What follows belongs to an exercise in optimizing a design on an open flow for small area; a production flow would make more cautious choices. The RTL was checked by simulation tests, not by an equivalence proof against the original design. Some runs may be left out. An edit can pass the tests and still lose a function that they never use. Treat power and IR drop as tool artefacts here; the default activity estimate runs too high for this design.

==> flow/design.v <==
module adc(
    input              sck,
    input              rst,
    input              ws,
    input              run,       
    input        [3:0] sd,
    input              flag_in,
    output reg         flag_out,
    output reg  [95:0] data       
);
    reg  [4:0] cnt;
    reg [95:0] sreg;
    wire full = (cnt == 5'd25);
    wire load = ws & full;
    always @(posedge sck or posedge rst) begin
        if (rst) begin
            cnt      <= 5'd0;
            flag_out <= 1'b0;
            data     <= 96'd0;
        end else begin
            if (!ws && run && !flag_out)
                cnt <= full ? cnt : cnt + 5'd1;
            else
                cnt <= 5'd0;
            flag_out <= flag_out ? !flag_in : load;
            if (load)
                data <= sreg;
        end
    end
    integer i;
    always @(posedge sck) begin
        if (!full)
            for (i = 0; i < 4; i = i + 1)
                sreg[24*i +: 24] <= {sreg[24*i +: 23], sd[i]};
    end
endmodule
module mux(
    input               clk,
    input               rst,
    input               start,
    input               S_AXIS_tready,
    input        [95:0] data_a,      
    input        [95:0] data_b,      
    input               flag_a_in,
    input               flag_b_in,
    output reg   [95:0] tdata,
    output reg          S_AXIS_tvalid,
    output reg          S_AXIS_tlast,
    output reg          flag_a_out,
    output reg          flag_b_out
);
    localparam S_IDLE   = 2'd0;
    localparam S_CHECK  = 2'd1;
    localparam S_TRANS1 = 2'd2;
    localparam S_TRANS2 = 2'd3;
    reg [1:0] state;
    always @(posedge clk or posedge rst) begin
        if (rst) begin
            state         <= S_IDLE;
            S_AXIS_tvalid <= 1'b0;
            S_AXIS_tlast  <= 1'b0;
            tdata         <= 96'd0;
            flag_a_out    <= 1'b0;
            flag_b_out    <= 1'b0;
        end else begin
            case (state)
                S_IDLE: begin
                    state         <= start ? S_CHECK : S_IDLE;
                    S_AXIS_tvalid <= 1'b0;
                    S_AXIS_tlast  <= 1'b0;
                end
                S_CHECK: begin
                    state         <= (S_AXIS_tready && flag_a_in) ? S_TRANS1 : S_CHECK;
                    S_AXIS_tvalid <= 1'b0;
                    S_AXIS_tlast  <= 1'b0;
                    flag_a_out    <= 1'b1;
                    flag_b_out    <= 1'b1;
                end
                S_TRANS1: begin
                    state         <= (S_AXIS_tready && flag_b_in) ? S_TRANS2 : S_TRANS1;
                    tdata         <= data_a;
                    S_AXIS_tvalid <= 1'b1;
                    S_AXIS_tlast  <= 1'b0;
                    flag_a_out    <= 1'b0;
                end
                S_TRANS2: begin
                    state         <= S_IDLE;
                    tdata         <= data_b;
                    S_AXIS_tvalid <= 1'b1;
                    S_AXIS_tlast  <= 1'b1;
                    flag_b_out    <= 1'b0;
                end
            endcase
        end
    end
endmodule
module wrapper(
  input sck,
  input ws,
  input rst,
  input start,
  input S_AXIS_tready,
  input [7:0]sd,
  output   [7:0] flag_mux_to_adc_debug,
  output   [7:0] flag_adc_to_mux_debug,
  output [127:0] S_AXIS_tdata,
  output         S_AXIS_tvalid,
  output         S_AXIS_tlast,
  output [255:0] data_debug
);
  reg run;
  always @(posedge sck or posedge rst)
    if (rst) run <= 1'b0;
    else if (start) run <= 1'b1;
  wire [95:0] data_a, data_b, tdata;
  wire        valid_a, valid_b, ready_a, ready_b;
  adc u_adc_a (
    .sck(sck), .rst(rst), .ws(ws), .run(run), .sd(sd[3:0]),
    .flag_in(ready_a), .flag_out(valid_a), .data(data_a)
  );
  adc u_adc_b (
    .sck(sck), .rst(rst), .ws(ws), .run(run), .sd(sd[7:4]),
    .flag_in(ready_b), .flag_out(valid_b), .data(data_b)
  );
  mux m0 (
    .clk(sck), .rst(rst), .start(start), .S_AXIS_tready(S_AXIS_tready),
    .data_a(data_a), .data_b(data_b),
    .flag_a_in(valid_a), .flag_b_in(valid_b),
    .tdata(tdata), .S_AXIS_tvalid(S_AXIS_tvalid), .S_AXIS_tlast(S_AXIS_tlast),
    .flag_a_out(ready_a), .flag_b_out(ready_b)
  );
  assign flag_mux_to_adc_debug = {{4{ready_b}}, {4{ready_a}}};
  assign flag_adc_to_mux_debug = {{4{valid_b}}, {4{valid_a}}};
  genvar i;
  generate
    for (i = 0; i < 4; i = i + 1) begin : g_out
      assign data_debug[32*i +: 32]      = {data_a[24*i +: 24], 8'h00};
      assign data_debug[32*(i+4) +: 32]  = {data_b[24*i +: 24], 8'h00};
      assign S_AXIS_tdata[32*i +: 32]    = {tdata[24*i +: 24], 8'h00};
    end
  endgenerate
endmodule
==> flow/run.sh <==
#!/bin/bash
# synth_recipe.tcl (not shown) runs the flow's synth.tcl, then flattens the netlist and writes it again
# the make line also repeats each setting of config.mk as NAME=value (left out here)
make -C /OpenROAD-flow-scripts/flow DESIGN_CONFIG=/design/flow/config.mk WORK_HOME=/design/flow/orfs CLKGATE_MAP_FILE= SYNTH_SCRIPT=/design/flow/synth_recipe.tcl finish
==> flow/config.mk <==
export PLATFORM = sky130hd
export DESIGN_NAME = wrapper
export DESIGN_NICKNAME = wrapper
export VERILOG_FILES = /design/flow/design.v
export SDC_FILE = /design/flow/constraint.sdc
export NUM_CORES = 4
export LEC_CHECK = 0
export CAP_MARGIN = 20
export CORE_MARGIN = 2
export CORE_UTILIZATION = 40
export SLEW_MARGIN = 20
==> flow/constraint.sdc <==
create_clock -name core_clock -period 5.0 [get_ports {sck}]
set_input_delay 1.0000 -clock core_clock [delete_from_list [all_inputs] [get_ports {sck}]]
set_output_delay 1.0000 -clock core_clock [all_outputs]
set_load 0.01 [all_outputs]
==> notes.md, run 1 <==
clock skew between 20 and 25 ps; CTS root buffer clkbuf_16; CTS buffer count 52; Final Critical Period roughly 3000 ps; Max-Cap Viols 0; Final Wtd Congestion roughly 0.75; Final Hold Fails 0; Iter 0 DRT Violations approximately 600; Clock Path Buffers 3; Placed Cells 2075; nature of the critical path endpoint register; metal3 WL around 2300 um; Setup Fix Bufs, Post-CTS 0; antenna viol nets, final 0; RSZ-0062 raised after global routing no; Synth Area in Compound Gates 0.0269; area leader, netlist dfrtp_1; mapped cell area about 0.019 mm2; NonClk Buf Share 0.141; M2 GR Usage 0.259; R2R Setup Slk a little over 2000 ps; Layout Cells excl Fill approximately 2200; cell area after layout 0.0242 mm2; Clock transition at path regs around 60 ps; R2R Path End u_adc_a.data[0]; Detail Placement HPWL between 20000 and 30000 um; Finished Core Util 0.517; # diodes 1; unique cell type count in the Yosys netlist 28; WL/cell 18.8 um; FFs & Latches ~500; comb_multi_in about 630; layout cells sized above 1 0.186; max-slew violation count 0; commonest cells in the netlist 307 x dfrtp_1, 192 x edfxtp_1, 164 x mux2_2, 115 x buf_4, 100 x nand2_1; RR Startpoint u_adc_a.cnt[1]; Top Layer Used met4; Mapped Cells 1205; Seq/total area 0.556; total area of sequential cells between 0.01 and 0.015 mm2; fin worst setup slack roughly 2100 ps; clk cell area share 0.0689; Non-CTS buffers between 300 and 400; via count 10295; first-pass GRT wire length approximately 64000 um; mux share of post-synthesis cell area 0.172; hold buffers post-CTS 0; ranking of synthesized cells by area dfrtp_1 40%, edfxtp_1 30%, mux2_2 9.7%; worst skew pair latency roughly 590 ps; GRT Overall Usage 0.165; H-tree level count 2; Synth Area per Inst ~16 um2; worst slew pin tran 1010 ps; largest net degree at the start of global routing about 110; vias in the first global route slightly above 10000; status timing/DRC/antenna clean
### Supply network, run 1

The bar under the picture is 50 um long. Pins as bars on the die edge. Tap cells in gray.
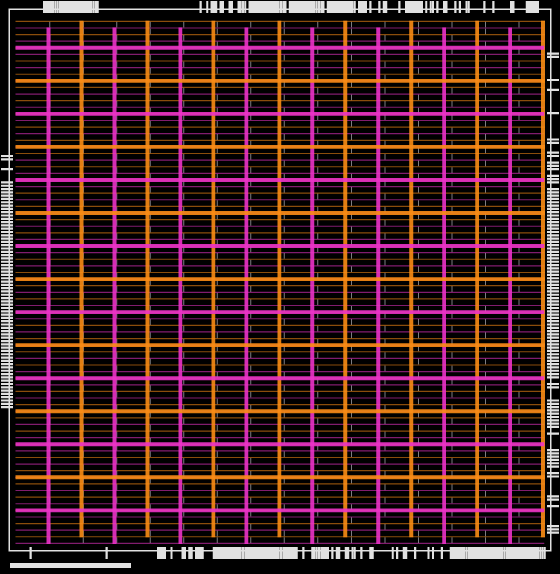
- VSS: magenta
- VDD: orange
- signal pins: 415
- rows: 79
- met4 straps: 16
- met5 straps: 15
- met1 rails: 80
Die Y-Extent: 222 um
die width: 222 um

### Placement by cell class, run 1

The bar under the picture is 50 um long.
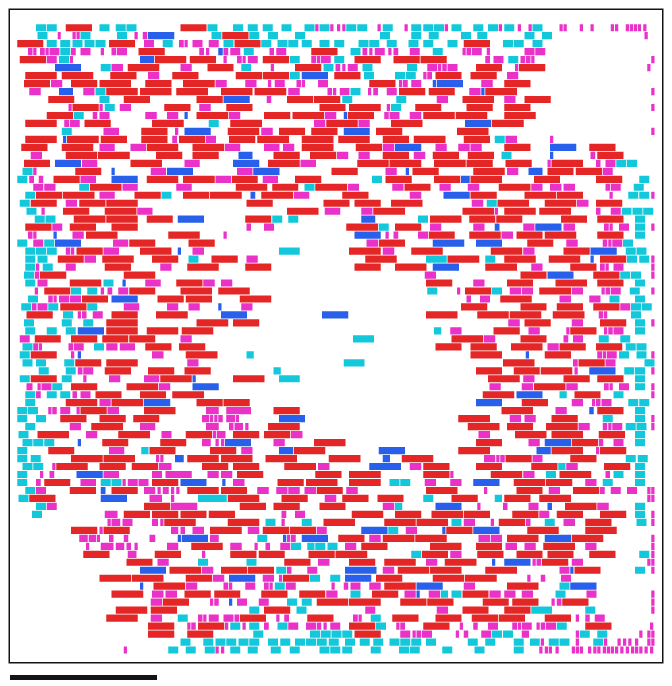
- remaining logic cells: magenta (cells 636; share of their area 21%)
- registers: red (cells 499; share of their area 57%)
- remaining buffers and delay cells: cyan (cells 335; share of their area 15%)
- clock drivers and dummy loads: blue (cells 98; share of their area 7.1%)

### Routed clock nets over the placement, run 1

The bar under the picture is 50 um long.
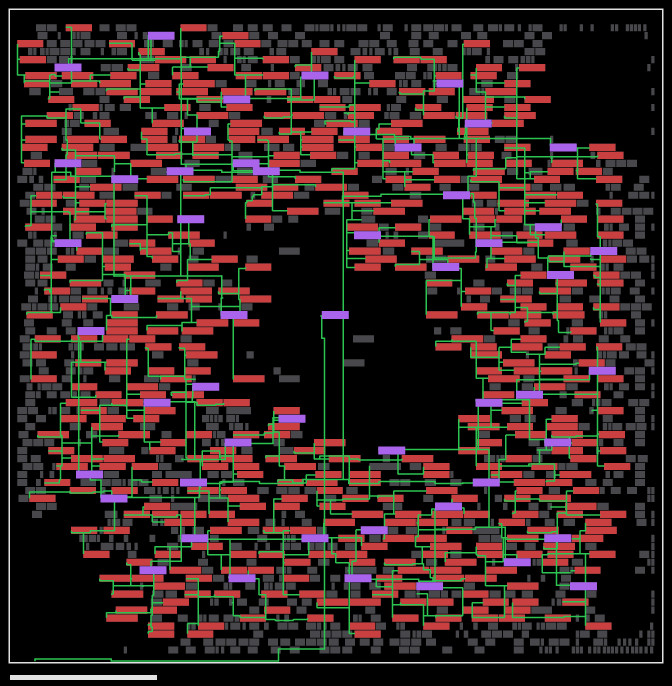
- flip-flops: red (count 499)
- clock wires: green (length 6100 um)
- clock-net drivers: purple (count 52)
- routed clock nets: 53
- flops lie: all over the die

==> run 1 -> run 2 <==
--- a/flow/config.mk
+++ b/flow/config.mk
@@ -7,2 +7,3 @@
 export LEC_CHECK = 0
+export ABC_AREA = 1
 export CAP_MARGIN = 20
==> run 2 against run 1 <==
Register-to-register slack better by 290 ps. Largest cell class unchanged. Clock skew down 4.6 ps.
==> notes.md, run 2 <==
CTS root buffer clkbuf_16 (unchanged); RR Startpoint m0.state[0] (was u_adc_a.cnt[1]); comb_multi_in 1188 (was 627); Final Critical Period 2680 ps (was 2940 ps); R2R Setup Slk 2350 ps (was 2060 ps); mapped cell area 0.0201 mm2 (was 0.0191 mm2); CTS buffer count 53 (was 52); unique cell type count in the Yosys netlist 26 (was 28); Setup Fix Bufs, Post-CTS 0 (unchanged); RSZ-0062 raised after global routing no (unchanged); metal3 WL 2440 um (was 2320 um); layout cells sized above 1 0.0509 (was 0.186); mux share of post-synthesis cell area 0 (was 0.172); WL/cell 16.8 um (was 18.8 um); fin worst setup slack 2320 ps (was 2060 ps); via count 13719 (was 10295); vias in the first global route 13324 (was 10349); Final Hold Fails 0 (unchanged); Synth Area in Compound Gates 0.0304 (was 0.0269); # diodes 0 (was 1); status timing/DRC/antenna clean (unchanged); area leader, netlist dfrtp_1 (unchanged); FFs & Latches 499 (unchanged); Synth Area per Inst 10.4 um2 (was 15.8 um2); Max-Cap Viols 0 (unchanged); total area of sequential cells 0.0134 mm2 (unchanged); Detail Placement HPWL 31000 um (was 26200 um); max-slew violation count 0 (unchanged); Mapped Cells 1928 (was 1205); hold buffers post-CTS 0 (unchanged); Clock transition at path regs 60 ps (about the same); Finished Core Util 0.499 (was 0.517); Seq/total area 0.540 (was 0.556); clk cell area share 0.0670 (was 0.0689); NonClk Buf Share 0.136 (was 0.141); ranking of synthesized cells by area dfrtp_1 38%, edfxtp_1 29%, nand2_1 13% (was dfrtp_1 40%, edfxtp_1 30%, mux2_2 9.7%); cell area after layout 0.0249 mm2 (was 0.0242 mm2); H-tree level count 2 (unchanged); Iter 0 DRT Violations 852 (was 586); R2R Path End m0.tdata[64] (was u_adc_a.data[0]); Clock Path Buffers 3 (unchanged); Final Wtd Congestion 0.770 (was 0.752); GRT Overall Usage 0.187 (was 0.165)
### Supply network, run 2

The bar under the picture is 50 um long. Pins as bars on the die edge. Tap cells in gray.
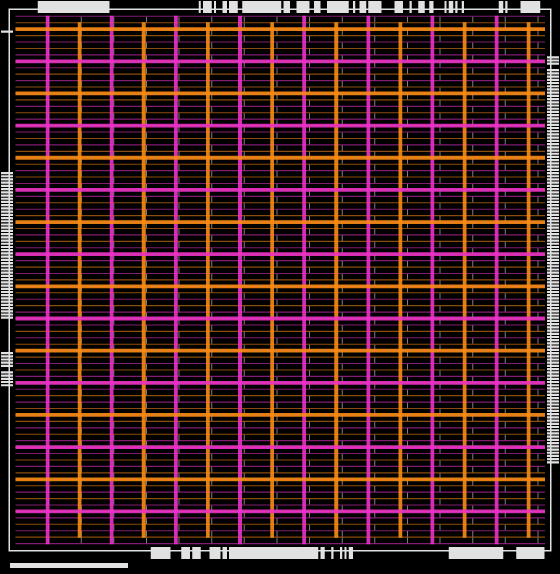
- VDD: orange
- VSS: magenta
- signal pins: 415
- tap cells: 672
die width: 228 um
Core Box Area: 0.0500 mm2

### Signal wires by layer, run 2

Only two layers are drawn.
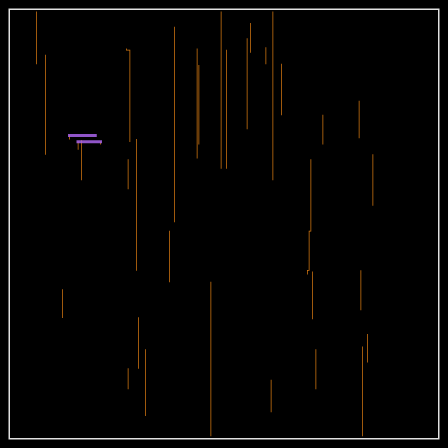
- M5: purple (wire length 25.8 um)
- M4: orange (wire length 1260 um)

### Routed clock nets over the placement, run 2

The bar under the picture is 50 um long.
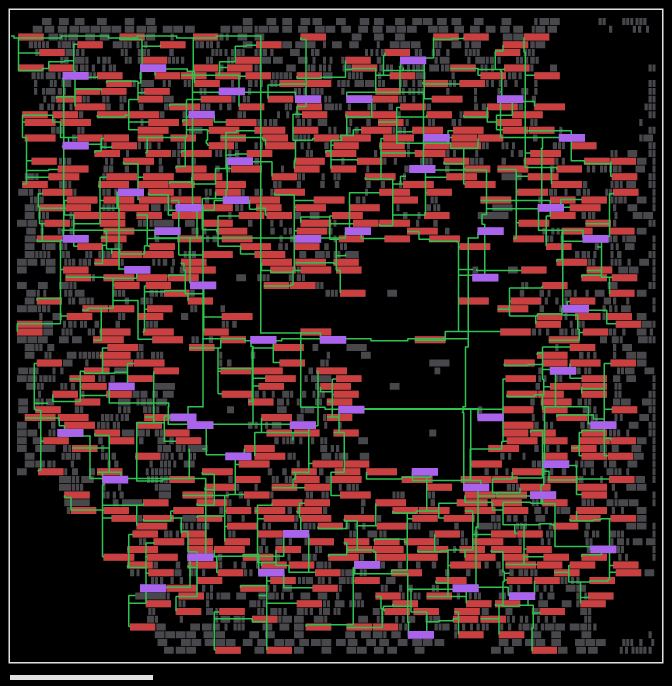
- clock wires: green (length 6390 um)
- clock-net drivers: purple (count 53)
- flip-flops: red (count 499)
- routed clock nets: 54
worst skew pair latency: 590 ps
clock skew: 17.9 ps

==> run 2 -> run 3 <==
==> flow/flow/run.sh (new file) <==
#!/bin/bash
# Standard layout with two changes: ports get the smallest buffer
# (buf_1) instead of the resizer's default pick, and clock tree synthesis
# inserts no dummy loads. Each tool's output goes to a log of its own here.
set -euo pipefail
export BUFFER_PORTS_ARGS="-buffer_cell sky130_fd_sc_hd__buf_1"
export CTS_ARGS="-sink_clustering_enable -repair_clock_nets -dont_use_dummy_load -buf_list {sky130_fd_sc_hd__clkbuf_4 sky130_fd_sc_hd__clkbuf_8}"
bash standard.sh > standard.log 2>&1
==> flow/standard.sh (new file) <==
#!/bin/bash
# synth_recipe.tcl (not shown) runs the flow's synth.tcl, then flattens the netlist and writes it again
# the make line also repeats each setting of config.mk as NAME=value (left out here)
make -C /OpenROAD-flow-scripts/flow DESIGN_CONFIG=/design/flow/config.mk WORK_HOME=/design/flow/orfs CLKGATE_MAP_FILE= SYNTH_SCRIPT=/design/flow/synth_recipe.tcl "${@:-finish}"
--- a/flow/config.mk
+++ b/flow/config.mk
@@ -11,2 +11,3 @@
 export CORE_UTILIZATION = 40
+export CTS_BUF_LIST = sky130_fd_sc_hd__clkbuf_4 sky130_fd_sc_hd__clkbuf_8
 export SLEW_MARGIN = 20
removed: flow/run.sh
==> run 3 against run 2 <==
Non-clock buffer count is 1 lower. Critical endpoint is now u_adc_b.sreg[74]. Core utilization is 5.0 points lower. Still clean.
==> notes.md, run 3 <==
status timing/DRC/antenna clean (unchanged); R2R Setup Slk 2400 ps (was 2350 ps); clk cell area share 0.0522 (was 0.0670); antenna viol nets, final 0 (unchanged); RSZ-0062 raised after global routing no (unchanged); die width 228 um (unchanged); GRT Max-Usage Layer met2 (unchanged); via count 13847 (was 13719); synth warn 3 (unchanged); nature of the critical path endpoint register (was primary output); CTS root buffer clkbuf_8 (was clkbuf_16); Detail Placement HPWL 29200 um (was 31000 um); worst slew pin tran 1030 ps (was 1000 ps); crit path to u_adc_b.sreg[74] (was flag_adc_to_mux_debug[7]); worst stage delay on the critical path 610 ps (was 600 ps); CP Launch Point u_adc_b.cnt[1] (was u_adc_b.flag_out); GRT Overall Usage 0.182 (was 0.187); comb_multi_in 1188 (unchanged); metal3 WL 2780 um (was 2440 um); FFs & Latches 499 (unchanged); Max-Cap Viols 0 (unchanged); fin worst setup slack 2400 ps (was 2320 ps); register bit total from synthesis 499 (unchanged); most common cell after layout, fill and taps aside nand2_1 (unchanged); Worst Reg-to-Reg Cells 7 (unchanged); Layout Cells excl Fill 2895 (was 2911); Leading cell kind registers (unchanged); max-slew violation count 0 (unchanged); Core Box Area 0.0500 mm2 (unchanged); die area 0.0522 mm2 (unchanged); Well Taps 672 (unchanged); Top Layer Used met5 (unchanged); fraction of area in multi-input gates 0.229 (was 0.206); Placed Cells 2810 (was 2811); Final Wtd Congestion 0.789 (was 0.770); first-pass GRT wire length 75500 um (was 77700 um); Clock transition at path regs 50 ps (was 60 ps); commonest cells in the netlist 696 x nand2_1, 307 x dfrtp_1, 206 x nand3_1, 192 x edfxtp_1, 131 x buf_4 (unchanged); total negative slack 0 ps (unchanged); CTS buffer count 85 (was 53); most frequent cell after synthesis nand2_1 (unchanged); Die Y-Extent 228 um (unchanged); area leader, netlist dfrtp_1 (unchanged); Setup Fix Bufs, Post-CTS 0 (unchanged); vias in the first global route 13399 (was 13324); worst skew pair latency 630 ps (was 590 ps); R2R Path End u_adc_b.sreg[74] (was m0.tdata[64]); total area of sequential cells 0.0134 mm2 (unchanged); Seq/total area 0.600 (was 0.540); mapped cell area 0.0201 mm2 (unchanged); hold buffers post-CTS 0 (unchanged); M2 GR Usage 0.291 (was 0.308); layout cells sized above 1 0.0522 (was 0.0509); WL/cell 16.1 um (was 16.8 um); area share of fa/ha/maj cells after synthesis 0.00497 (unchanged); footprint of the multi-input gates 0.00513 mm2 (unchanged); async set or reset register ratio after synthesis 0.615 (unchanged); Synth Area per Inst 10.4 um2 (unchanged); Synth Area in Compound Gates 0.0304 (unchanged); mux share of post-synthesis cell area 0 (unchanged); cell area after layout 0.0224 mm2 (was 0.0249 mm2); Iter 0 DRT Violations 849 (was 852); # nets final 2246 (was 2215); # diodes 0 (unchanged); Mapped Cells 1928 (unchanged); ranking of synthesized cells by area dfrtp_1 38%, edfxtp_1 29%, nand2_1 13% (unchanged); CP Max Fanout 63 (was 6); Final Critical Period 2600 ps (was 2680 ps); H-tree level count 3 (was 2); Final Hold Fails 0 (unchanged); largest net degree at the start of global routing 112 (was 120); Synth Flop Type dfrtp_1 (unchanged); RR Startpoint u_adc_b.cnt[1] (was m0.state[0]); unique cell type count in the Yosys netlist 26 (unchanged); area share of the largest cell type after synthesis 0.381 (unchanged); NonClk Buf Share 0.0609 (was 0.136); Clock Path Buffers 3 (unchanged); Non-CTS buffers 333 (was 334); Finished Core Util 0.448 (was 0.499)
### Placement by cell class, run 3

The bar under the picture is 50 um long.
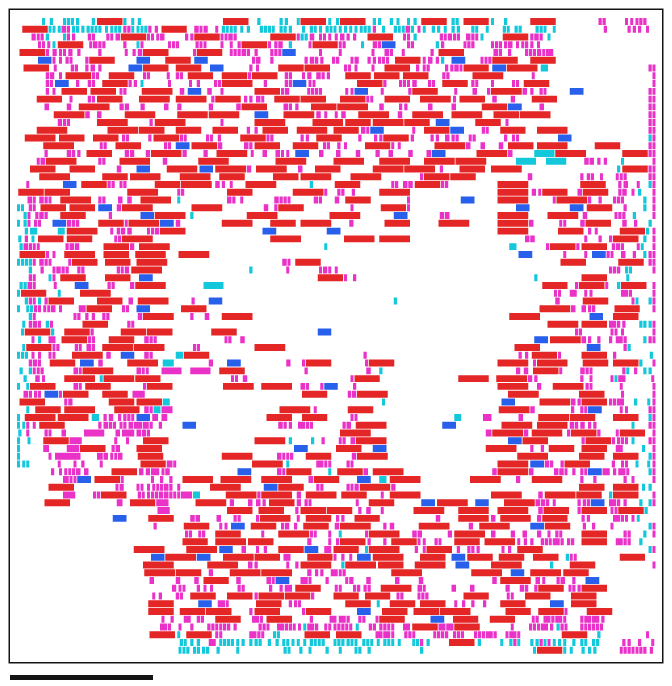
- remaining logic cells: magenta (cells 1306; share of their area 26%)
- registers: red (cells 499; share of their area 62%)
- clock-net drivers: blue (cells 85; share of their area 5.4%)
- remaining buffers and delay cells: cyan (cells 333; share of their area 6.3%)

### Routed clock nets over the placement, run 3

The bar under the picture is 50 um long.
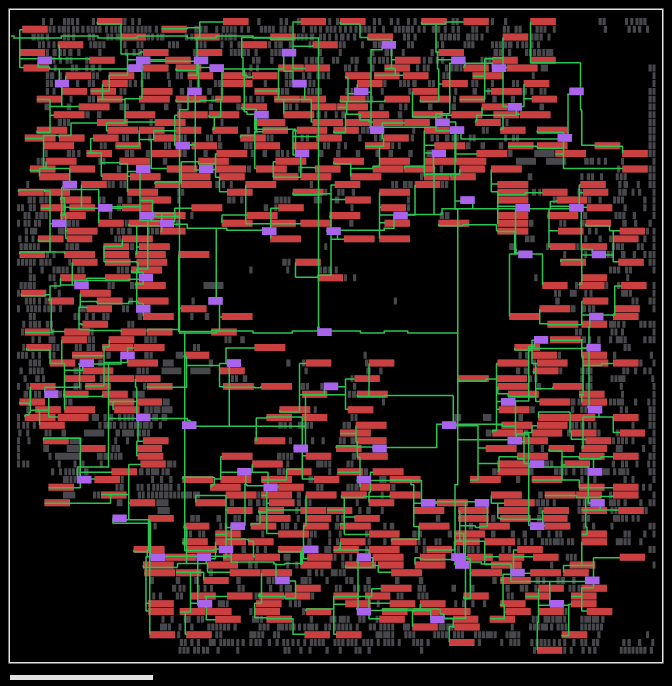
- flip-flops: red (count 499)
- clock-net drivers: purple (count 85)
- clock wires: green (length 6690 um)
- routed clock nets: 86
clock skew: 57.3 ps

### IR drop map, run 3

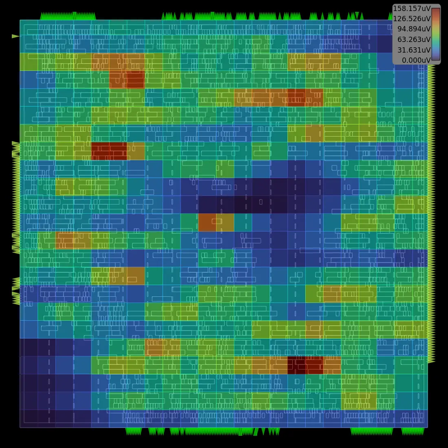

### Routing view, run 3

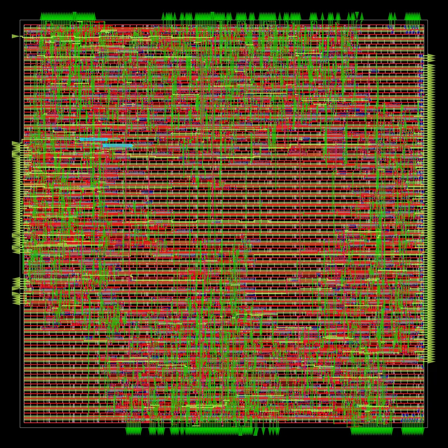

==> run 3 -> run 4 <==
==> flow/flow/run.sh (replaced) <==
#!/bin/bash
# Standard layout with these changes: ports get the smallest buffer
# (buf_1), clock tree synthesis uses larger sink clusters and no dummy
# loads and no dummy loads.
# Each tool's output goes to a log of its own here.
set -euo pipefail
export BUFFER_PORTS_ARGS="-buffer_cell sky130_fd_sc_hd__buf_1"
export CTS_ARGS="-sink_clustering_enable -repair_clock_nets -dont_use_dummy_load -sink_clustering_size 20 -sink_clustering_max_diameter 60 -buf_list {sky130_fd_sc_hd__clkbuf_4 sky130_fd_sc_hd__clkbuf_8}"
bash standard.sh > standard.log 2>&1
--- a/flow/config.mk
+++ b/flow/config.mk
@@ -7,3 +7,2 @@
 export LEC_CHECK = 0
-export ABC_AREA = 1
 export CAP_MARGIN = 20
@@ -11,3 +10,2 @@
 export CORE_UTILIZATION = 40
-export CTS_BUF_LIST = sky130_fd_sc_hd__clkbuf_4 sky130_fd_sc_hd__clkbuf_8
 export SLEW_MARGIN = 20
### Routing view, run 4

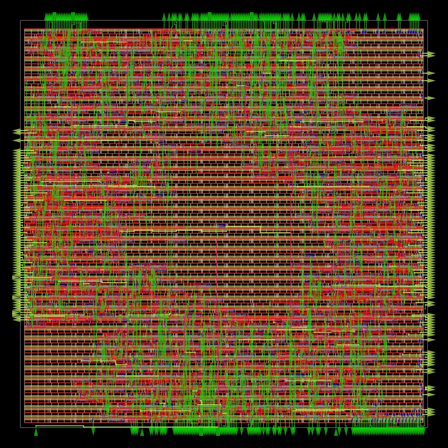
WL/cell: 18.5 um
routed wl met2: 18800 um

### Placement by cell class, run 4

The bar under the picture is 50 um long.
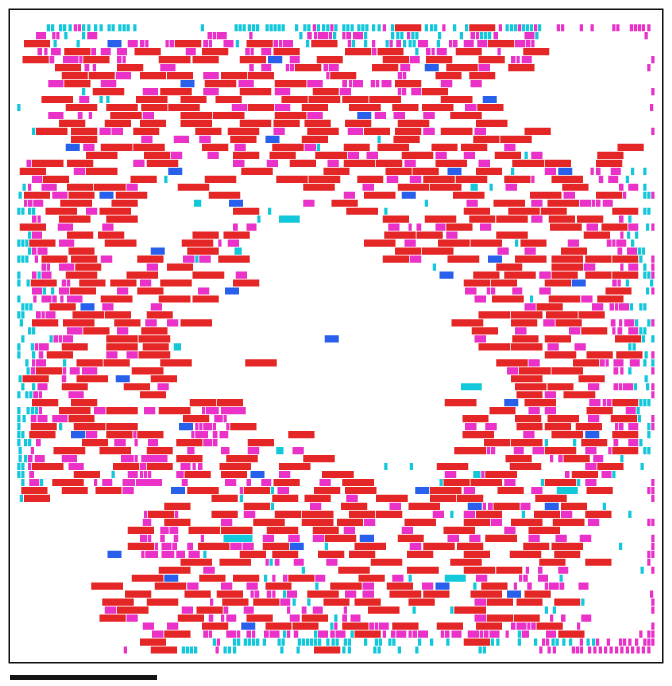
- clock-net drivers: blue (cells 38; share of their area 2.6%)
- registers: red (cells 499; share of their area 67%)
- remaining logic cells: magenta (cells 636; share of their area 24%)
- remaining buffers and delay cells: cyan (cells 329; share of their area 6.7%)

### IR drop map, run 4

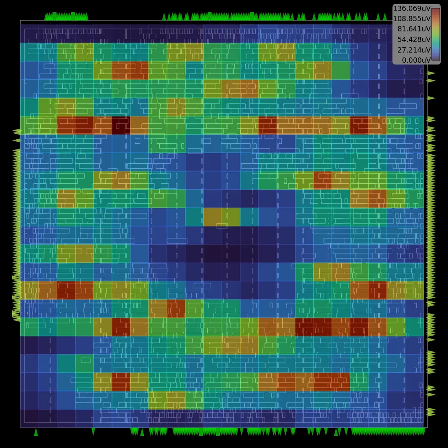

==> run 4 against run 3 <==
Still clean on timing, DRC and antenna. Synthesized cell count is 38% lower. Cell count is 27% lower. Final area is 6.4% lower. Non-clock buffer count is 4 lower. Global-route usage is 2.6 points lower. Sequential share of layout area is 4.1 points higher. Clock skew is 22 ps higher. Critical path type unchanged.
==> notes.md, run 4 <==
status timing/DRC/antenna clean (unchanged); worst slew pin tran 999 ps (was 1030 ps); total area of sequential cells 0.0134 mm2 (unchanged); Top Layer Used met4 (was met5); CTS buffer count 38 (was 85); unique cell type count in the Yosys netlist 28 (was 26); most frequent cell after synthesis dfrtp_1 (was nand2_1); first-pass GRT wire length 60200 um (was 75500 um); die width 222 um (was 228 um); R2R Setup Slk 2210 ps (was 2400 ps); layout cells sized above 1 0.167 (was 0.0522); Final Hold Fails 0 (unchanged); vias in the first global route 9749 (was 13399); Detail Placement HPWL 25400 um (was 29200 um); GRT Max-Usage Layer met2 (unchanged); Layout Cells excl Fill 2109 (was 2895); register bit total from synthesis 499 (unchanged); CP Max Fanout 51 (was 63); synth warn 3 (unchanged); area share of fa/ha/maj cells after synthesis 0.00525 (was 0.00497); Iter 0 DRT Violations 561 (was 849); comb_multi_in 627 (was 1188); footprint of the multi-input gates 0.00486 mm2 (was 0.00513 mm2); area leader, netlist dfrtp_1 (unchanged); Non-CTS buffers 329 (was 333); cell area after layout 0.0210 mm2 (was 0.0224 mm2); die area 0.0494 mm2 (was 0.0522 mm2); metal3 WL 1800 um (was 2780 um); Die Y-Extent 222 um (was 228 um); clk cell area share 0.0249 (was 0.0522); total negative slack 0 ps (unchanged); nature of the critical path endpoint register (unchanged); # diodes 0 (unchanged); Core Box Area 0.0468 mm2 (was 0.0500 mm2); worst stage delay on the critical path 690 ps (was 610 ps); M2 GR Usage 0.245 (was 0.291); commonest cells in the netlist 307 x dfrtp_1, 192 x edfxtp_1, 164 x mux2_2, 115 x buf_4, 100 x nand2_1 (was 696 x nand2_1, 307 x dfrtp_1, 206 x nand3_1, 192 x edfxtp_1, 131 x buf_4); # nets final 1525 (was 2246); area share of the largest cell type after synthesis 0.403 (was 0.381); Final Critical Period 2790 ps (was 2600 ps); fraction of area in multi-input gates 0.232 (was 0.229); async set or reset register ratio after synthesis 0.615 (unchanged); Finished Core Util 0.449 (was 0.448); mapped cell area 0.0191 mm2 (was 0.0201 mm2); RSZ-0062 raised after global routing no (unchanged); Synth Area per Inst 15.8 um2 (was 10.4 um2); Placed Cells 2070 (was 2810); largest net degree at the start of global routing 142 (was 112); crit path to u_adc_a.data[32] (was u_adc_b.sreg[74]); largest family of logic cells by synthesized area multiplexers (was simple AND/OR/NAND/NOR gates); antenna viol nets, final 0 (unchanged); Mapped Cells 1205 (was 1928); Max-Cap Viols 0 (unchanged); most common cell after layout, fill and taps aside buf_1 (was nand2_1); NonClk Buf Share 0.0642 (was 0.0609); Synth Area in Compound Gates 0.0269 (was 0.0304); Synth Flop Type dfrtp_1 (unchanged); H-tree level count 2 (was 3); Well Taps 607 (was 672); RR Startpoint u_adc_a.cnt[0] (was u_adc_b.cnt[1]); CTS root buffer clkbuf_8 (unchanged); FFs & Latches 499 (unchanged); Tcrit/Tclk final 0.558 (was 0.520); Final Wtd Congestion 0.762 (was 0.789); Clock transition at path regs 110 ps (was 50 ps); fin worst setup slack 2210 ps (was 2400 ps); mux share of post-synthesis cell area 0.172 (was 0); ranking of synthesized cells by area dfrtp_1 40%, edfxtp_1 30%, mux2_2 9.7% (was dfrtp_1 38%, edfxtp_1 29%, nand2_1 13%)
## Run 5: files that changed since run 4, shown whole
==> flow/design.v <==
module adc(
    input              sck,
    input              rst,
    input              ws,
    input              run,       
    input        [3:0] sd,
    input              flag_in,
    output             flag_out,
    output reg  [95:0] data       
);
    localparam [4:0] S0      = 5'b00000;
    localparam [4:0] S_FULL  = 5'b01001;    
    localparam [4:0] S_VALID = 5'b10011;    
    reg  [4:0] st;
    reg [95:0] sreg;
    wire full  = (st == S_FULL);
    wire valid = (st == S_VALID);
    wire load  = ws & full;
    wire [4:0] step = {st[3:0], ~(st[4] ^ st[2])};
    assign flag_out = valid;
    always @(posedge sck or posedge rst) begin
        if (rst) begin
            st   <= S0;
            data <= 96'd0;
        end else begin
            if (valid)
                st <= flag_in ? S0 : S_VALID;
            else if (full)
                st <= ws ? S_VALID : S_FULL;
            else
                st <= (ws || !run) ? S0 : step;
            if (load)
                data <= sreg;
        end
    end
    integer i;
    always @(posedge sck) begin
        if (!full)
            for (i = 0; i < 4; i = i + 1)
                sreg[24*i +: 24] <= {sreg[24*i +: 23], sd[i]};
    end
endmodule
module mux(
    input               clk,
    input               rst,
    input               start,
    input               S_AXIS_tready,
    input        [95:0] data_a,      
    input        [95:0] data_b,      
    input               flag_a_in,
    input               flag_b_in,
    output reg   [95:0] tdata,
    output              S_AXIS_tvalid,
    output              S_AXIS_tlast,
    output              flag_a_out,
    output              flag_b_out,
    output              run
);
    localparam [2:0] NEVER   = 3'b000;
    localparam [2:0] IDLE    = 3'b001;
    localparam [2:0] IDLE_L  = 3'b010;
    localparam [2:0] CHECK_0 = 3'b011;
    localparam [2:0] CHECK   = 3'b100;
    localparam [2:0] T1_0    = 3'b101;
    localparam [2:0] T1      = 3'b111;
    localparam [2:0] T2      = 3'b110;
    reg [2:0] state;
    wire in_t1 = (state == T1_0) || (state == T1);
    wire in_t2 = (state == T2);
    assign run           = (state != NEVER);
    assign flag_a_out    = (state == CHECK) || (state == T1_0);
    assign flag_b_out    = state[2];
    assign S_AXIS_tvalid = (state == IDLE_L) || (state == T1) || (state == T2);
    assign S_AXIS_tlast  = (state == IDLE_L);
    always @(posedge clk or posedge rst) begin
        if (rst) begin
            state <= NEVER;
            tdata <= 96'd0;
        end else begin
            case (state)
                NEVER, IDLE, IDLE_L:
                    state <= start ? CHECK_0 : (state == NEVER ? NEVER : IDLE);
                CHECK_0, CHECK:
                    state <= (S_AXIS_tready && flag_a_in) ? T1_0 : CHECK;
                T1_0, T1:
                    state <= (S_AXIS_tready && flag_b_in) ? T2 : T1;
                default:
                    state <= IDLE_L;
            endcase
            if (in_t1)
                tdata <= data_a;
            else if (in_t2)
                tdata <= data_b;
        end
    end
endmodule
module wrapper(
  input sck,
  input ws,
  input rst,
  input start,
  input S_AXIS_tready,
  input [7:0]sd,
  output   [7:0] flag_mux_to_adc_debug,
  output   [7:0] flag_adc_to_mux_debug,
  output [127:0] S_AXIS_tdata,
  output         S_AXIS_tvalid,
  output         S_AXIS_tlast,
  output [255:0] data_debug
);
  wire [95:0] data_a, data_b, tdata;
  wire        valid_a, valid_b, ready_a, ready_b, run;
  adc u_adc_a (
    .sck(sck), .rst(rst), .ws(ws), .run(run), .sd(sd[3:0]),
    .flag_in(ready_a), .flag_out(valid_a), .data(data_a)
  );
  adc u_adc_b (
    .sck(sck), .rst(rst), .ws(ws), .run(run), .sd(sd[7:4]),
    .flag_in(ready_b), .flag_out(valid_b), .data(data_b)
  );
  mux m0 (
    .clk(sck), .rst(rst), .start(start), .S_AXIS_tready(S_AXIS_tready),
    .data_a(data_a), .data_b(data_b),
    .flag_a_in(valid_a), .flag_b_in(valid_b),
    .tdata(tdata), .S_AXIS_tvalid(S_AXIS_tvalid), .S_AXIS_tlast(S_AXIS_tlast),
    .flag_a_out(ready_a), .flag_b_out(ready_b), .run(run)
  );
  assign flag_mux_to_adc_debug = {{4{ready_b}}, {4{ready_a}}};
  assign flag_adc_to_mux_debug = {{4{valid_b}}, {4{valid_a}}};
  genvar i;
  generate
    for (i = 0; i < 4; i = i + 1) begin : g_out
      assign data_debug[32*i +: 32]      = {data_a[24*i +: 24], 8'h00};
      assign data_debug[32*(i+4) +: 32]  = {data_b[24*i +: 24], 8'h00};
      assign S_AXIS_tdata[32*i +: 32]    = {tdata[24*i +: 24], 8'h00};
    end
  endgenerate
endmodule
==> flow/flow/run.sh <==
#!/bin/bash
# The standard layout (standard.sh) with these changes:
#  - synthesis maps logic with an area-oriented ABC script (flow/synth.tcl);
#    flip-flops are mapped exactly as in the standard synthesis
#  - every port gets the smallest buffer, buf_1
#  - clock tree synthesis: larger sink clusters, clkbuf_4/clkbuf_8, no
#    dummy loads
#  - constant outputs share one tie cell (no tie fanout repair)
# Each tool's output goes to a log of its own in this folder.
set -euo pipefail
here=$(pwd)
export FLOW_ABC_SCRIPT=$here/flow/abc_area.script
export BUFFER_PORTS_ARGS="-buffer_cell sky130_fd_sc_hd__buf_1"
export CTS_ARGS="-sink_clustering_enable -repair_clock_nets -dont_use_dummy_load -sink_clustering_size 20 -sink_clustering_max_diameter 60 -buf_list {sky130_fd_sc_hd__clkbuf_4 sky130_fd_sc_hd__clkbuf_8}"
export SKIP_REPAIR_TIE_FANOUT=1
sed "s#SYNTH_SCRIPT=[^ ]*#SYNTH_SCRIPT=$here/flow/synth.tcl#" standard.sh > flow_standard.sh
grep -q "SYNTH_SCRIPT=$here/flow/synth.tcl" flow_standard.sh
bash flow_standard.sh > standard.log 2>&1
==> flow/flow/abc_area.script <==
strash
dch -f
amap -m -F 4 -A 8
topo
strash
dch -f
amap -m -F 4 -A 8
topo
==> flow/flow/synth.tcl <==
# The standard flow's synthesis script (synth_recipe.tcl) with one change: ABC maps the
# logic with an area-oriented script (flow/abc_area.script) instead of
# ORFS's speed script. Flip-flops are mapped before ABC runs, so the
# registers, their names and cell types are those of the standard synthesis.
proc synth {args} { yosys synth -nofsm -noshare {*}$args }
proc abc {args} {
  set i [lsearch -exact $args -script]
  if { $i >= 0 } {
    lset args [expr {$i + 1}] $::env(FLOW_ABC_SCRIPT)
  }
  yosys abc {*}$args
}
source $::env(SCRIPTS_DIR)/synth.tcl
# left out here: clear keep_hierarchy, flatten, clean up, hide names made inside functions, write 1_2_yosys.v
==> run 5 against run 4 <==
Die area decreased by 7.7%. First-iteration DRC count increased by 82%. Final area fell by 7.6%.
==> notes.md, run 5 <==
ranking of synthesized cells by area dfrtp_1 43%, edfxtp_1 33%, a22o_1 9.6% (was dfrtp_1 40%, edfxtp_1 30%, mux2_2 9.7%); Final Critical Period 3090 ps (was 2790 ps); Synth Flop Type dfrtp_1 (unchanged); Layout Cells excl Fill 1992 (was 2109); CP Launch Point u_adc_b.st[3] (was u_adc_a.cnt[0]); first-pass GRT wire length 63100 um (was 60200 um); async set or reset register ratio after synthesis 0.611 (was 0.615); CTS buffer count 38 (unchanged); worst skew pair latency 600 ps (was 630 ps); nature of the critical path endpoint primary output (was register); RR Startpoint u_adc_a.st[2] (was u_adc_a.cnt[0]); total negative slack 0 ps (unchanged); vias in the first global route 10250 (was 9749); mux share of post-synthesis cell area 0 (was 0.172); Tcrit/Tclk final 0.619 (was 0.558); most frequent cell after synthesis dfrtp_1 (unchanged); # nets final 1422 (was 1525); Seq/total area 0.687 (was 0.641); Clock Path Buffers 3 (unchanged); fraction of area in multi-input gates 0.174 (was 0.232); largest family of logic cells by synthesized area compound AO/OA/AOI/OAI gates (was multiplexers); Placed Cells 1954 (was 2070); metal3 WL 2920 um (was 1800 um); Detail Placement HPWL 24900 um (was 25400 um); H-tree level count 2 (unchanged); CTS root buffer clkbuf_8 (unchanged); via count 10869 (was 10025); die width 214 um (was 222 um); Leading cell kind registers (unchanged); Core Box Area 0.0432 mm2 (was 0.0468 mm2); most common cell after layout, fill and taps aside buf_1 (unchanged); Clock transition at path regs 110 ps (about the same); clock skew 74.7 ps (was 79.1 ps); register bit total from synthesis 493 (was 499); NonClk Buf Share 0.0689 (was 0.0642); crit path to flag_adc_to_mux_debug[5] (was u_adc_a.data[32]); routed wl met2 18500 um (was 18800 um); M2 GR Usage 0.262 (was 0.245); CP Max Fanout 8 (was 51); synth warn 2 (was 3); WL/cell 20.8 um (was 18.5 um); die area 0.0456 mm2 (was 0.0494 mm2); R2R Path End u_adc_a.data[29] (was u_adc_a.data[32]); Well Taps 585 (was 607); Iter 0 DRT Violations 1019 (was 561); status timing/DRC/antenna clean (unchanged); area share of fa/ha/maj cells after synthesis 0 (was 0.00525); FFs & Latches 493 (was 499); area share of the largest cell type after synthesis 0.429 (was 0.403); Final Hold Fails 0 (unchanged); total area of sequential cells 0.0133 mm2 (was 0.0134 mm2); clk cell area share 0.0270 (was 0.0249)
### Placement by cell class, run 5

The bar under the picture is 50 um long.
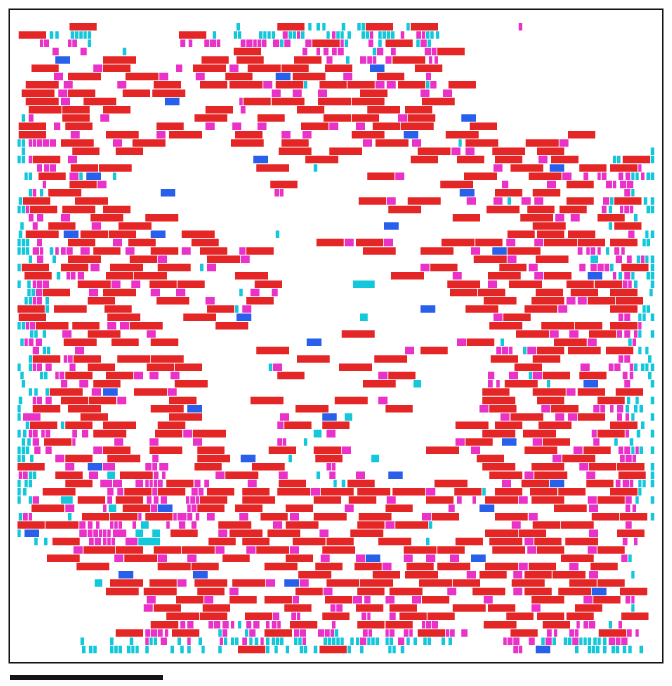
- clock-net drivers: blue (cells 38; share of their area 2.8%)
- registers: red (cells 493; share of their area 71%)
- remaining logic cells: magenta (cells 543; share of their area 19%)
- remaining buffers and delay cells: cyan (cells 333; share of their area 7.2%)

### Signal wires by layer, run 5

Only two layers are drawn.
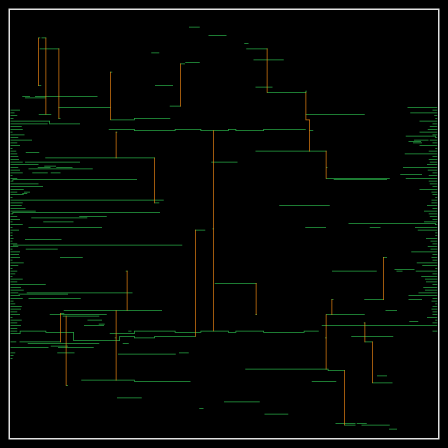
- M4: orange (wire length 628 um)
- M3: green (wire length 2920 um)

### Routed clock nets over the placement, run 5

The bar under the picture is 50 um long.
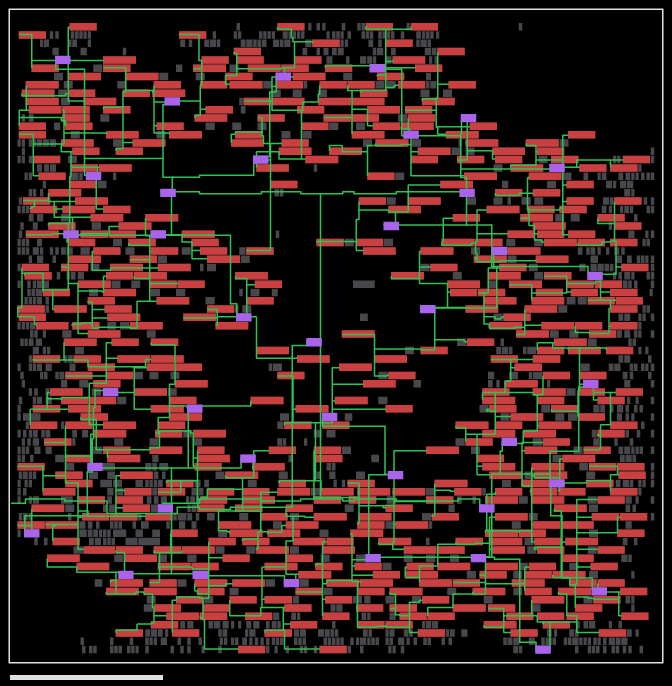
- clock-net drivers: purple (count 38)
- flip-flops: red (count 493)
- clock wires: green (length 5780 um)
- routed clock nets: 39

==> run 5 -> run 6 <==
--- a/flow/config.mk
+++ b/flow/config.mk
@@ -7,5 +7,5 @@
 export LEC_CHECK = 0
-export CAP_MARGIN = 20
+export CAP_MARGIN = 5
 export CORE_MARGIN = 2
 export CORE_UTILIZATION = 40
-export SLEW_MARGIN = 20
+export SLEW_MARGIN = 5
### Supply network, run 6

The bar under the picture is 50 um long. Pins as bars on the die edge. Tap cells in gray.
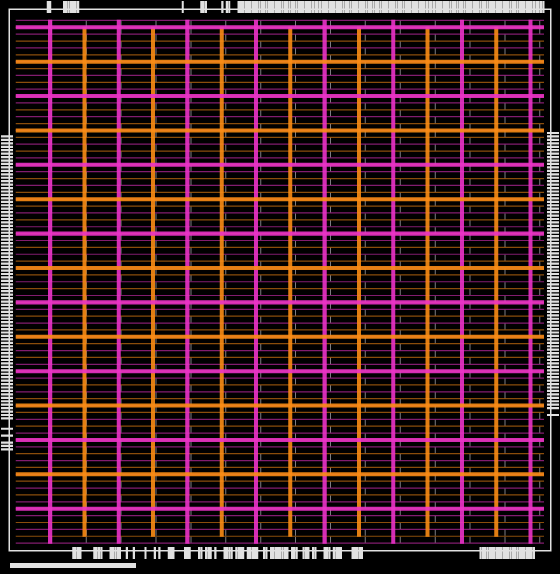
- VSS: magenta
- VDD: orange
- rows: 76
- met5 straps: 15
- signal pins: 415
- tap cells: 585
- met4 straps: 15

### Placement by cell class, run 6

The bar under the picture is 50 um long.
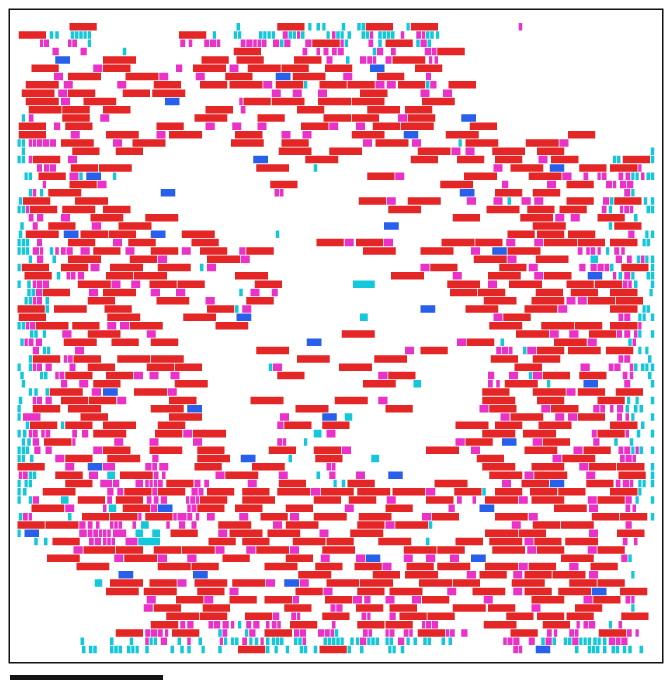
- remaining logic cells: magenta (cells 543; share of their area 19%)
- registers: red (cells 493; share of their area 71%)
- remaining buffers and delay cells: cyan (cells 333; share of their area 7.1%)
- clock-net drivers: blue (cells 38; share of their area 2.8%)
cell area after layout: 0.0194 mm2
num rows: 76
Seq/total area: 0.687
Finished Core Util: 0.449
Core Box Area: 0.0432 mm2

==> run 6 against run 5 <==
Area after synthesis stayed put. Final area hardly changed. Hold slack hardly changed. Critical endpoint unchanged. Core utilization hardly changed. Still clean. Clock skew is 0.70 ps lower. Highest routed layer unchanged.
==> notes.md, run 6 <==
Placed Cells 1954 (unchanged); status timing/DRC/antenna clean (unchanged); Max-Cap Viols 0 (unchanged); hold buffers post-CTS 0 (unchanged); CP Launch Point u_adc_b.st[3] (unchanged); R2R Setup Slk 2030 ps (was 2010 ps); Final Critical Period 3110 ps (was 3090 ps); Layout Cells excl Fill 1992 (unchanged); Final Hold Fails 0 (unchanged); WL/cell 20.8 um (about the same); worst stage delay on the critical path 770 ps (was 750 ps); mux share of post-synthesis cell area 0 (unchanged); R2R Path End u_adc_a.data[29] (unchanged); unique cell type count in the Yosys netlist 18 (unchanged); # nets final 1422 (unchanged); Synth Area in Compound Gates 0.165 (unchanged); Synth Area per Inst 15.3 um2 (unchanged); largest net degree at the start of global routing 176 (unchanged); die area 0.0456 mm2 (unchanged); NonClk Buf Share 0.0688 (was 0.0689); most frequent cell after synthesis dfrtp_1 (unchanged); area share of the largest cell type after synthesis 0.429 (unchanged); Final Wtd Congestion 0.781 (unchanged); total negative slack 0 ps (unchanged); clk cell area share 0.0270 (about the same); area leader, netlist dfrtp_1 (unchanged); async set or reset register ratio after synthesis 0.611 (unchanged); Synth Flop Type dfrtp_1 (unchanged); worst skew pair latency 600 ps (about the same); Worst Reg-to-Reg Cells 8 (unchanged); Mapped Cells 1148 (unchanged); GRT Overall Usage 0.180 (unchanged); Leading cell kind registers (unchanged); fraction of area in multi-input gates 0.174 (about the same); CP Max Fanout 8 (unchanged); Non-CTS buffers 333 (unchanged); CTS buffer count 38 (unchanged); GRT Max-Usage Layer met1 (unchanged); FFs & Latches 493 (unchanged); Setup Fix Bufs, Post-CTS 0 (unchanged); total area of sequential cells 0.0133 mm2 (unchanged); Die Y-Extent 214 um (unchanged); antenna viol nets, final 0 (unchanged); Detail Placement HPWL 24900 um (unchanged); footprint of the multi-input gates 0.00338 mm2 (unchanged); die width 214 um (unchanged); vias in the first global route 10250 (unchanged); RR Startpoint u_adc_a.st[2] (unchanged); crit path to flag_adc_to_mux_debug[5] (unchanged); area share of fa/ha/maj cells after synthesis 0 (unchanged); # diodes 0 (unchanged); commonest cells in the netlist 301 x dfrtp_1, 192 x a22o_1, 192 x edfxtp_1, 112 x buf_4, 103 x nor2_1 (unchanged); clock skew 74.0 ps (was 74.7 ps); routed wl met2 18600 um (was 18500 um); layout cells sized above 1 0.0448 (unchanged); fin worst setup slack 1890 ps (was 1910 ps); synth warn 2 (unchanged); Clock Path Buffers 3 (unchanged)
### Routing view, run 6

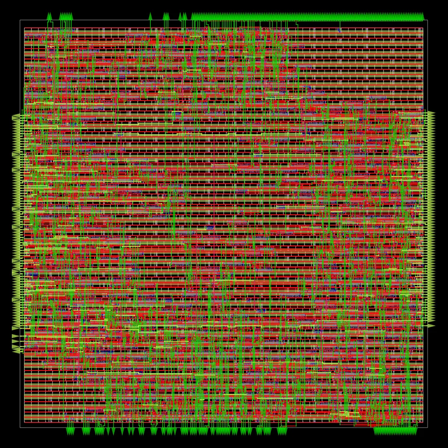
via count: 10859
Routed met1 length: 19400 um
metal3 WL: 2840 um

==> run 6 -> run 7 <==
--- a/flow/flow/run.sh
+++ b/flow/flow/run.sh
@@ -13,3 +13,3 @@
 export BUFFER_PORTS_ARGS="-buffer_cell sky130_fd_sc_hd__buf_1"
-export CTS_ARGS="-sink_clustering_enable -repair_clock_nets -dont_use_dummy_load -sink_clustering_size 20 -sink_clustering_max_diameter 60 -buf_list {sky130_fd_sc_hd__clkbuf_4 sky130_fd_sc_hd__clkbuf_8}"
+export CTS_ARGS="-sink_clustering_enable -repair_clock_nets -dont_use_dummy_load -sink_clustering_size 20 -sink_clustering_max_diameter 40 -buf_list {sky130_fd_sc_hd__clkbuf_4 sky130_fd_sc_hd__clkbuf_8}"
 export SKIP_REPAIR_TIE_FANOUT=1
--- a/flow/config.mk
+++ b/flow/config.mk
@@ -7,5 +7,6 @@
 export LEC_CHECK = 0
-export CAP_MARGIN = 5
+export CAP_MARGIN = 20
 export CORE_MARGIN = 2
-export CORE_UTILIZATION = 40
-export SLEW_MARGIN = 5
+export CORE_UTILIZATION = 65
+export PLACE_DENSITY = 0.75
+export SLEW_MARGIN = 20
==> run 7 against run 6 <==
Still clean on timing, DRC and antenna. First-iteration DRC count is 0.91% higher. Via count grew 1.2%. Synthesized cell count stayed put. Largest cell class unchanged.
==> notes.md, run 7 <==
comb_multi_in 523 (unchanged); # diodes 0 (unchanged); R2R Setup Slk 1850 ps (was 2030 ps); Final Hold Fails 0 (unchanged); Iter 0 DRT Violations 1000 (was 991); H-tree level count 2 (unchanged); crit path to S_AXIS_tvalid (was flag_adc_to_mux_debug[5]); nature of the critical path endpoint primary output (unchanged); fraction of area in multi-input gates 0.176 (was 0.174); M2 GR Usage 0.411 (was 0.262); largest family of logic cells by synthesized area compound AO/OA/AOI/OAI gates (unchanged); async set or reset register ratio after synthesis 0.611 (unchanged); area leader, netlist dfrtp_1 (unchanged); Max-Cap Viols 0 (unchanged); commonest cells in the netlist 301 x dfrtp_1, 192 x a22o_1, 192 x edfxtp_1, 112 x buf_4, 103 x nor2_1 (unchanged); antenna viol nets, final 0 (unchanged); Synth Area in Compound Gates 0.165 (unchanged); NonClk Buf Share 0.0683 (was 0.0688); Syn-to-layout area delta 9.03% (was 10.2%); num rows 60 (was 76); CTS root buffer clkbuf_8 (unchanged); mapped cell area 0.0176 mm2 (unchanged); Mapped Cells 1148 (unchanged); area share of fa/ha/maj cells after synthesis 0 (unchanged); ranking of synthesized cells by area dfrtp_1 43%, edfxtp_1 33%, a22o_1 9.6% (unchanged); mux share of post-synthesis cell area 0 (unchanged); cell area after layout 0.0191 mm2 (was 0.0194 mm2); unique cell type count in the Yosys netlist 18 (unchanged); FFs & Latches 493 (unchanged); # nets final 1428 (was 1422); Leading cell kind registers (unchanged); Finished Core Util 0.717 (was 0.449); CTS buffer count 46 (was 38); Clock transition at path regs 110 ps (about the same); clk cell area share 0.0331 (was 0.0270); register bit total from synthesis 493 (unchanged); Top Layer Used met4 (unchanged); hold slack final 389 ps (was 387 ps); Port Buf Inserts 318 (unchanged); most frequent cell after synthesis dfrtp_1 (unchanged); Seq/total area 0.695 (was 0.687); CP Launch Point m0.state[0] (was u_adc_b.st[3]); metal3 WL 2880 um (was 2840 um); WL/cell 21.8 um (was 20.8 um); Placed Cells 1708 (was 1954); die area 0.0284 mm2 (was 0.0456 mm2); final WL 38200 um (was 41400 um); CP Max Fanout 56 (was 8); RSZ-0062 raised after global routing no (unchanged); Non-CTS inverters 20 (unchanged); max-slew violation count 0 (unchanged); worst skew pair latency 590 ps (was 600 ps); worst slew pin tran 989 ps (was 1150 ps); RR Startpoint u_adc_b.st[1] (was u_adc_a.st[2]); GRT Overall Usage 0.269 (was 0.180); Setup Fix Bufs, Post-CTS 0 (unchanged); via count 10988 (was 10859); footprint of the multi-input gates 0.00338 mm2 (unchanged); Final Wtd Congestion 0.782 (was 0.781); fin worst setup slack 1740 ps (was 1890 ps); vias in the first global route 10417 (was 10250); xor/xnor share of the synthesized area 0 (unchanged); Non-CTS buffers 331 (was 333); first-pass GRT wire length 60000 um (was 63100 um); largest net degree at the start of global routing 179 (was 176); Tcrit/Tclk final 0.651 (was 0.623); clock skew 60.1 ps (was 74.0 ps); placed inst area 0.0185 mm2 (was 0.0188 mm2); Worst Reg-to-Reg Cells 7 (was 8); Die Y-Extent 168 um (was 214 um); Clock Path Buffers 3 (unchanged); total area of sequential cells 0.0133 mm2 (unchanged); Worst EP arrival 2260 ps (was 2110 ps); Core Box Area 0.0267 mm2 (was 0.0432 mm2); die width 168 um (was 214 um); total negative slack 0 ps (unchanged); worst stage delay on the critical path 790 ps (was 770 ps); Synth Flop Type dfrtp_1 (unchanged); status timing/DRC/antenna clean (unchanged); most common cell after layout, fill and taps aside buf_1 (unchanged); Routed met1 length 16700 um (was 19400 um); layout cells sized above 1 0.0488 (was 0.0448); hold buffers post-CTS 0 (unchanged); R2R Path End u_adc_b.data[91] (was u_adc_a.data[29]); initial antenna violation count 0 (unchanged); Final Critical Period 3260 ps (was 3110 ps); area share of the largest cell type after synthesis 0.429 (unchanged); Synth Area per Inst 15.3 um2 (unchanged); synth warn 2 (unchanged); routed wl met2 17900 um (was 18600 um); relative slew slack 0.334 (was 0.236)
### Placement by cell class, run 7

The bar under the picture is 50 um long.
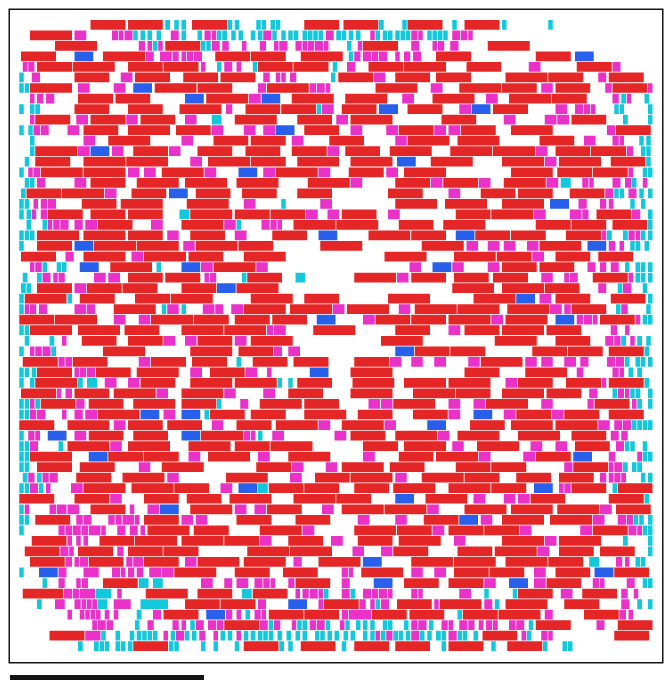
- remaining logic cells: magenta (cells 543; share of their area 19%)
- clock-net drivers: blue (cells 46; share of their area 3.4%)
- remaining buffers and delay cells: cyan (cells 331; share of their area 7.0%)
- registers: red (cells 493; share of their area 71%)

### Routed clock nets over the placement, run 7

The bar under the picture is 50 um long.
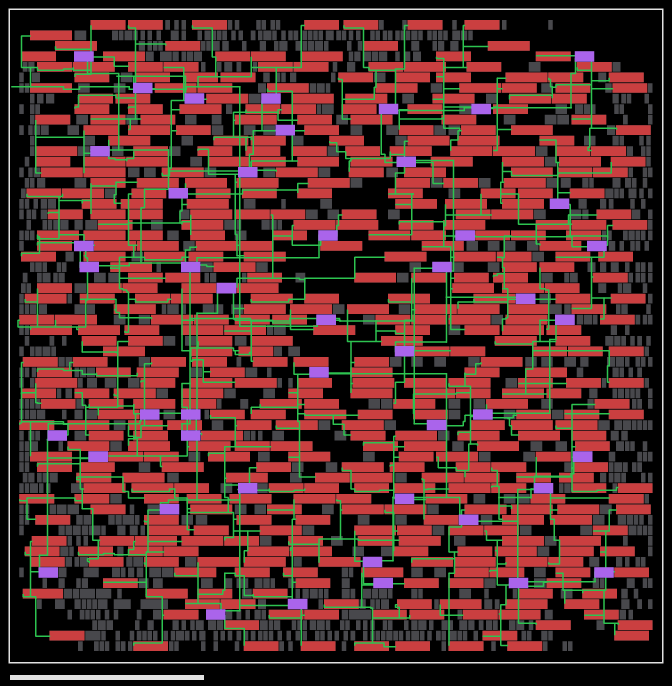
- clock-net drivers: purple (count 46)
- flip-flops: red (count 493)
- clock wires: green (length 4890 um)
- flops lie: all over the die
- routed clock nets: 47

### Signal wires by layer, run 7

Only two layers are drawn.
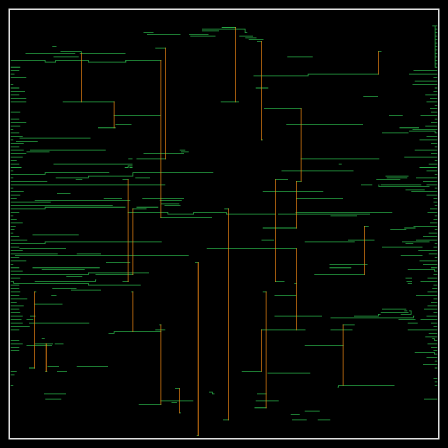
- M4: orange (wire length 749 um)
- M3: green (wire length 2880 um)

### IR drop map, run 7

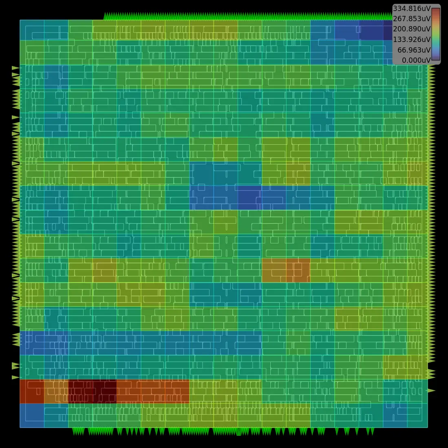

==> run 7 -> run 8 <==
--- a/flow/flow/run.sh
+++ b/flow/flow/run.sh
@@ -13,3 +13,3 @@
 export BUFFER_PORTS_ARGS="-buffer_cell sky130_fd_sc_hd__buf_1"
-export CTS_ARGS="-sink_clustering_enable -repair_clock_nets -dont_use_dummy_load -sink_clustering_size 20 -sink_clustering_max_diameter 40 -buf_list {sky130_fd_sc_hd__clkbuf_4 sky130_fd_sc_hd__clkbuf_8}"
+export CTS_ARGS="-sink_clustering_enable -repair_clock_nets -dont_use_dummy_load -sink_clustering_size 16 -sink_clustering_max_diameter 50 -buf_list {sky130_fd_sc_hd__clkbuf_8}"
 export SKIP_REPAIR_TIE_FANOUT=1
--- a/flow/config.mk
+++ b/flow/config.mk
@@ -9,4 +9,3 @@
 export CORE_MARGIN = 2
-export CORE_UTILIZATION = 65
-export PLACE_DENSITY = 0.75
+export CORE_UTILIZATION = 40
 export SLEW_MARGIN = 20
### IR drop map, run 8

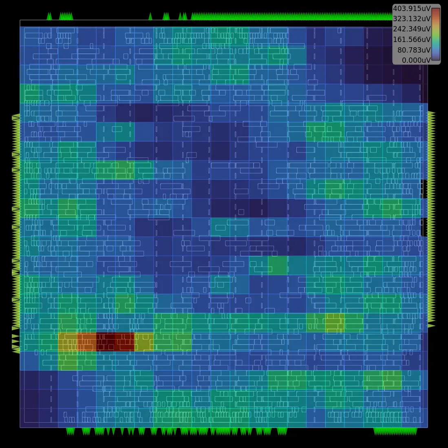

### Placement by cell class, run 8

The bar under the picture is 50 um long.
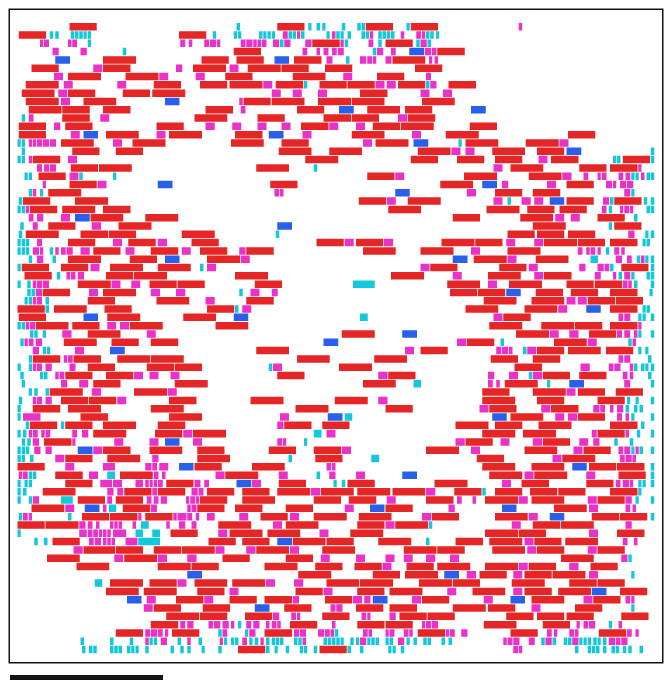
- remaining logic cells: magenta (cells 543; share of their area 19%)
- remaining buffers and delay cells: cyan (cells 333; share of their area 7.1%)
- registers: red (cells 493; share of their area 71%)
- clock-net drivers: blue (cells 46; share of their area 3.4%)
Seq/total area: 0.683
cell area after layout: 0.0195 mm2

### Signal wires by layer, run 8

Only two layers are drawn.
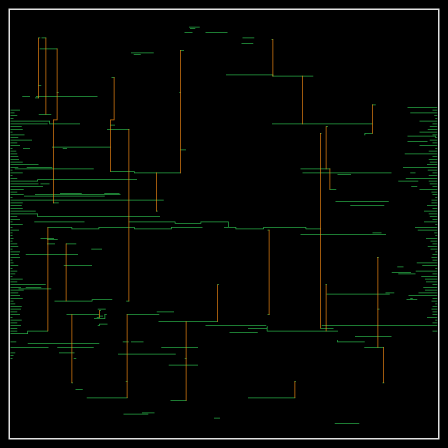
- M3: green (wire length 2540 um)
- M4: orange (wire length 899 um)
GRT Overall Usage: 0.180
via count: 10938
WL/cell: 20.8 um
final WL: 41700 um

==> run 8 against run 7 <==
Register-to-register slack better by 150 ps. Global-route usage is 9.0 points lower. Core utilization is 27 points lower. Synthesized cell count stayed put. Cell count is 14% higher.
==> notes.md, run 8 <==
R2R Setup Slk 2000 ps (was 1850 ps); async set or reset register ratio after synthesis 0.611 (unchanged); area share of fa/ha/maj cells after synthesis 0 (unchanged); total negative slack 0 ps (unchanged); Non-CTS buffers 333 (was 331); first-pass GRT wire length 63000 um (was 60000 um); Setup Fix Bufs, Post-CTS 0 (unchanged); Top Layer Used met4 (unchanged); Routed met1 length 19700 um (was 16700 um); area share of the largest cell type after synthesis 0.429 (unchanged); Clock transition at path regs 100 ps (was 110 ps); most frequent cell after synthesis dfrtp_1 (unchanged); Placed Cells 1954 (was 1708); num rows 76 (was 60); worst slew pin tran 982 ps (was 989 ps); Final Critical Period 3130 ps (was 3260 ps); metal3 WL 2540 um (was 2880 um); placed inst area 0.0188 mm2 (was 0.0185 mm2); Synth Flop Type dfrtp_1 (unchanged); fin worst setup slack 1870 ps (was 1740 ps); footprint of the multi-input gates 0.00338 mm2 (unchanged); worst stage delay on the critical path 790 ps (about the same); Core Box Area 0.0432 mm2 (was 0.0267 mm2); most common cell after layout, fill and taps aside buf_1 (unchanged); Finished Core Util 0.451 (was 0.717); crit path to flag_adc_to_mux_debug[5] (was S_AXIS_tvalid); Max-Cap Viols 0 (unchanged); register bit total from synthesis 493 (unchanged); Worst EP arrival 2130 ps (was 2260 ps); nature of the critical path endpoint primary output (unchanged); worst min path class reg2reg (unchanged); CP Launch Point u_adc_b.st[4] (was m0.state[0]); Synth Area per Inst 15.3 um2 (unchanged); M2 GR Usage 0.260 (was 0.411); routed wl met2 18500 um (was 17900 um); RSZ-0062 raised after global routing no (unchanged); GRT Max-Usage Layer met1 (unchanged); clock skew 51.5 ps (was 60.1 ps); Layout Cells excl Fill 2000 (was 1754); Iter 0 DRT Violations 929 (was 1000); largest family of logic cells by synthesized area compound AO/OA/AOI/OAI gates (unchanged); FFs & Latches 493 (unchanged); Worst Reg-to-Reg Cells 8 (was 7); die area 0.0456 mm2 (was 0.0284 mm2); hold buffers post-CTS 0 (unchanged); Final Hold Fails 0 (unchanged); Detail Placement HPWL 24900 um (was 23000 um); synth warn 2 (unchanged); Die Y-Extent 214 um (was 168 um); max-slew violation count 0 (unchanged); xor/xnor share of the synthesized area 0 (unchanged); layout cells sized above 1 0.0502 (was 0.0488); Mapped Cells 1148 (unchanged); ranking of synthesized cells by area dfrtp_1 43%, edfxtp_1 33%, a22o_1 9.6% (unchanged); status timing/DRC/antenna clean (unchanged); Non-CTS inverters 20 (unchanged); die width 214 um (was 168 um); Syn-to-layout area delta 10.9% (was 9.03%); mux share of post-synthesis cell area 0 (unchanged); hold slack final 413 ps (was 389 ps); relative slew slack 0.340 (was 0.334); CTS root buffer clkbuf_8 (unchanged); largest net degree at the start of global routing 176 (was 179); CP Max Fanout 8 (was 56); R2R Path End u_adc_a.data[32] (was u_adc_b.data[91]); area leader, netlist dfrtp_1 (unchanged); vias in the first global route 10337 (was 10417); comb_multi_in 523 (unchanged); # nets final 1430 (was 1428); NonClk Buf Share 0.0685 (was 0.0683); H-tree level count 2 (unchanged); Clock Path Buffers 3 (unchanged); clk cell area share 0.0325 (was 0.0331); Final Wtd Congestion 0.781 (was 0.782); Synth Area in Compound Gates 0.165 (unchanged); Well Taps 585 (was 341); Tcrit/Tclk final 0.626 (was 0.651); worst skew pair latency 620 ps (was 590 ps); CTS buffer count 46 (unchanged); commonest cells in the netlist 301 x dfrtp_1, 192 x a22o_1, 192 x edfxtp_1, 112 x buf_4, 103 x nor2_1 (unchanged); antenna viol nets, final 0 (unchanged)
### Routing view, run 8

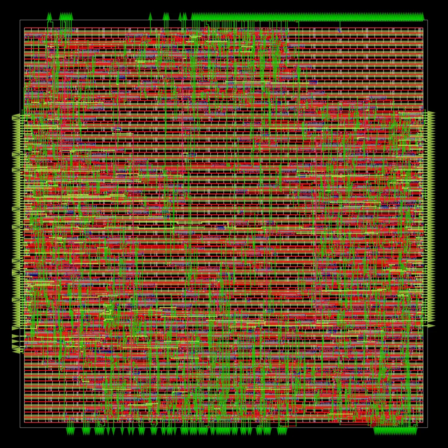

==> run 8 -> run 9 <==
--- a/flow/flow/run.sh
+++ b/flow/flow/run.sh
@@ -13,3 +13,3 @@
 export BUFFER_PORTS_ARGS="-buffer_cell sky130_fd_sc_hd__buf_1"
-export CTS_ARGS="-sink_clustering_enable -repair_clock_nets -dont_use_dummy_load -sink_clustering_size 16 -sink_clustering_max_diameter 50 -buf_list {sky130_fd_sc_hd__clkbuf_8}"
+export CTS_ARGS="-sink_clustering_enable -repair_clock_nets -dont_use_dummy_load -sink_clustering_size 12 -sink_clustering_max_diameter 35 -buf_list {sky130_fd_sc_hd__clkbuf_4 sky130_fd_sc_hd__clkbuf_8}"
 export SKIP_REPAIR_TIE_FANOUT=1
### Routing view, run 9

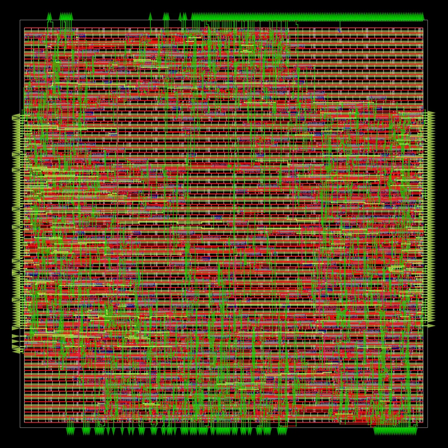
Top Layer Used: met4
metal3 WL: 2920 um

### Placement by cell class, run 9

The bar under the picture is 50 um long.
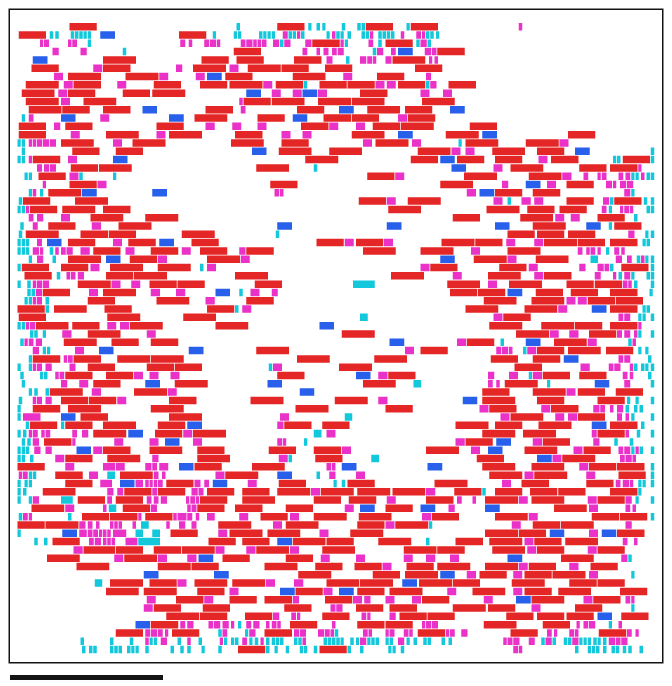
- clock-net drivers: blue (cells 79; share of their area 5.7%)
- registers: red (cells 493; share of their area 69%)
- remaining logic cells: magenta (cells 543; share of their area 18%)
- remaining buffers and delay cells: cyan (cells 333; share of their area 7.0%)
Finished Core Util: 0.462
Seq/total area: 0.667
cell area after layout: 0.0199 mm2

==> run 9 against run 8 <==
Hold slack got worse by 1.3 ps. Sequential cell count unchanged. Critical path depth is 1 higher. Maximum frequency rose by 0.93%. Area after synthesis is the same. Global-route usage rose by 0.27 points. Highest routed layer unchanged.
==> notes.md, run 9 <==
Final Wtd Congestion 0.781 (unchanged); vias in the first global route 10589 (was 10337); worst stage delay on the critical path 770 ps (was 790 ps); routed wl met2 18700 um (was 18500 um); Final Critical Period 3100 ps (was 3130 ps); Worst EP arrival 2100 ps (was 2130 ps); register bit total from synthesis 493 (unchanged); fraction of area in multi-input gates 0.169 (was 0.173); Synth Area per Inst 15.3 um2 (unchanged); footprint of the multi-input gates 0.00338 mm2 (unchanged); H-tree level count 3 (was 2); Leading cell kind registers (unchanged); total area of sequential cells 0.0133 mm2 (unchanged); commonest cells in the netlist 301 x dfrtp_1, 192 x a22o_1, 192 x edfxtp_1, 112 x buf_4, 103 x nor2_1 (unchanged); WL/cell 20.6 um (was 20.8 um); die area 0.0456 mm2 (unchanged); R2R Setup Slk 2010 ps (was 2000 ps); Clock transition at path regs 70 ps (was 100 ps); xor/xnor share of the synthesized area 0 (unchanged); Non-CTS buffers 333 (unchanged); GRT Overall Usage 0.182 (was 0.180); RR Startpoint u_adc_a.st[2] (unchanged); final WL 41900 um (was 41700 um); num rows 76 (unchanged); crit path to flag_adc_to_mux_debug[5] (unchanged); Tcrit/Tclk final 0.620 (was 0.626); Layout Cells excl Fill 2033 (was 2000); Well Taps 585 (unchanged); Detail Placement HPWL 24900 um (unchanged); Setup Fix Bufs, Post-CTS 0 (unchanged); CTS root buffer clkbuf_8 (unchanged); Clock Path Buffers 3 (unchanged); synth warn 2 (unchanged); Syn-to-layout area delta 13.5% (was 10.9%); Die Y-Extent 214 um (unchanged); # diodes 0 (unchanged); via count 11090 (was 10938); CP Max Fanout 8 (unchanged); hold slack final 412 ps (was 413 ps); area share of the largest cell type after synthesis 0.429 (unchanged); unique cell type count in the Yosys netlist 18 (unchanged); hold buffers post-CTS 0 (unchanged); Final Hold Fails 0 (unchanged); die width 214 um (unchanged); Synth Area in Compound Gates 0.165 (unchanged); layout cells sized above 1 0.0718 (was 0.0502); status timing/DRC/antenna clean (unchanged); Core Box Area 0.0432 mm2 (unchanged); R2R Path End u_adc_a.data[6] (was u_adc_a.data[32]); Routed met1 length 19700 um (about the same); M2 GR Usage 0.263 (was 0.260); Worst Reg-to-Reg Cells 8 (unchanged); max-slew violation count 0 (unchanged); fin worst setup slack 1900 ps (was 1870 ps); RSZ-0062 raised after global routing no (unchanged); comb_multi_in 523 (unchanged); Iter 0 DRT Violations 846 (was 929); # nets final 1463 (was 1430); largest family of logic cells by synthesized area compound AO/OA/AOI/OAI gates (unchanged); FFs & Latches 493 (unchanged); antenna viol nets, final 0 (unchanged); clock skew 79.4 ps (was 51.5 ps); NonClk Buf Share 0.0670 (was 0.0685); Non-CTS inverters 20 (unchanged); worst skew pair latency 620 ps (about the same); placed inst area 0.0188 mm2 (unchanged); Max-Cap Viols 0 (unchanged); total negative slack 0 ps (unchanged); Mapped Cells 1148 (unchanged); Synth Flop Type dfrtp_1 (unchanged); most common cell after layout, fill and taps aside buf_1 (unchanged); area leader, netlist dfrtp_1 (unchanged); area share of fa/ha/maj cells after synthesis 0 (unchanged); CP Launch Point u_adc_b.st[3] (was u_adc_b.st[4])
### Routed clock nets over the placement, run 9

The bar under the picture is 50 um long.
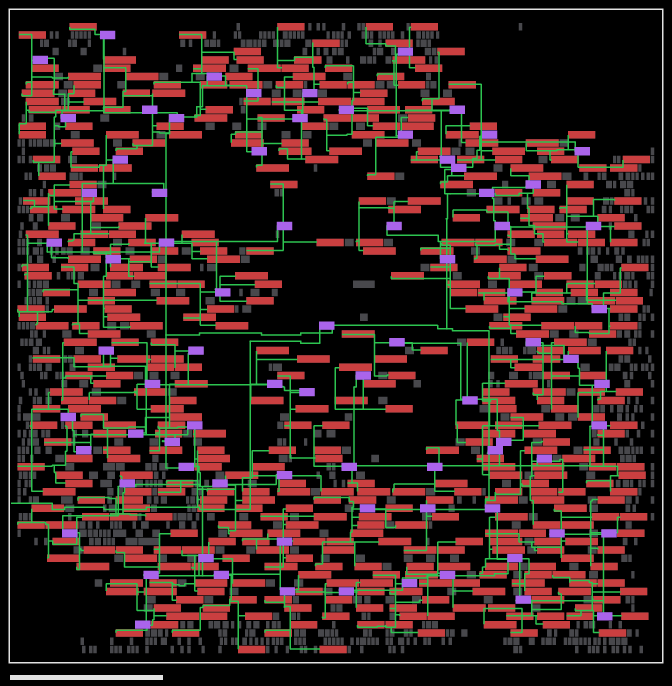
- clock wires: green (length 6180 um)
- flip-flops: red (count 493)
- clock-net drivers: purple (count 79)
- routed clock nets: 80
- flops lie: all over the die

==> run 9 -> run 10 <==
--- a/flow/flow/run.sh
+++ b/flow/flow/run.sh
@@ -13,3 +13,3 @@
 export BUFFER_PORTS_ARGS="-buffer_cell sky130_fd_sc_hd__buf_1"
-export CTS_ARGS="-sink_clustering_enable -repair_clock_nets -dont_use_dummy_load -sink_clustering_size 12 -sink_clustering_max_diameter 35 -buf_list {sky130_fd_sc_hd__clkbuf_4 sky130_fd_sc_hd__clkbuf_8}"
+export CTS_ARGS="-sink_clustering_enable -repair_clock_nets -dont_use_dummy_load -sink_clustering_size 36 -sink_clustering_max_diameter 60 -buf_list {sky130_fd_sc_hd__clkbuf_16}"
 export SKIP_REPAIR_TIE_FANOUT=1
==> run 10 against run 9 <==
Hold slack lost 12 ps. Highest routed layer unchanged. Core utilization fell by 0.55 points. Wire length decreased by 1.1%. Sequential cell count stayed put. Critical path type unchanged. Critical path depth decreased by 1.
==> notes.md, run 10 <==
status timing/DRC/antenna clean (unchanged); Setup Fix Bufs, Post-CTS 0 (unchanged); area share of the largest cell type after synthesis 0.429 (unchanged); async set or reset register ratio after synthesis 0.611 (unchanged); Final Wtd Congestion 0.781 (unchanged); clock skew 61.5 ps (was 79.4 ps); ranking of synthesized cells by area dfrtp_1 43%, edfxtp_1 33%, a22o_1 9.6% (unchanged); CTS buffer count 34 (was 79); hold slack final 399 ps (was 412 ps); Synth Area per Inst 15.3 um2 (unchanged); Non-CTS buffers 333 (unchanged); Final Hold Fails 0 (unchanged); CTS root buffer clkbuf_16 (was clkbuf_8); worst min path class reg2reg (unchanged); CP Launch Point u_adc_b.st[4] (was u_adc_b.st[3]); HP Start u_adc_a.sreg[35] (was u_adc_b.sreg[7]); FFs & Latches 493 (unchanged); cell area after layout 0.0197 mm2 (was 0.0199 mm2); Port Buf Inserts 318 (unchanged); footprint of the multi-input gates 0.00338 mm2 (unchanged); Non-CTS inverters 20 (unchanged); die width 214 um (unchanged); DRC 0 (unchanged); Finished Core Util 0.456 (was 0.462); total area of sequential cells 0.0133 mm2 (unchanged); comb_multi_in 523 (unchanged); mapped cell area 0.0176 mm2 (unchanged); unique cell type count in the Yosys netlist 18 (unchanged); layout cells sized above 1 0.0421 (was 0.0718); CP Max Fanout 8 (unchanged); worst skew pair latency 560 ps (was 620 ps); routed wl met2 18600 um (was 18700 um); area share of fa/ha/maj cells after synthesis 0 (unchanged); largest family of logic cells by synthesized area compound AO/OA/AOI/OAI gates (unchanged); register bit total from synthesis 493 (unchanged); Placed Cells 1954 (unchanged); WL/cell 20.9 um (was 20.6 um); initial antenna violation count 0 (unchanged); num rows 76 (unchanged); critical path's slowest cell nor3_1 (unchanged); Well Taps 585 (unchanged); most common cell after layout, fill and taps aside buf_1 (unchanged); die area 0.0456 mm2 (unchanged); first-pass GRT wire length 63000 um (was 64000 um); antenna viol nets, final 0 (unchanged); final WL 41500 um (was 41900 um); Layout Cells excl Fill 1988 (was 2033); xor/xnor share of the synthesized area 0 (unchanged); crit path to flag_adc_to_mux_debug[5] (unchanged); synth warn 2 (unchanged); Synth Flop Type dfrtp_1 (unchanged); GRT Max-Usage Layer met1 (unchanged); Leading cell kind registers (unchanged); Core Box Area 0.0432 mm2 (unchanged); Die Y-Extent 214 um (unchanged); fraction of area in multi-input gates 0.172 (was 0.169); Tcrit/Tclk final 0.605 (was 0.620); max-slew violation count 0 (unchanged); Max-Cap Viols 0 (unchanged); RSZ-0062 raised after global routing no (unchanged); worst stage delay on the critical path 790 ps (was 770 ps); H-tree level count 2 (was 3); metal3 WL 2540 um (was 2920 um); commonest cells in the netlist 301 x dfrtp_1, 192 x a22o_1, 192 x edfxtp_1, 112 x buf_4, 103 x nor2_1 (unchanged); vias in the first global route 10281 (was 10589); total negative slack 0 ps (unchanged); NonClk Buf Share 0.0678 (was 0.0670); Worst EP arrival 2030 ps (was 2100 ps); Syn-to-layout area delta 12.1% (was 13.5%); area leader, netlist dfrtp_1 (unchanged); hold buffers post-CTS 0 (unchanged); CTS tree done (unchanged); placed inst area 0.0188 mm2 (unchanged); RR Startpoint u_adc_a.st[2] (unchanged); # diodes 0 (unchanged); M2 GR Usage 0.263 (about the same); worst slew pin tran 979 ps (was 1000 ps); R2R Path End u_adc_a.data[6] (unchanged); Worst Reg-to-Reg Cells 8 (unchanged); most frequent cell after synthesis dfrtp_1 (unchanged); Synth Area in Simple Gates 0.0260 (unchanged); Clock Path Buffers 3 (unchanged); Seq/total area 0.675 (was 0.667); fin worst setup slack 1970 ps (was 1900 ps); Clock transition at path regs 90 ps (was 70 ps); R2R Setup Slk 2000 ps (was 2010 ps); Starting Density 0.407 (unchanged); nature of the critical path endpoint primary output (unchanged); Iter 0 DRT Violations 986 (was 846); relative slew slack 0.343 (was 0.326); Top Layer Used met4 (unchanged)
### IR drop map, run 10

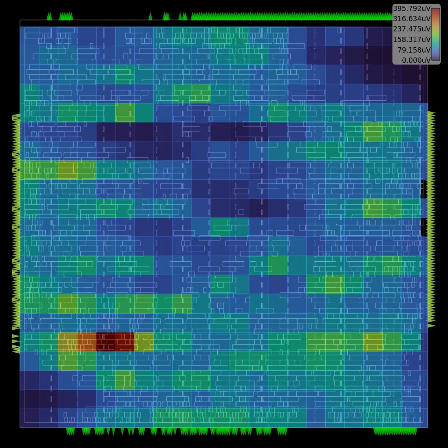

### Routing view, run 10

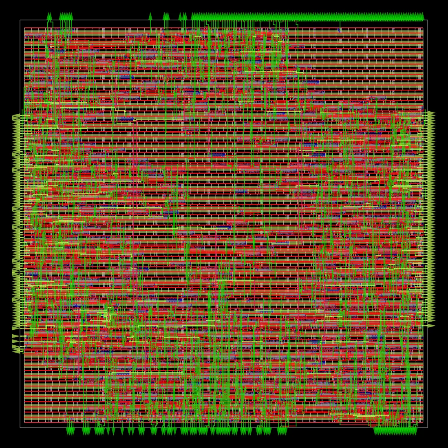
Routed met1 length: 19500 um
GRT Overall Usage: 0.180
via count: 10989

### Signal wires by layer, run 10

Only two layers are drawn.
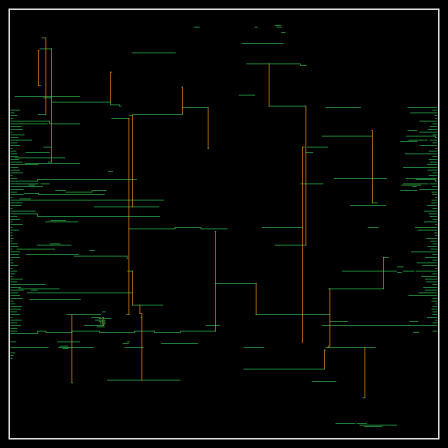
- M4: orange (wire length 768 um)
- M3: green (wire length 2540 um)

==> run 10 -> run 11 <==
--- a/flow/flow/run.sh
+++ b/flow/flow/run.sh
@@ -13,3 +13,3 @@
 export BUFFER_PORTS_ARGS="-buffer_cell sky130_fd_sc_hd__buf_1"
-export CTS_ARGS="-sink_clustering_enable -repair_clock_nets -dont_use_dummy_load -sink_clustering_size 36 -sink_clustering_max_diameter 60 -buf_list {sky130_fd_sc_hd__clkbuf_16}"
+export CTS_ARGS="-sink_clustering_enable -repair_clock_nets -dont_use_dummy_load -sink_clustering_size 10 -sink_clustering_max_diameter 40 -buf_list {sky130_fd_sc_hd__clkbuf_4}"
 export SKIP_REPAIR_TIE_FANOUT=1
==> run 11 against run 10 <==
Non-clock buffer count unchanged. Wire length rose by 0.71%. Via count up 0.96%. Synthesized cell count unchanged. Critical path depth unchanged. Worst setup slack worse by 220 ps. Sequential share of layout area up 1.1 points. Register-to-register slack better by 30 ps. Critical endpoint unchanged. Clock-buffer cell count is 36 higher.
==> notes.md, run 11 <==
largest family of logic cells by synthesized area compound AO/OA/AOI/OAI gates (unchanged); fin worst setup slack 1760 ps (was 1970 ps); area leader, netlist dfrtp_1 (unchanged); met1 usage 0.273 (was 0.275); num rows 76 (unchanged); status timing/DRC/antenna clean (unchanged); Die Y-Extent 214 um (unchanged); mux share of post-synthesis cell area 0 (unchanged); Layout Cells excl Fill 2025 (was 1988); Leading cell kind registers (unchanged); most common cell after layout, fill and taps aside buf_1 (unchanged); Mapped Cells 1148 (unchanged); footprint of the multi-input gates 0.00338 mm2 (unchanged); # diodes 1 (was 0); Routed met1 length 19300 um (was 19500 um); CTS root buffer clkbuf_4 (was clkbuf_16); die area 0.0456 mm2 (unchanged); vias in the first global route 10513 (was 10281); crit path to flag_adc_to_mux_debug[5] (unchanged); ranking of synthesized cells by area dfrtp_1 43%, edfxtp_1 33%, a22o_1 9.6% (unchanged); CP Max Fanout 8 (unchanged); Worst EP arrival 2240 ps (was 2030 ps); Non-CTS buffers 333 (unchanged); CP Launch Point u_adc_b.st[4] (unchanged); mapped cell area 0.0176 mm2 (unchanged); Seq/total area 0.687 (was 0.675); comb_multi_in 523 (unchanged); Starting Density 0.407 (unchanged); Syn-to-layout area delta 10.3% (was 12.1%); final WL 41800 um (was 41500 um); relative slew slack 0.355 (was 0.343); NonClk Buf Share 0.0689 (was 0.0678); total negative slack 0 ps (unchanged); via count 11094 (was 10989); RR Startpoint u_adc_a.st[2] (unchanged); area share of fa/ha/maj cells after synthesis 0 (unchanged); clk cell area share 0.0271 (was 0.0432); total area of sequential cells 0.0133 mm2 (unchanged); R2R Setup Slk 2030 ps (was 2000 ps); largest net degree at the start of global routing 176 (unchanged); worst skew pair latency 760 ps (was 560 ps); M2 GR Usage 0.261 (was 0.263); Final Hold Fails 0 (unchanged); # nets final 1454 (was 1418); Synth Area in Compound Gates 0.165 (unchanged); H-tree level count 3 (was 2); routed wl met2 18600 um (about the same); commonest cells in the netlist 301 x dfrtp_1, 192 x a22o_1, 192 x edfxtp_1, 112 x buf_4, 103 x nor2_1 (unchanged); fraction of area in multi-input gates 0.174 (was 0.172); async set or reset register ratio after synthesis 0.611 (unchanged); Final Wtd Congestion 0.781 (unchanged); area share of the largest cell type after synthesis 0.429 (unchanged); CTS tree done (unchanged); Final Critical Period 3240 ps (was 3030 ps); Clock transition at path regs 120 ps (was 90 ps); Synth Area in Simple Gates 0.0260 (unchanged); worst stage delay on the critical path 760 ps (was 790 ps); Well Taps 585 (unchanged); hold buffers post-CTS 0 (unchanged); Iter 0 DRT Violations 820 (was 986); most frequent cell after synthesis dfrtp_1 (unchanged); R2R Path End u_adc_a.data[33] (was u_adc_a.data[6]); Core Box Area 0.0432 mm2 (unchanged); RSZ-0062 raised after global routing no (unchanged); GRT Max-Usage Layer met1 (unchanged); unique cell type count in the Yosys netlist 18 (unchanged); DRC 0 (unchanged); Detail Placement HPWL 24900 um (unchanged); CTS buffer count 70 (was 34); Synth Area per Inst 15.3 um2 (unchanged); Port Buf Inserts 318 (unchanged); placed inst area 0.0188 mm2 (unchanged); clock skew 87.9 ps (was 61.5 ps); Placed Cells 1954 (unchanged); worst min path class in2reg (was reg2reg); WL/cell 20.6 um (was 20.9 um); Non-CTS inverters 20 (unchanged); worst slew pin tran 967 ps (was 979 ps); metal3 WL 3170 um (was 2540 um); hold slack final 397 ps (was 399 ps); layout cells sized above 1 0.0660 (was 0.0421); Worst Reg-to-Reg Cells 8 (unchanged); die width 214 um (unchanged); max-slew violation count 0 (unchanged); Tcrit/Tclk final 0.649 (was 0.605); FFs & Latches 493 (unchanged); antenna viol nets, final 0 (unchanged); synth warn 2 (unchanged)
### Placement by cell class, run 11

The bar under the picture is 50 um long.
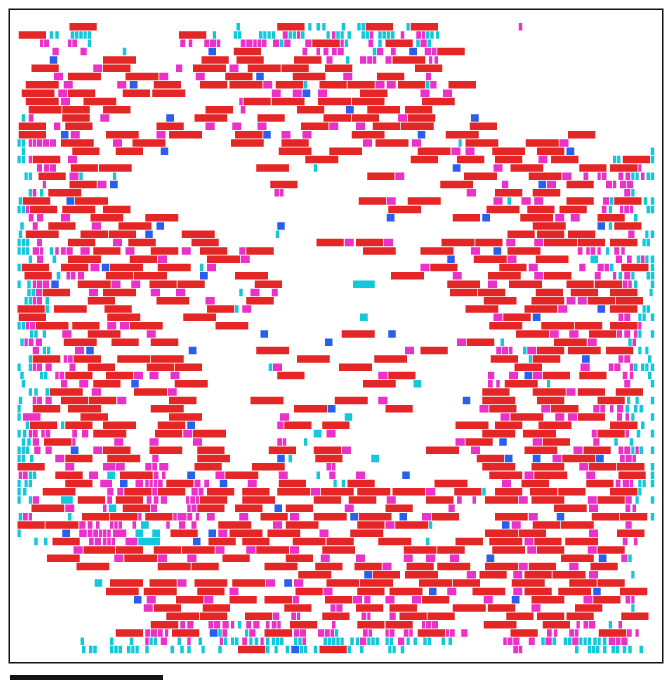
- remaining buffers and delay cells: cyan (cells 333; share of their area 7.2%)
- clock-net drivers: blue (cells 70; share of their area 2.8%)
- remaining logic cells: magenta (cells 543; share of their area 19%)
- registers: red (cells 493; share of their area 71%)
Finished Core Util: 0.449
cell area after layout: 0.0194 mm2

### IR drop map, run 11

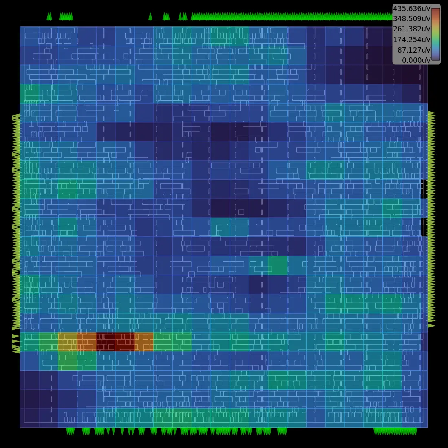

### Signal wires by layer, run 11

Only two layers are drawn.
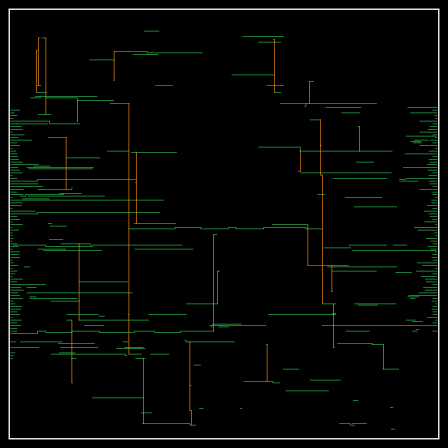
- M4: orange (wire length 741 um)
- M3: green (wire length 3170 um)

==> run 11 -> run 12 <==
--- a/flow/flow/run.sh
+++ b/flow/flow/run.sh
@@ -5,3 +5,3 @@
 #  - every port gets the smallest buffer, buf_1
-#  - clock tree synthesis: larger sink clusters, clkbuf_4/clkbuf_8, no
+#  - clock tree synthesis: larger sink clusters, clkbuf_16, no
 #    dummy loads
@@ -13,3 +13,3 @@
 export BUFFER_PORTS_ARGS="-buffer_cell sky130_fd_sc_hd__buf_1"
-export CTS_ARGS="-sink_clustering_enable -repair_clock_nets -dont_use_dummy_load -sink_clustering_size 10 -sink_clustering_max_diameter 40 -buf_list {sky130_fd_sc_hd__clkbuf_4}"
+export CTS_ARGS="-sink_clustering_enable -repair_clock_nets -dont_use_dummy_load -sink_clustering_size 32 -sink_clustering_max_diameter 80 -buf_list {sky130_fd_sc_hd__clkbuf_16}"
 export SKIP_REPAIR_TIE_FANOUT=1
### Routing view, run 12

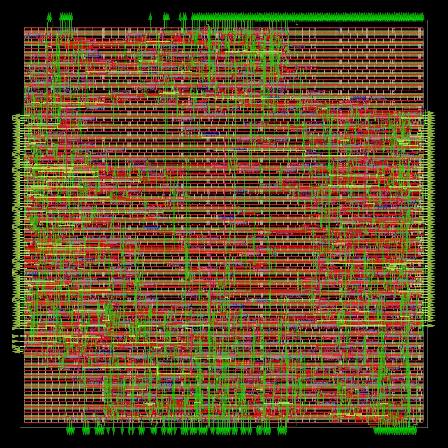
Routed met1 length: 19200 um
metal3 WL: 2630 um
WL/cell: 20.7 um
final WL: 41000 um

### Placement by cell class, run 12

The bar under the picture is 50 um long.
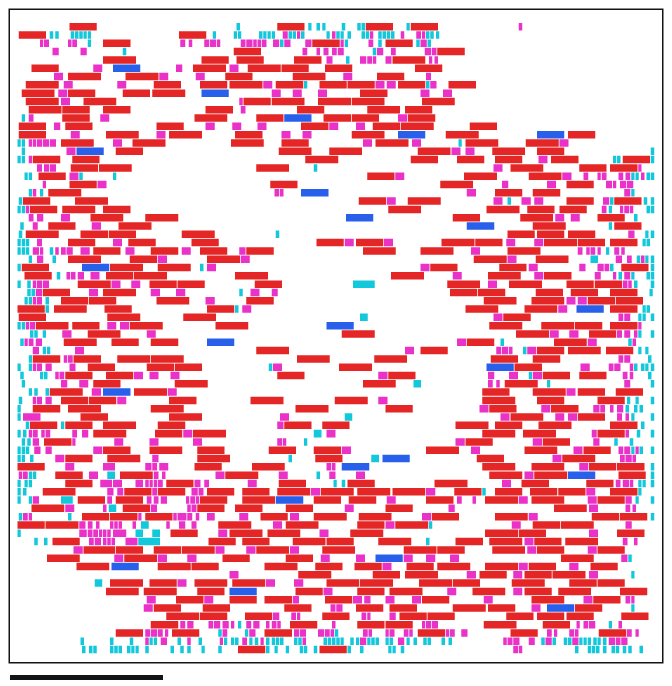
- clock-net drivers: blue (cells 23; share of their area 3.1%)
- remaining buffers and delay cells: cyan (cells 333; share of their area 7.1%)
- remaining logic cells: magenta (cells 543; share of their area 19%)
- registers: red (cells 493; share of their area 71%)
cell area after layout: 0.0194 mm2
Seq/total area: 0.685
Finished Core Util: 0.450

==> run 12 against run 11 <==
Critical path depth unchanged. First-iteration DRC count up 9.8%. Synthesized cell count unchanged. Sequential cell count unchanged. Clock-buffer cell count down 47. Via count down 2.3%. Highest routed layer unchanged. Sequential share of layout area down 0.17 points. Critical endpoint unchanged. Maximum frequency up 7.4%. Die area unchanged. Cell count down 2.4%.
==> notes.md, run 12 <==
Synth Flop Type dfrtp_1 (unchanged); NonClk Buf Share 0.0687 (was 0.0689); Well Taps 585 (unchanged); H-tree level count 1 (was 3); vias in the first global route 10128 (was 10513); met1 usage 0.275 (was 0.273); Starting Density 0.407 (unchanged); fin worst setup slack 1980 ps (was 1760 ps); FFs & Latches 493 (unchanged); worst stage delay on the critical path 770 ps (was 760 ps); routed wl met2 18600 um (about the same); worst min path class reg2reg (was in2reg); CTS root buffer clkbuf_16 (was clkbuf_4); first-pass GRT wire length 62500 um (was 63700 um); async set or reset register ratio after synthesis 0.611 (unchanged); commonest cells in the netlist 301 x dfrtp_1, 192 x a22o_1, 192 x edfxtp_1, 112 x buf_4, 103 x nor2_1 (unchanged); Final Critical Period 3020 ps (was 3240 ps); synth warn 2 (unchanged); Max-Cap Viols 0 (unchanged); CP Max Fanout 8 (unchanged); Iter 0 DRT Violations 900 (was 820); die width 214 um (unchanged); crit path to flag_adc_to_mux_debug[5] (unchanged); clock skew 54.9 ps (was 87.9 ps); layout cells sized above 1 0.0345 (was 0.0660); area share of fa/ha/maj cells after synthesis 0 (unchanged); DRC 0 (unchanged); Synth Area in Simple Gates 0.0260 (unchanged); unique cell type count in the Yosys netlist 18 (unchanged); Placed Cells 1954 (unchanged); area leader, netlist dfrtp_1 (unchanged); Synth Area in Compound Gates 0.165 (unchanged); comb_multi_in 523 (unchanged); Non-CTS buffers 333 (unchanged); Leading cell kind registers (unchanged); num rows 76 (unchanged); M2 GR Usage 0.263 (was 0.261); worst slew pin tran 965 ps (was 967 ps); max-slew violation count 0 (unchanged); Clock Path Buffers 3 (unchanged); GRT Overall Usage 0.176 (was 0.182); Worst EP arrival 2020 ps (was 2240 ps); mapped cell area 0.0176 mm2 (unchanged); via count 10835 (was 11094); register bit total from synthesis 493 (unchanged); ranking of synthesized cells by area dfrtp_1 43%, edfxtp_1 33%, a22o_1 9.6% (unchanged); total negative slack 0 ps (unchanged); initial antenna violation count 0 (was 1); CTS buffer count 23 (was 70); status timing/DRC/antenna clean (unchanged); Syn-to-layout area delta 10.6% (was 10.3%); area share of the largest cell type after synthesis 0.429 (unchanged); Core Box Area 0.0432 mm2 (unchanged); placed inst area 0.0188 mm2 (unchanged); worst skew pair latency 570 ps (was 760 ps); RSZ-0062 raised after global routing no (unchanged); footprint of the multi-input gates 0.00338 mm2 (unchanged); relative slew slack 0.357 (was 0.355); Mapped Cells 1148 (unchanged); Synth Area per Inst 15.3 um2 (unchanged); Worst Reg-to-Reg Cells 8 (unchanged); Top Layer Used met4 (unchanged); hold buffers post-CTS 0 (unchanged); R2R Setup Slk 2020 ps (was 2030 ps); Final Hold Fails 0 (unchanged); fraction of area in multi-input gates 0.174 (about the same); die area 0.0456 mm2 (unchanged); most common cell after layout, fill and taps aside buf_1 (unchanged)
### IR drop map, run 12

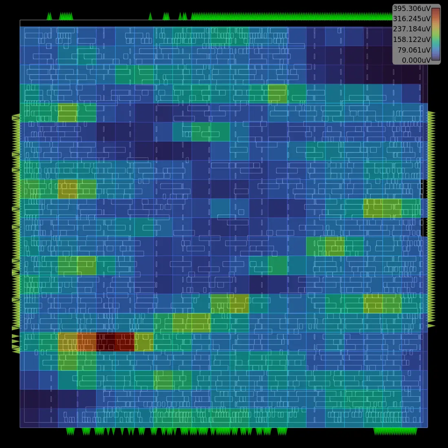

==> run 12 -> run 13 <==
--- a/flow/flow/run.sh
+++ b/flow/flow/run.sh
@@ -5,3 +5,3 @@
 #  - every port gets the smallest buffer, buf_1
-#  - clock tree synthesis: larger sink clusters, clkbuf_16, no
+#  - clock tree synthesis: larger sink clusters, clkbuf_4/clkbuf_8, no
 #    dummy loads
@@ -13,3 +13,3 @@
 export BUFFER_PORTS_ARGS="-buffer_cell sky130_fd_sc_hd__buf_1"
-export CTS_ARGS="-sink_clustering_enable -repair_clock_nets -dont_use_dummy_load -sink_clustering_size 32 -sink_clustering_max_diameter 80 -buf_list {sky130_fd_sc_hd__clkbuf_16}"
+export CTS_ARGS="-sink_clustering_enable -repair_clock_nets -dont_use_dummy_load -sink_clustering_size 24 -sink_clustering_max_diameter 50 -buf_list {sky130_fd_sc_hd__clkbuf_8 sky130_fd_sc_hd__clkbuf_16}"
 export SKIP_REPAIR_TIE_FANOUT=1
--- a/flow/config.mk
+++ b/flow/config.mk
@@ -9,3 +9,4 @@
 export CORE_MARGIN = 2
-export CORE_UTILIZATION = 40
+export CORE_UTILIZATION = 55
+export PLACE_DENSITY = 0.7
 export SLEW_MARGIN = 20
### Supply network, run 13

The bar under the picture is 50 um long. Pins as bars on the die edge. Tap cells in gray.
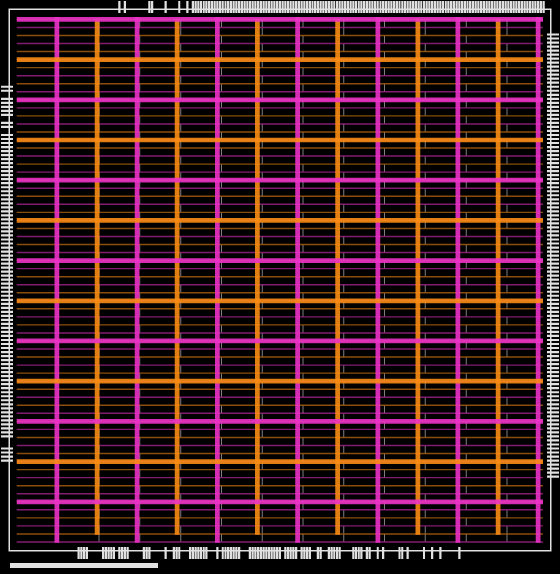
- VDD: orange
- VSS: magenta
- rows: 65
- met1 rails: 66
- signal pins: 415
- met5 straps: 13

### Signal wires by layer, run 13

Only two layers are drawn.
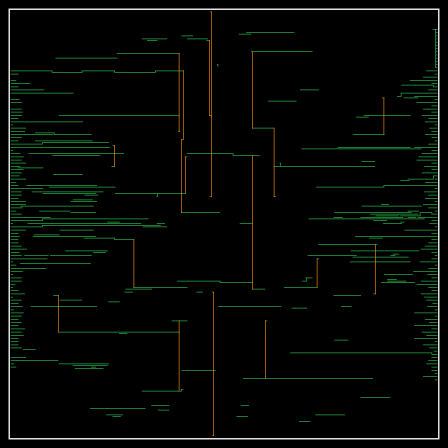
- M3: green (wire length 3230 um)
- M4: orange (wire length 550 um)
WL/cell: 21.8 um
GRT Overall Usage: 0.236

### Placement by cell class, run 13

The bar under the picture is 50 um long.
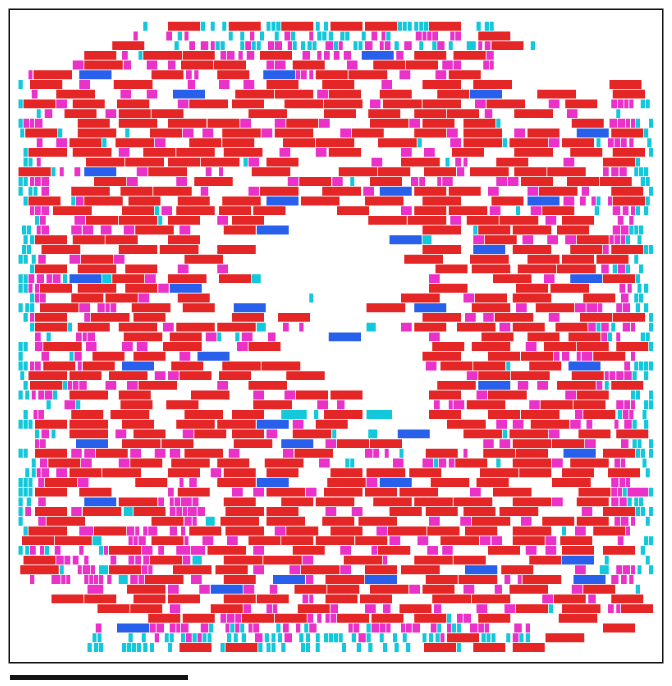
- registers: red (cells 493; share of their area 70%)
- clock-net drivers: blue (cells 38; share of their area 5.0%)
- remaining logic cells: magenta (cells 543; share of their area 18%)
- remaining buffers and delay cells: cyan (cells 334; share of their area 7.0%)

==> run 13 against run 12 <==
Sequential cell count unchanged. Hold slack got worse by 1.5 ps. Register-to-register slack got worse by 30 ps. Largest cell class unchanged. Maximum frequency decreased by 8.8%.
==> notes.md, run 13 <==
worst skew pair latency 520 ps (was 570 ps); Clock Path Buffers 3 (unchanged); crit path to S_AXIS_tvalid (was flag_adc_to_mux_debug[5]); Routed met1 length 17400 um (was 19200 um); area leader, netlist dfrtp_1 (unchanged); Max-Cap Viols 0 (unchanged); RR Startpoint u_adc_a.st[2] (unchanged); worst slew pin tran 938 ps (was 965 ps); ranking of synthesized cells by area dfrtp_1 43%, edfxtp_1 33%, a22o_1 9.6% (unchanged); metal3 WL 3230 um (was 2630 um); Synth Area per Inst 15.3 um2 (unchanged); # nets final 1423 (was 1407); Leading cell kind registers (unchanged); Placed Cells 1772 (was 1954); die width 183 um (was 214 um); Synth Area in Simple Gates 0.0260 (unchanged); Layout Cells excl Fill 1810 (was 1977); CTS root buffer clkbuf_16 (unchanged); FFs & Latches 493 (unchanged); worst stage delay on the critical path 810 ps (was 770 ps); async set or reset register ratio after synthesis 0.611 (unchanged); # diodes 0 (unchanged); Top Layer Used met4 (unchanged); Synth Area in Compound Gates 0.165 (unchanged); commonest cells in the netlist 301 x dfrtp_1, 192 x a22o_1, 192 x edfxtp_1, 112 x buf_4, 103 x nor2_1 (unchanged); GRT Max-Usage Layer met1 (unchanged); antenna viol nets, final 0 (unchanged); Iter 0 DRT Violations 947 (was 900); clk cell area share 0.0486 (was 0.0296); nature of the critical path endpoint primary output (unchanged); status timing/DRC/antenna clean (unchanged); comb_multi_in 523 (unchanged); layout cells sized above 1 0.0455 (was 0.0345); NonClk Buf Share 0.0684 (was 0.0687); Final Critical Period 3310 ps (was 3020 ps); footprint of the multi-input gates 0.00338 mm2 (unchanged); H-tree level count 2 (was 1); Seq/total area 0.680 (was 0.685)
==> run 13 -> run 14 <==
--- a/flow/design.v
+++ b/flow/design.v
@@ -74,21 +74,26 @@
     assign S_AXIS_tlast  = (state == IDLE_L);
+    reg [2:0] state_nx;
+    always @(*) begin
+        case (state)
+            NEVER, IDLE, IDLE_L:
+                state_nx = start ? CHECK_0 : (state == NEVER ? NEVER : IDLE);
+            CHECK_0, CHECK:
+                state_nx = (S_AXIS_tready && flag_a_in) ? T1_0 : CHECK;
+            T1_0, T1:
+                state_nx = (S_AXIS_tready && flag_b_in) ? T2 : T1;
+            default:
+                state_nx = IDLE_L;
+        endcase
+    end
+    reg keep_t;
     always @(posedge clk or posedge rst) begin
         if (rst) begin
-            state <= NEVER;
-            tdata <= 96'd0;
+            state  <= NEVER;
+            keep_t <= 1'b1;
+            tdata  <= 96'd0;
         end else begin
-            case (state)
-                NEVER, IDLE, IDLE_L:
-                    state <= start ? CHECK_0 : (state == NEVER ? NEVER : IDLE);
-                CHECK_0, CHECK:
-                    state <= (S_AXIS_tready && flag_a_in) ? T1_0 : CHECK;
-                T1_0, T1:
-                    state <= (S_AXIS_tready && flag_b_in) ? T2 : T1;
-                default:
-                    state <= IDLE_L;
-            endcase
-            if (in_t1)
-                tdata <= data_a;
-            else if (in_t2)
-                tdata <= data_b;
+            state  <= state_nx;
+            keep_t <= !(state_nx == T1_0 || state_nx == T1 || state_nx == T2);
+            tdata  <= ({96{in_t1}} & data_a) | ({96{in_t2}} & data_b) |
+                      ({96{keep_t}} & tdata);
         end
--- a/flow/flow/run.sh
+++ b/flow/flow/run.sh
@@ -13,3 +13,3 @@
 export BUFFER_PORTS_ARGS="-buffer_cell sky130_fd_sc_hd__buf_1"
-export CTS_ARGS="-sink_clustering_enable -repair_clock_nets -dont_use_dummy_load -sink_clustering_size 24 -sink_clustering_max_diameter 50 -buf_list {sky130_fd_sc_hd__clkbuf_8 sky130_fd_sc_hd__clkbuf_16}"
+export CTS_ARGS="-sink_clustering_enable -repair_clock_nets -dont_use_dummy_load -sink_clustering_size 11 -sink_clustering_max_diameter 30 -buf_list {sky130_fd_sc_hd__clkbuf_4}"
 export SKIP_REPAIR_TIE_FANOUT=1
--- a/flow/config.mk
+++ b/flow/config.mk
@@ -9,4 +9,3 @@
 export CORE_MARGIN = 2
-export CORE_UTILIZATION = 55
-export PLACE_DENSITY = 0.7
+export CORE_UTILIZATION = 40
 export SLEW_MARGIN = 20
==> run 14 against run 13 <==
First-iteration DRC count rose by 18%. Wire length rose by 3.8%. Register-to-register slack got worse by 80 ps. Core utilization fell by 17 points. Hold slack got worse by 51 ps. Clock-buffer cell count rose by 62. Clock skew rose by 47 ps. Die area rose by 36%. Sequential share of layout area rose by 0.43 points. Global-route usage fell by 5.6 points. Critical endpoint is now flag_adc_to_mux_debug[2]. Largest cell class unchanged.
==> notes.md, run 14 <==
area leader, netlist dfrtp_1 (unchanged); Layout Cells excl Fill 1960 (was 1810); CP Max Fanout 8 (was 55); GRT Max-Usage Layer met1 (unchanged); CP Launch Point u_adc_a.st[3] (was m0.state[0]); R2R Path End u_adc_a.data[58] (was u_adc_a.data[82]); most common cell after layout, fill and taps aside buf_1 (unchanged); crit path to flag_adc_to_mux_debug[2] (was S_AXIS_tvalid); RSZ-0062 raised after global routing no (unchanged); Seq/total area 0.684 (was 0.680); NonClk Buf Share 0.0671 (was 0.0684); Mapped Cells 1052 (was 1148); status timing/DRC/antenna clean (unchanged); footprint of the multi-input gates 0.00291 mm2 (was 0.00338 mm2); Worst Reg-to-Reg Cells 8 (unchanged); fin worst setup slack 1840 ps (was 1690 ps); Syn-to-layout area delta 11.6% (was 11.4%); nature of the critical path endpoint primary output (unchanged); xor/xnor share of the synthesized area 0 (unchanged); Clock transition at path regs 90 ps (was 80 ps); max-slew violation count 0 (unchanged); antenna viol nets, final 0 (unchanged); async set or reset register ratio after synthesis 0.611 (about the same); R2R Setup Slk 1910 ps (was 1990 ps); H-tree level count 3 (was 2); clock skew 87.5 ps (was 40.7 ps); mux share of post-synthesis cell area 0 (unchanged); # diodes 4 (was 0); CTS buffer count 100 (was 38); RR Startpoint u_adc_a.st[2] (unchanged); clk cell area share 0.0385 (was 0.0486); fraction of area in multi-input gates 0.149 (was 0.173); largest net degree at the start of global routing 165 (was 155); Synth Flop Type dfrtp_1 (unchanged); Clock Path Buffers 3 (unchanged); Non-CTS buffers 331 (was 334); HP Start u_adc_b.sreg[12] (was u_adc_b.sreg[60]); register bit total from synthesis 494 (was 493); Non-CTS inverters 114 (was 20); comb_multi_in 332 (was 523); ranking of synthesized cells by area dfrtp_1 43%, edfxtp_1 33%, a22o_1 9.6% (unchanged); die area 0.0454 mm2 (was 0.0334 mm2); Port Buf Inserts 318 (unchanged)
### IR drop map, run 14

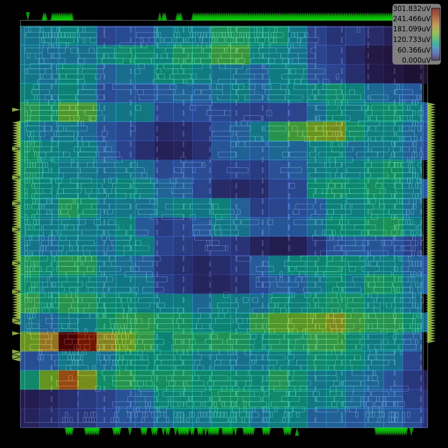

### Routed clock nets over the placement, run 14

The bar under the picture is 50 um long.
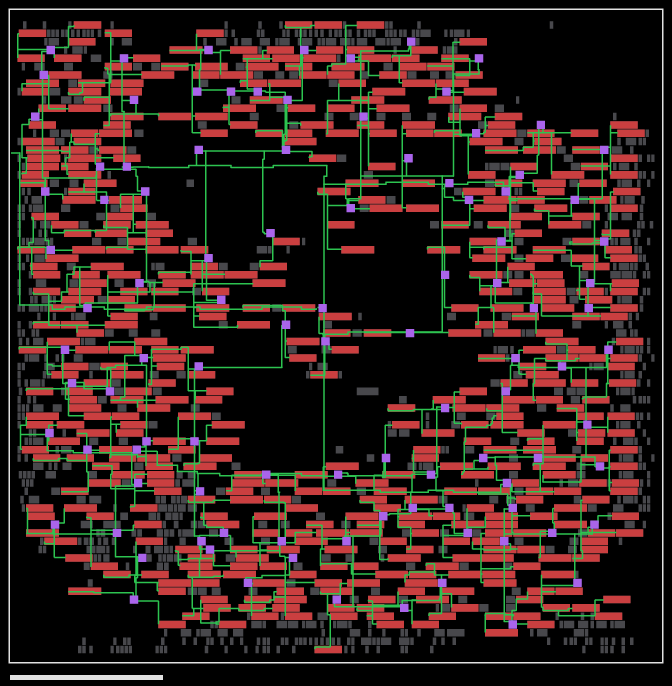
- clock-net drivers: purple (count 100)
- flip-flops: red (count 494)
- clock wires: green (length 5960 um)
- flops lie: all over the die
- routed clock nets: 101

### Routing view, run 14

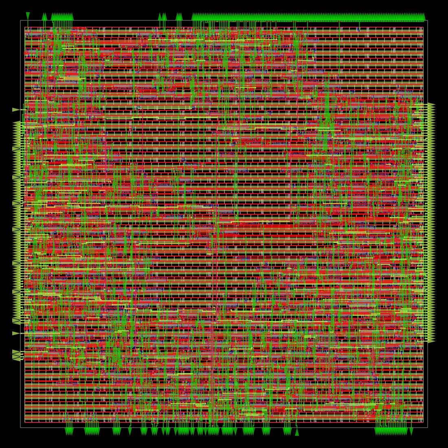
GRT Overall Usage: 0.180
final WL: 40900 um
WL/cell: 20.9 um
metal3 WL: 3140 um
via count: 10607

==> run 14 -> run 15 <==
--- a/flow/flow/run.sh
+++ b/flow/flow/run.sh
@@ -13,3 +13,3 @@
 export BUFFER_PORTS_ARGS="-buffer_cell sky130_fd_sc_hd__buf_1"
-export CTS_ARGS="-sink_clustering_enable -repair_clock_nets -dont_use_dummy_load -sink_clustering_size 11 -sink_clustering_max_diameter 30 -buf_list {sky130_fd_sc_hd__clkbuf_4}"
+export CTS_ARGS="-sink_clustering_enable -repair_clock_nets -dont_use_dummy_load -sink_clustering_size 10 -sink_clustering_max_diameter 40 -buf_list {sky130_fd_sc_hd__clkbuf_4}"
 export SKIP_REPAIR_TIE_FANOUT=1
--- a/flow/config.mk
+++ b/flow/config.mk
@@ -9,3 +9,3 @@
 export CORE_MARGIN = 2
-export CORE_UTILIZATION = 40
+export CORE_UTILIZATION = 30
 export SLEW_MARGIN = 20
### Supply network, run 15

The bar under the picture is 50 um long. Pins as bars on the die edge. Tap cells in gray.
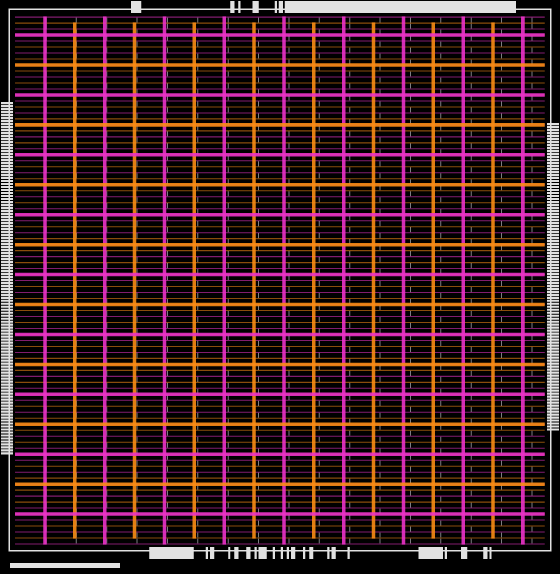
- VDD: orange
- VSS: magenta
- met4 straps: 17
- met1 rails: 89
- signal pins: 415
- tap cells: 765
- rows: 88
Die Y-Extent: 245 um
Core Box Area: 0.0576 mm2

### IR drop map, run 15

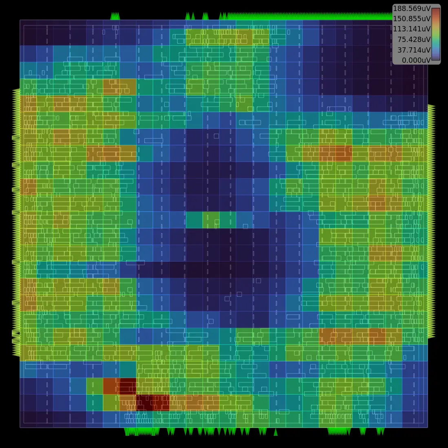

==> run 15 against run 14 <==
Still clean. Final area grew 0.29%. Wire length grew 6.1%. Hold slack lost 42 ps. Cell count grew 7.8%. Synthesized cell count is the same. Sequential cell count is the same. Largest cell class unchanged. Non-clock buffer count shrank 1.
==> notes.md, run 15 <==
Synth Area in Compound Gates 0.159 (unchanged); worst slew pin tran 1040 ps (about the same); Worst Reg-to-Reg Cells 8 (unchanged); Iter 0 DRT Violations 1217 (was 1114); layout cells sized above 1 0.0735 (was 0.0897); CP Launch Point u_adc_a.st[2] (was u_adc_a.st[3]); fin worst setup slack 1840 ps (about the same); CTS tree done (unchanged); Well Taps 765 (was 585); CP Max Fanout 49 (was 8); die area 0.0602 mm2 (was 0.0454 mm2); Seq/total area 0.682 (was 0.684); relative slew slack 0.306 (was 0.309); antenna viol nets, final 0 (unchanged); met1 usage 0.215 (was 0.266); die width 245 um (was 213 um); mapped cell area 0.0175 mm2 (unchanged); Tcrit/Tclk final 0.631 (about the same); Worst EP arrival 3770 ps (was 2160 ps); hold buffers post-CTS 0 (unchanged); Detail Placement HPWL 26900 um (was 24500 um); CTS root buffer clkbuf_4 (unchanged); num rows 88 (was 76); DRC 0 (unchanged); Leading cell kind registers (unchanged); Synth Flop Type dfrtp_1 (unchanged); RR Startpoint u_adc_a.st[2] (unchanged); area leader, netlist dfrtp_1 (unchanged); Clock transition at path regs 90 ps (about the same); Final Wtd Congestion 0.803 (was 0.774); ranking of synthesized cells by area dfrtp_1 43%, edfxtp_1 33%, a22o_1 9.6% (unchanged); largest net degree at the start of global routing 154 (was 165); Placed Cells 2035 (was 1856); H-tree level count 3 (unchanged); Clock Path Buffers 3 (unchanged); clock skew 91.0 ps (was 87.5 ps); Finished Core Util 0.339 (was 0.452); total area of sequential cells 0.0133 mm2 (unchanged); Layout Cells excl Fill 2113 (was 1960); WL/cell 20.5 um (was 20.9 um); Top Layer Used met4 (unchanged); Synth Area in Simple Gates 0.00537 (unchanged); async set or reset register ratio after synthesis 0.611 (unchanged); nature of the critical path endpoint register (was primary output); worst stage delay on the critical path 610 ps (was 670 ps); placed inst area 0.0190 mm2 (was 0.0187 mm2); worst min path class in2async (was reg2reg); max-slew violation count 0 (unchanged); most frequent cell after synthesis dfrtp_1 (unchanged); unique cell type count in the Yosys netlist 19 (unchanged); critical path's slowest cell buf_4 (was nor3_1); Max-Cap Viols 0 (unchanged); area share of fa/ha/maj cells after synthesis 0 (unchanged); FFs & Latches 494 (unchanged); Mapped Cells 1052 (unchanged); Port Buf Inserts 318 (unchanged); CTS buffer count 77 (was 100); mux share of post-synthesis cell area 0 (unchanged); Starting Density 0.303 (was 0.406); first-pass GRT wire length 66100 um (was 62500 um); M2 GR Usage 0.198 (was 0.256); total negative slack 0 ps (unchanged); xor/xnor share of the synthesized area 0 (unchanged); Syn-to-layout area delta 11.9% (was 11.6%); vias in the first global route 10463 (was 10344); NonClk Buf Share 0.0673 (was 0.0671); # nets final 1362 (was 1386); routed wl met2 18300 um (was 17900 um); R2R Setup Slk 1840 ps (was 1910 ps); RSZ-0062 raised after global routing no (unchanged); fraction of area in multi-input gates 0.149 (about the same); R2R Path End u_adc_a.data[63] (was u_adc_a.data[58]); initial antenna violation count 1 (was 2); commonest cells in the netlist 301 x dfrtp_1, 192 x a22o_1, 192 x edfxtp_1, 114 x clkinv_1, 112 x buf_4 (unchanged); Non-CTS buffers 330 (was 331); cell area after layout 0.0195 mm2 (about the same); Non-CTS inverters 114 (unchanged); status timing/DRC/antenna clean (unchanged); Final Hold Fails 0 (unchanged); register bit total from synthesis 494 (unchanged); GRT Max-Usage Layer met1 (unchanged); area share of the largest cell type after synthesis 0.431 (unchanged); comb_multi_in 332 (unchanged); metal3 WL 4010 um (was 3140 um); most common cell after layout, fill and taps aside buf_1 (unchanged); synth warn 2 (unchanged); Final Critical Period 3160 ps (about the same); Post-synth EDFFs 192 (unchanged)
### Signal wires by layer, run 15

Only two layers are drawn.
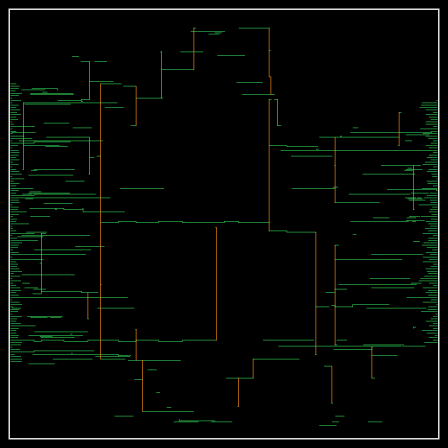
- M3: green (wire length 4010 um)
- M4: orange (wire length 875 um)
final WL: 43300 um
GRT Overall Usage: 0.143
via count: 10698

-- what the ideal ports hide --
Ports are ideal in the flow. The routed layouts listed here were re-timed in OpenROAD. Step 1, drivers: a clkbuf_16 drives sck and a buf_2 each remaining input, both assumed. Step 2 times the ports against the registers' clock, not the clock port: input delays grow and output delays shrink by t, the midpoint of the rising clock arrivals with the driver on. a / b / c = ideal / step 1 / step 2; a / b = the first two.
| run | t (ns) | setup slack, ns | worst setup path after step 2 | clock arrival spread, ns | slew at the worst register clock pin (ns) |
|---|---|---|---|---|---|
| run 1 | 0.630 | 2.061 / 2.061 / 1.750 | input to register | 0.028 / 0.028 | 0.06 / 0.06 |
| run 2 | 0.647 | 2.316 / 2.255 / 2.347 | register to register | 0.019 / 0.019 | 0.06 / 0.06 |
| run 3 | 0.662 | 2.399 / 2.399 / 2.305 | input to register | 0.065 / 0.066 | 0.06 / 0.06 |
| run 4 | 0.632 | 2.208 / 2.208 / 2.158 | input to register | 0.090 / 0.090 | 0.12 / 0.12 |
| run 5 | 0.621 | 1.906 / 1.860 / 1.885 | input to register | 0.095 / 0.095 | 0.12 / 0.12 |
| run 6 | 0.617 | 1.886 / 1.841 / 1.897 | input to register | 0.095 / 0.095 | 0.12 / 0.12 |
| run 7 | 0.603 | 1.744 / 1.699 / 1.725 | input to register | 0.063 / 0.063 | 0.11 / 0.11 |
| run 8 | 0.645 | 1.870 / 1.825 / 1.879 | input to register | 0.062 / 0.061 | 0.10 / 0.10 |
| run 9 | 0.631 | 1.898 / 1.854 / 1.861 | input to register | 0.089 / 0.089 | 0.08 / 0.08 |
| run 10 | 0.584 | 1.974 / 1.924 / 1.860 | input to register | 0.079 / 0.080 | 0.12 / 0.12 |
| run 11 | 0.763 | 1.757 / 1.712 / 1.872 | input to register | 0.088 / 0.088 | 0.12 / 0.12 |
| run 12 | 0.599 | 1.979 / 1.929 / 1.882 | input to register | 0.059 / 0.059 | 0.12 / 0.12 |
| run 13 | 0.551 | 1.688 / 1.639 / 1.918 | input to register | 0.043 / 0.044 | 0.09 / 0.09 |
| run 14 | 0.783 | 1.844 / 1.798 / 1.879 | input to register | 0.109 / 0.109 | 0.11 / 0.11 |
| run 15 | 0.784 | 1.844 / 1.819 / 1.844 | register to register | 0.114 / 0.114 | 0.11 / 0.11 |
After both steps every run listed still meets setup and hold. The setup slack of run 1, which loses most, moves by 0.000 ns with the drivers and by -0.311 ns with both steps.
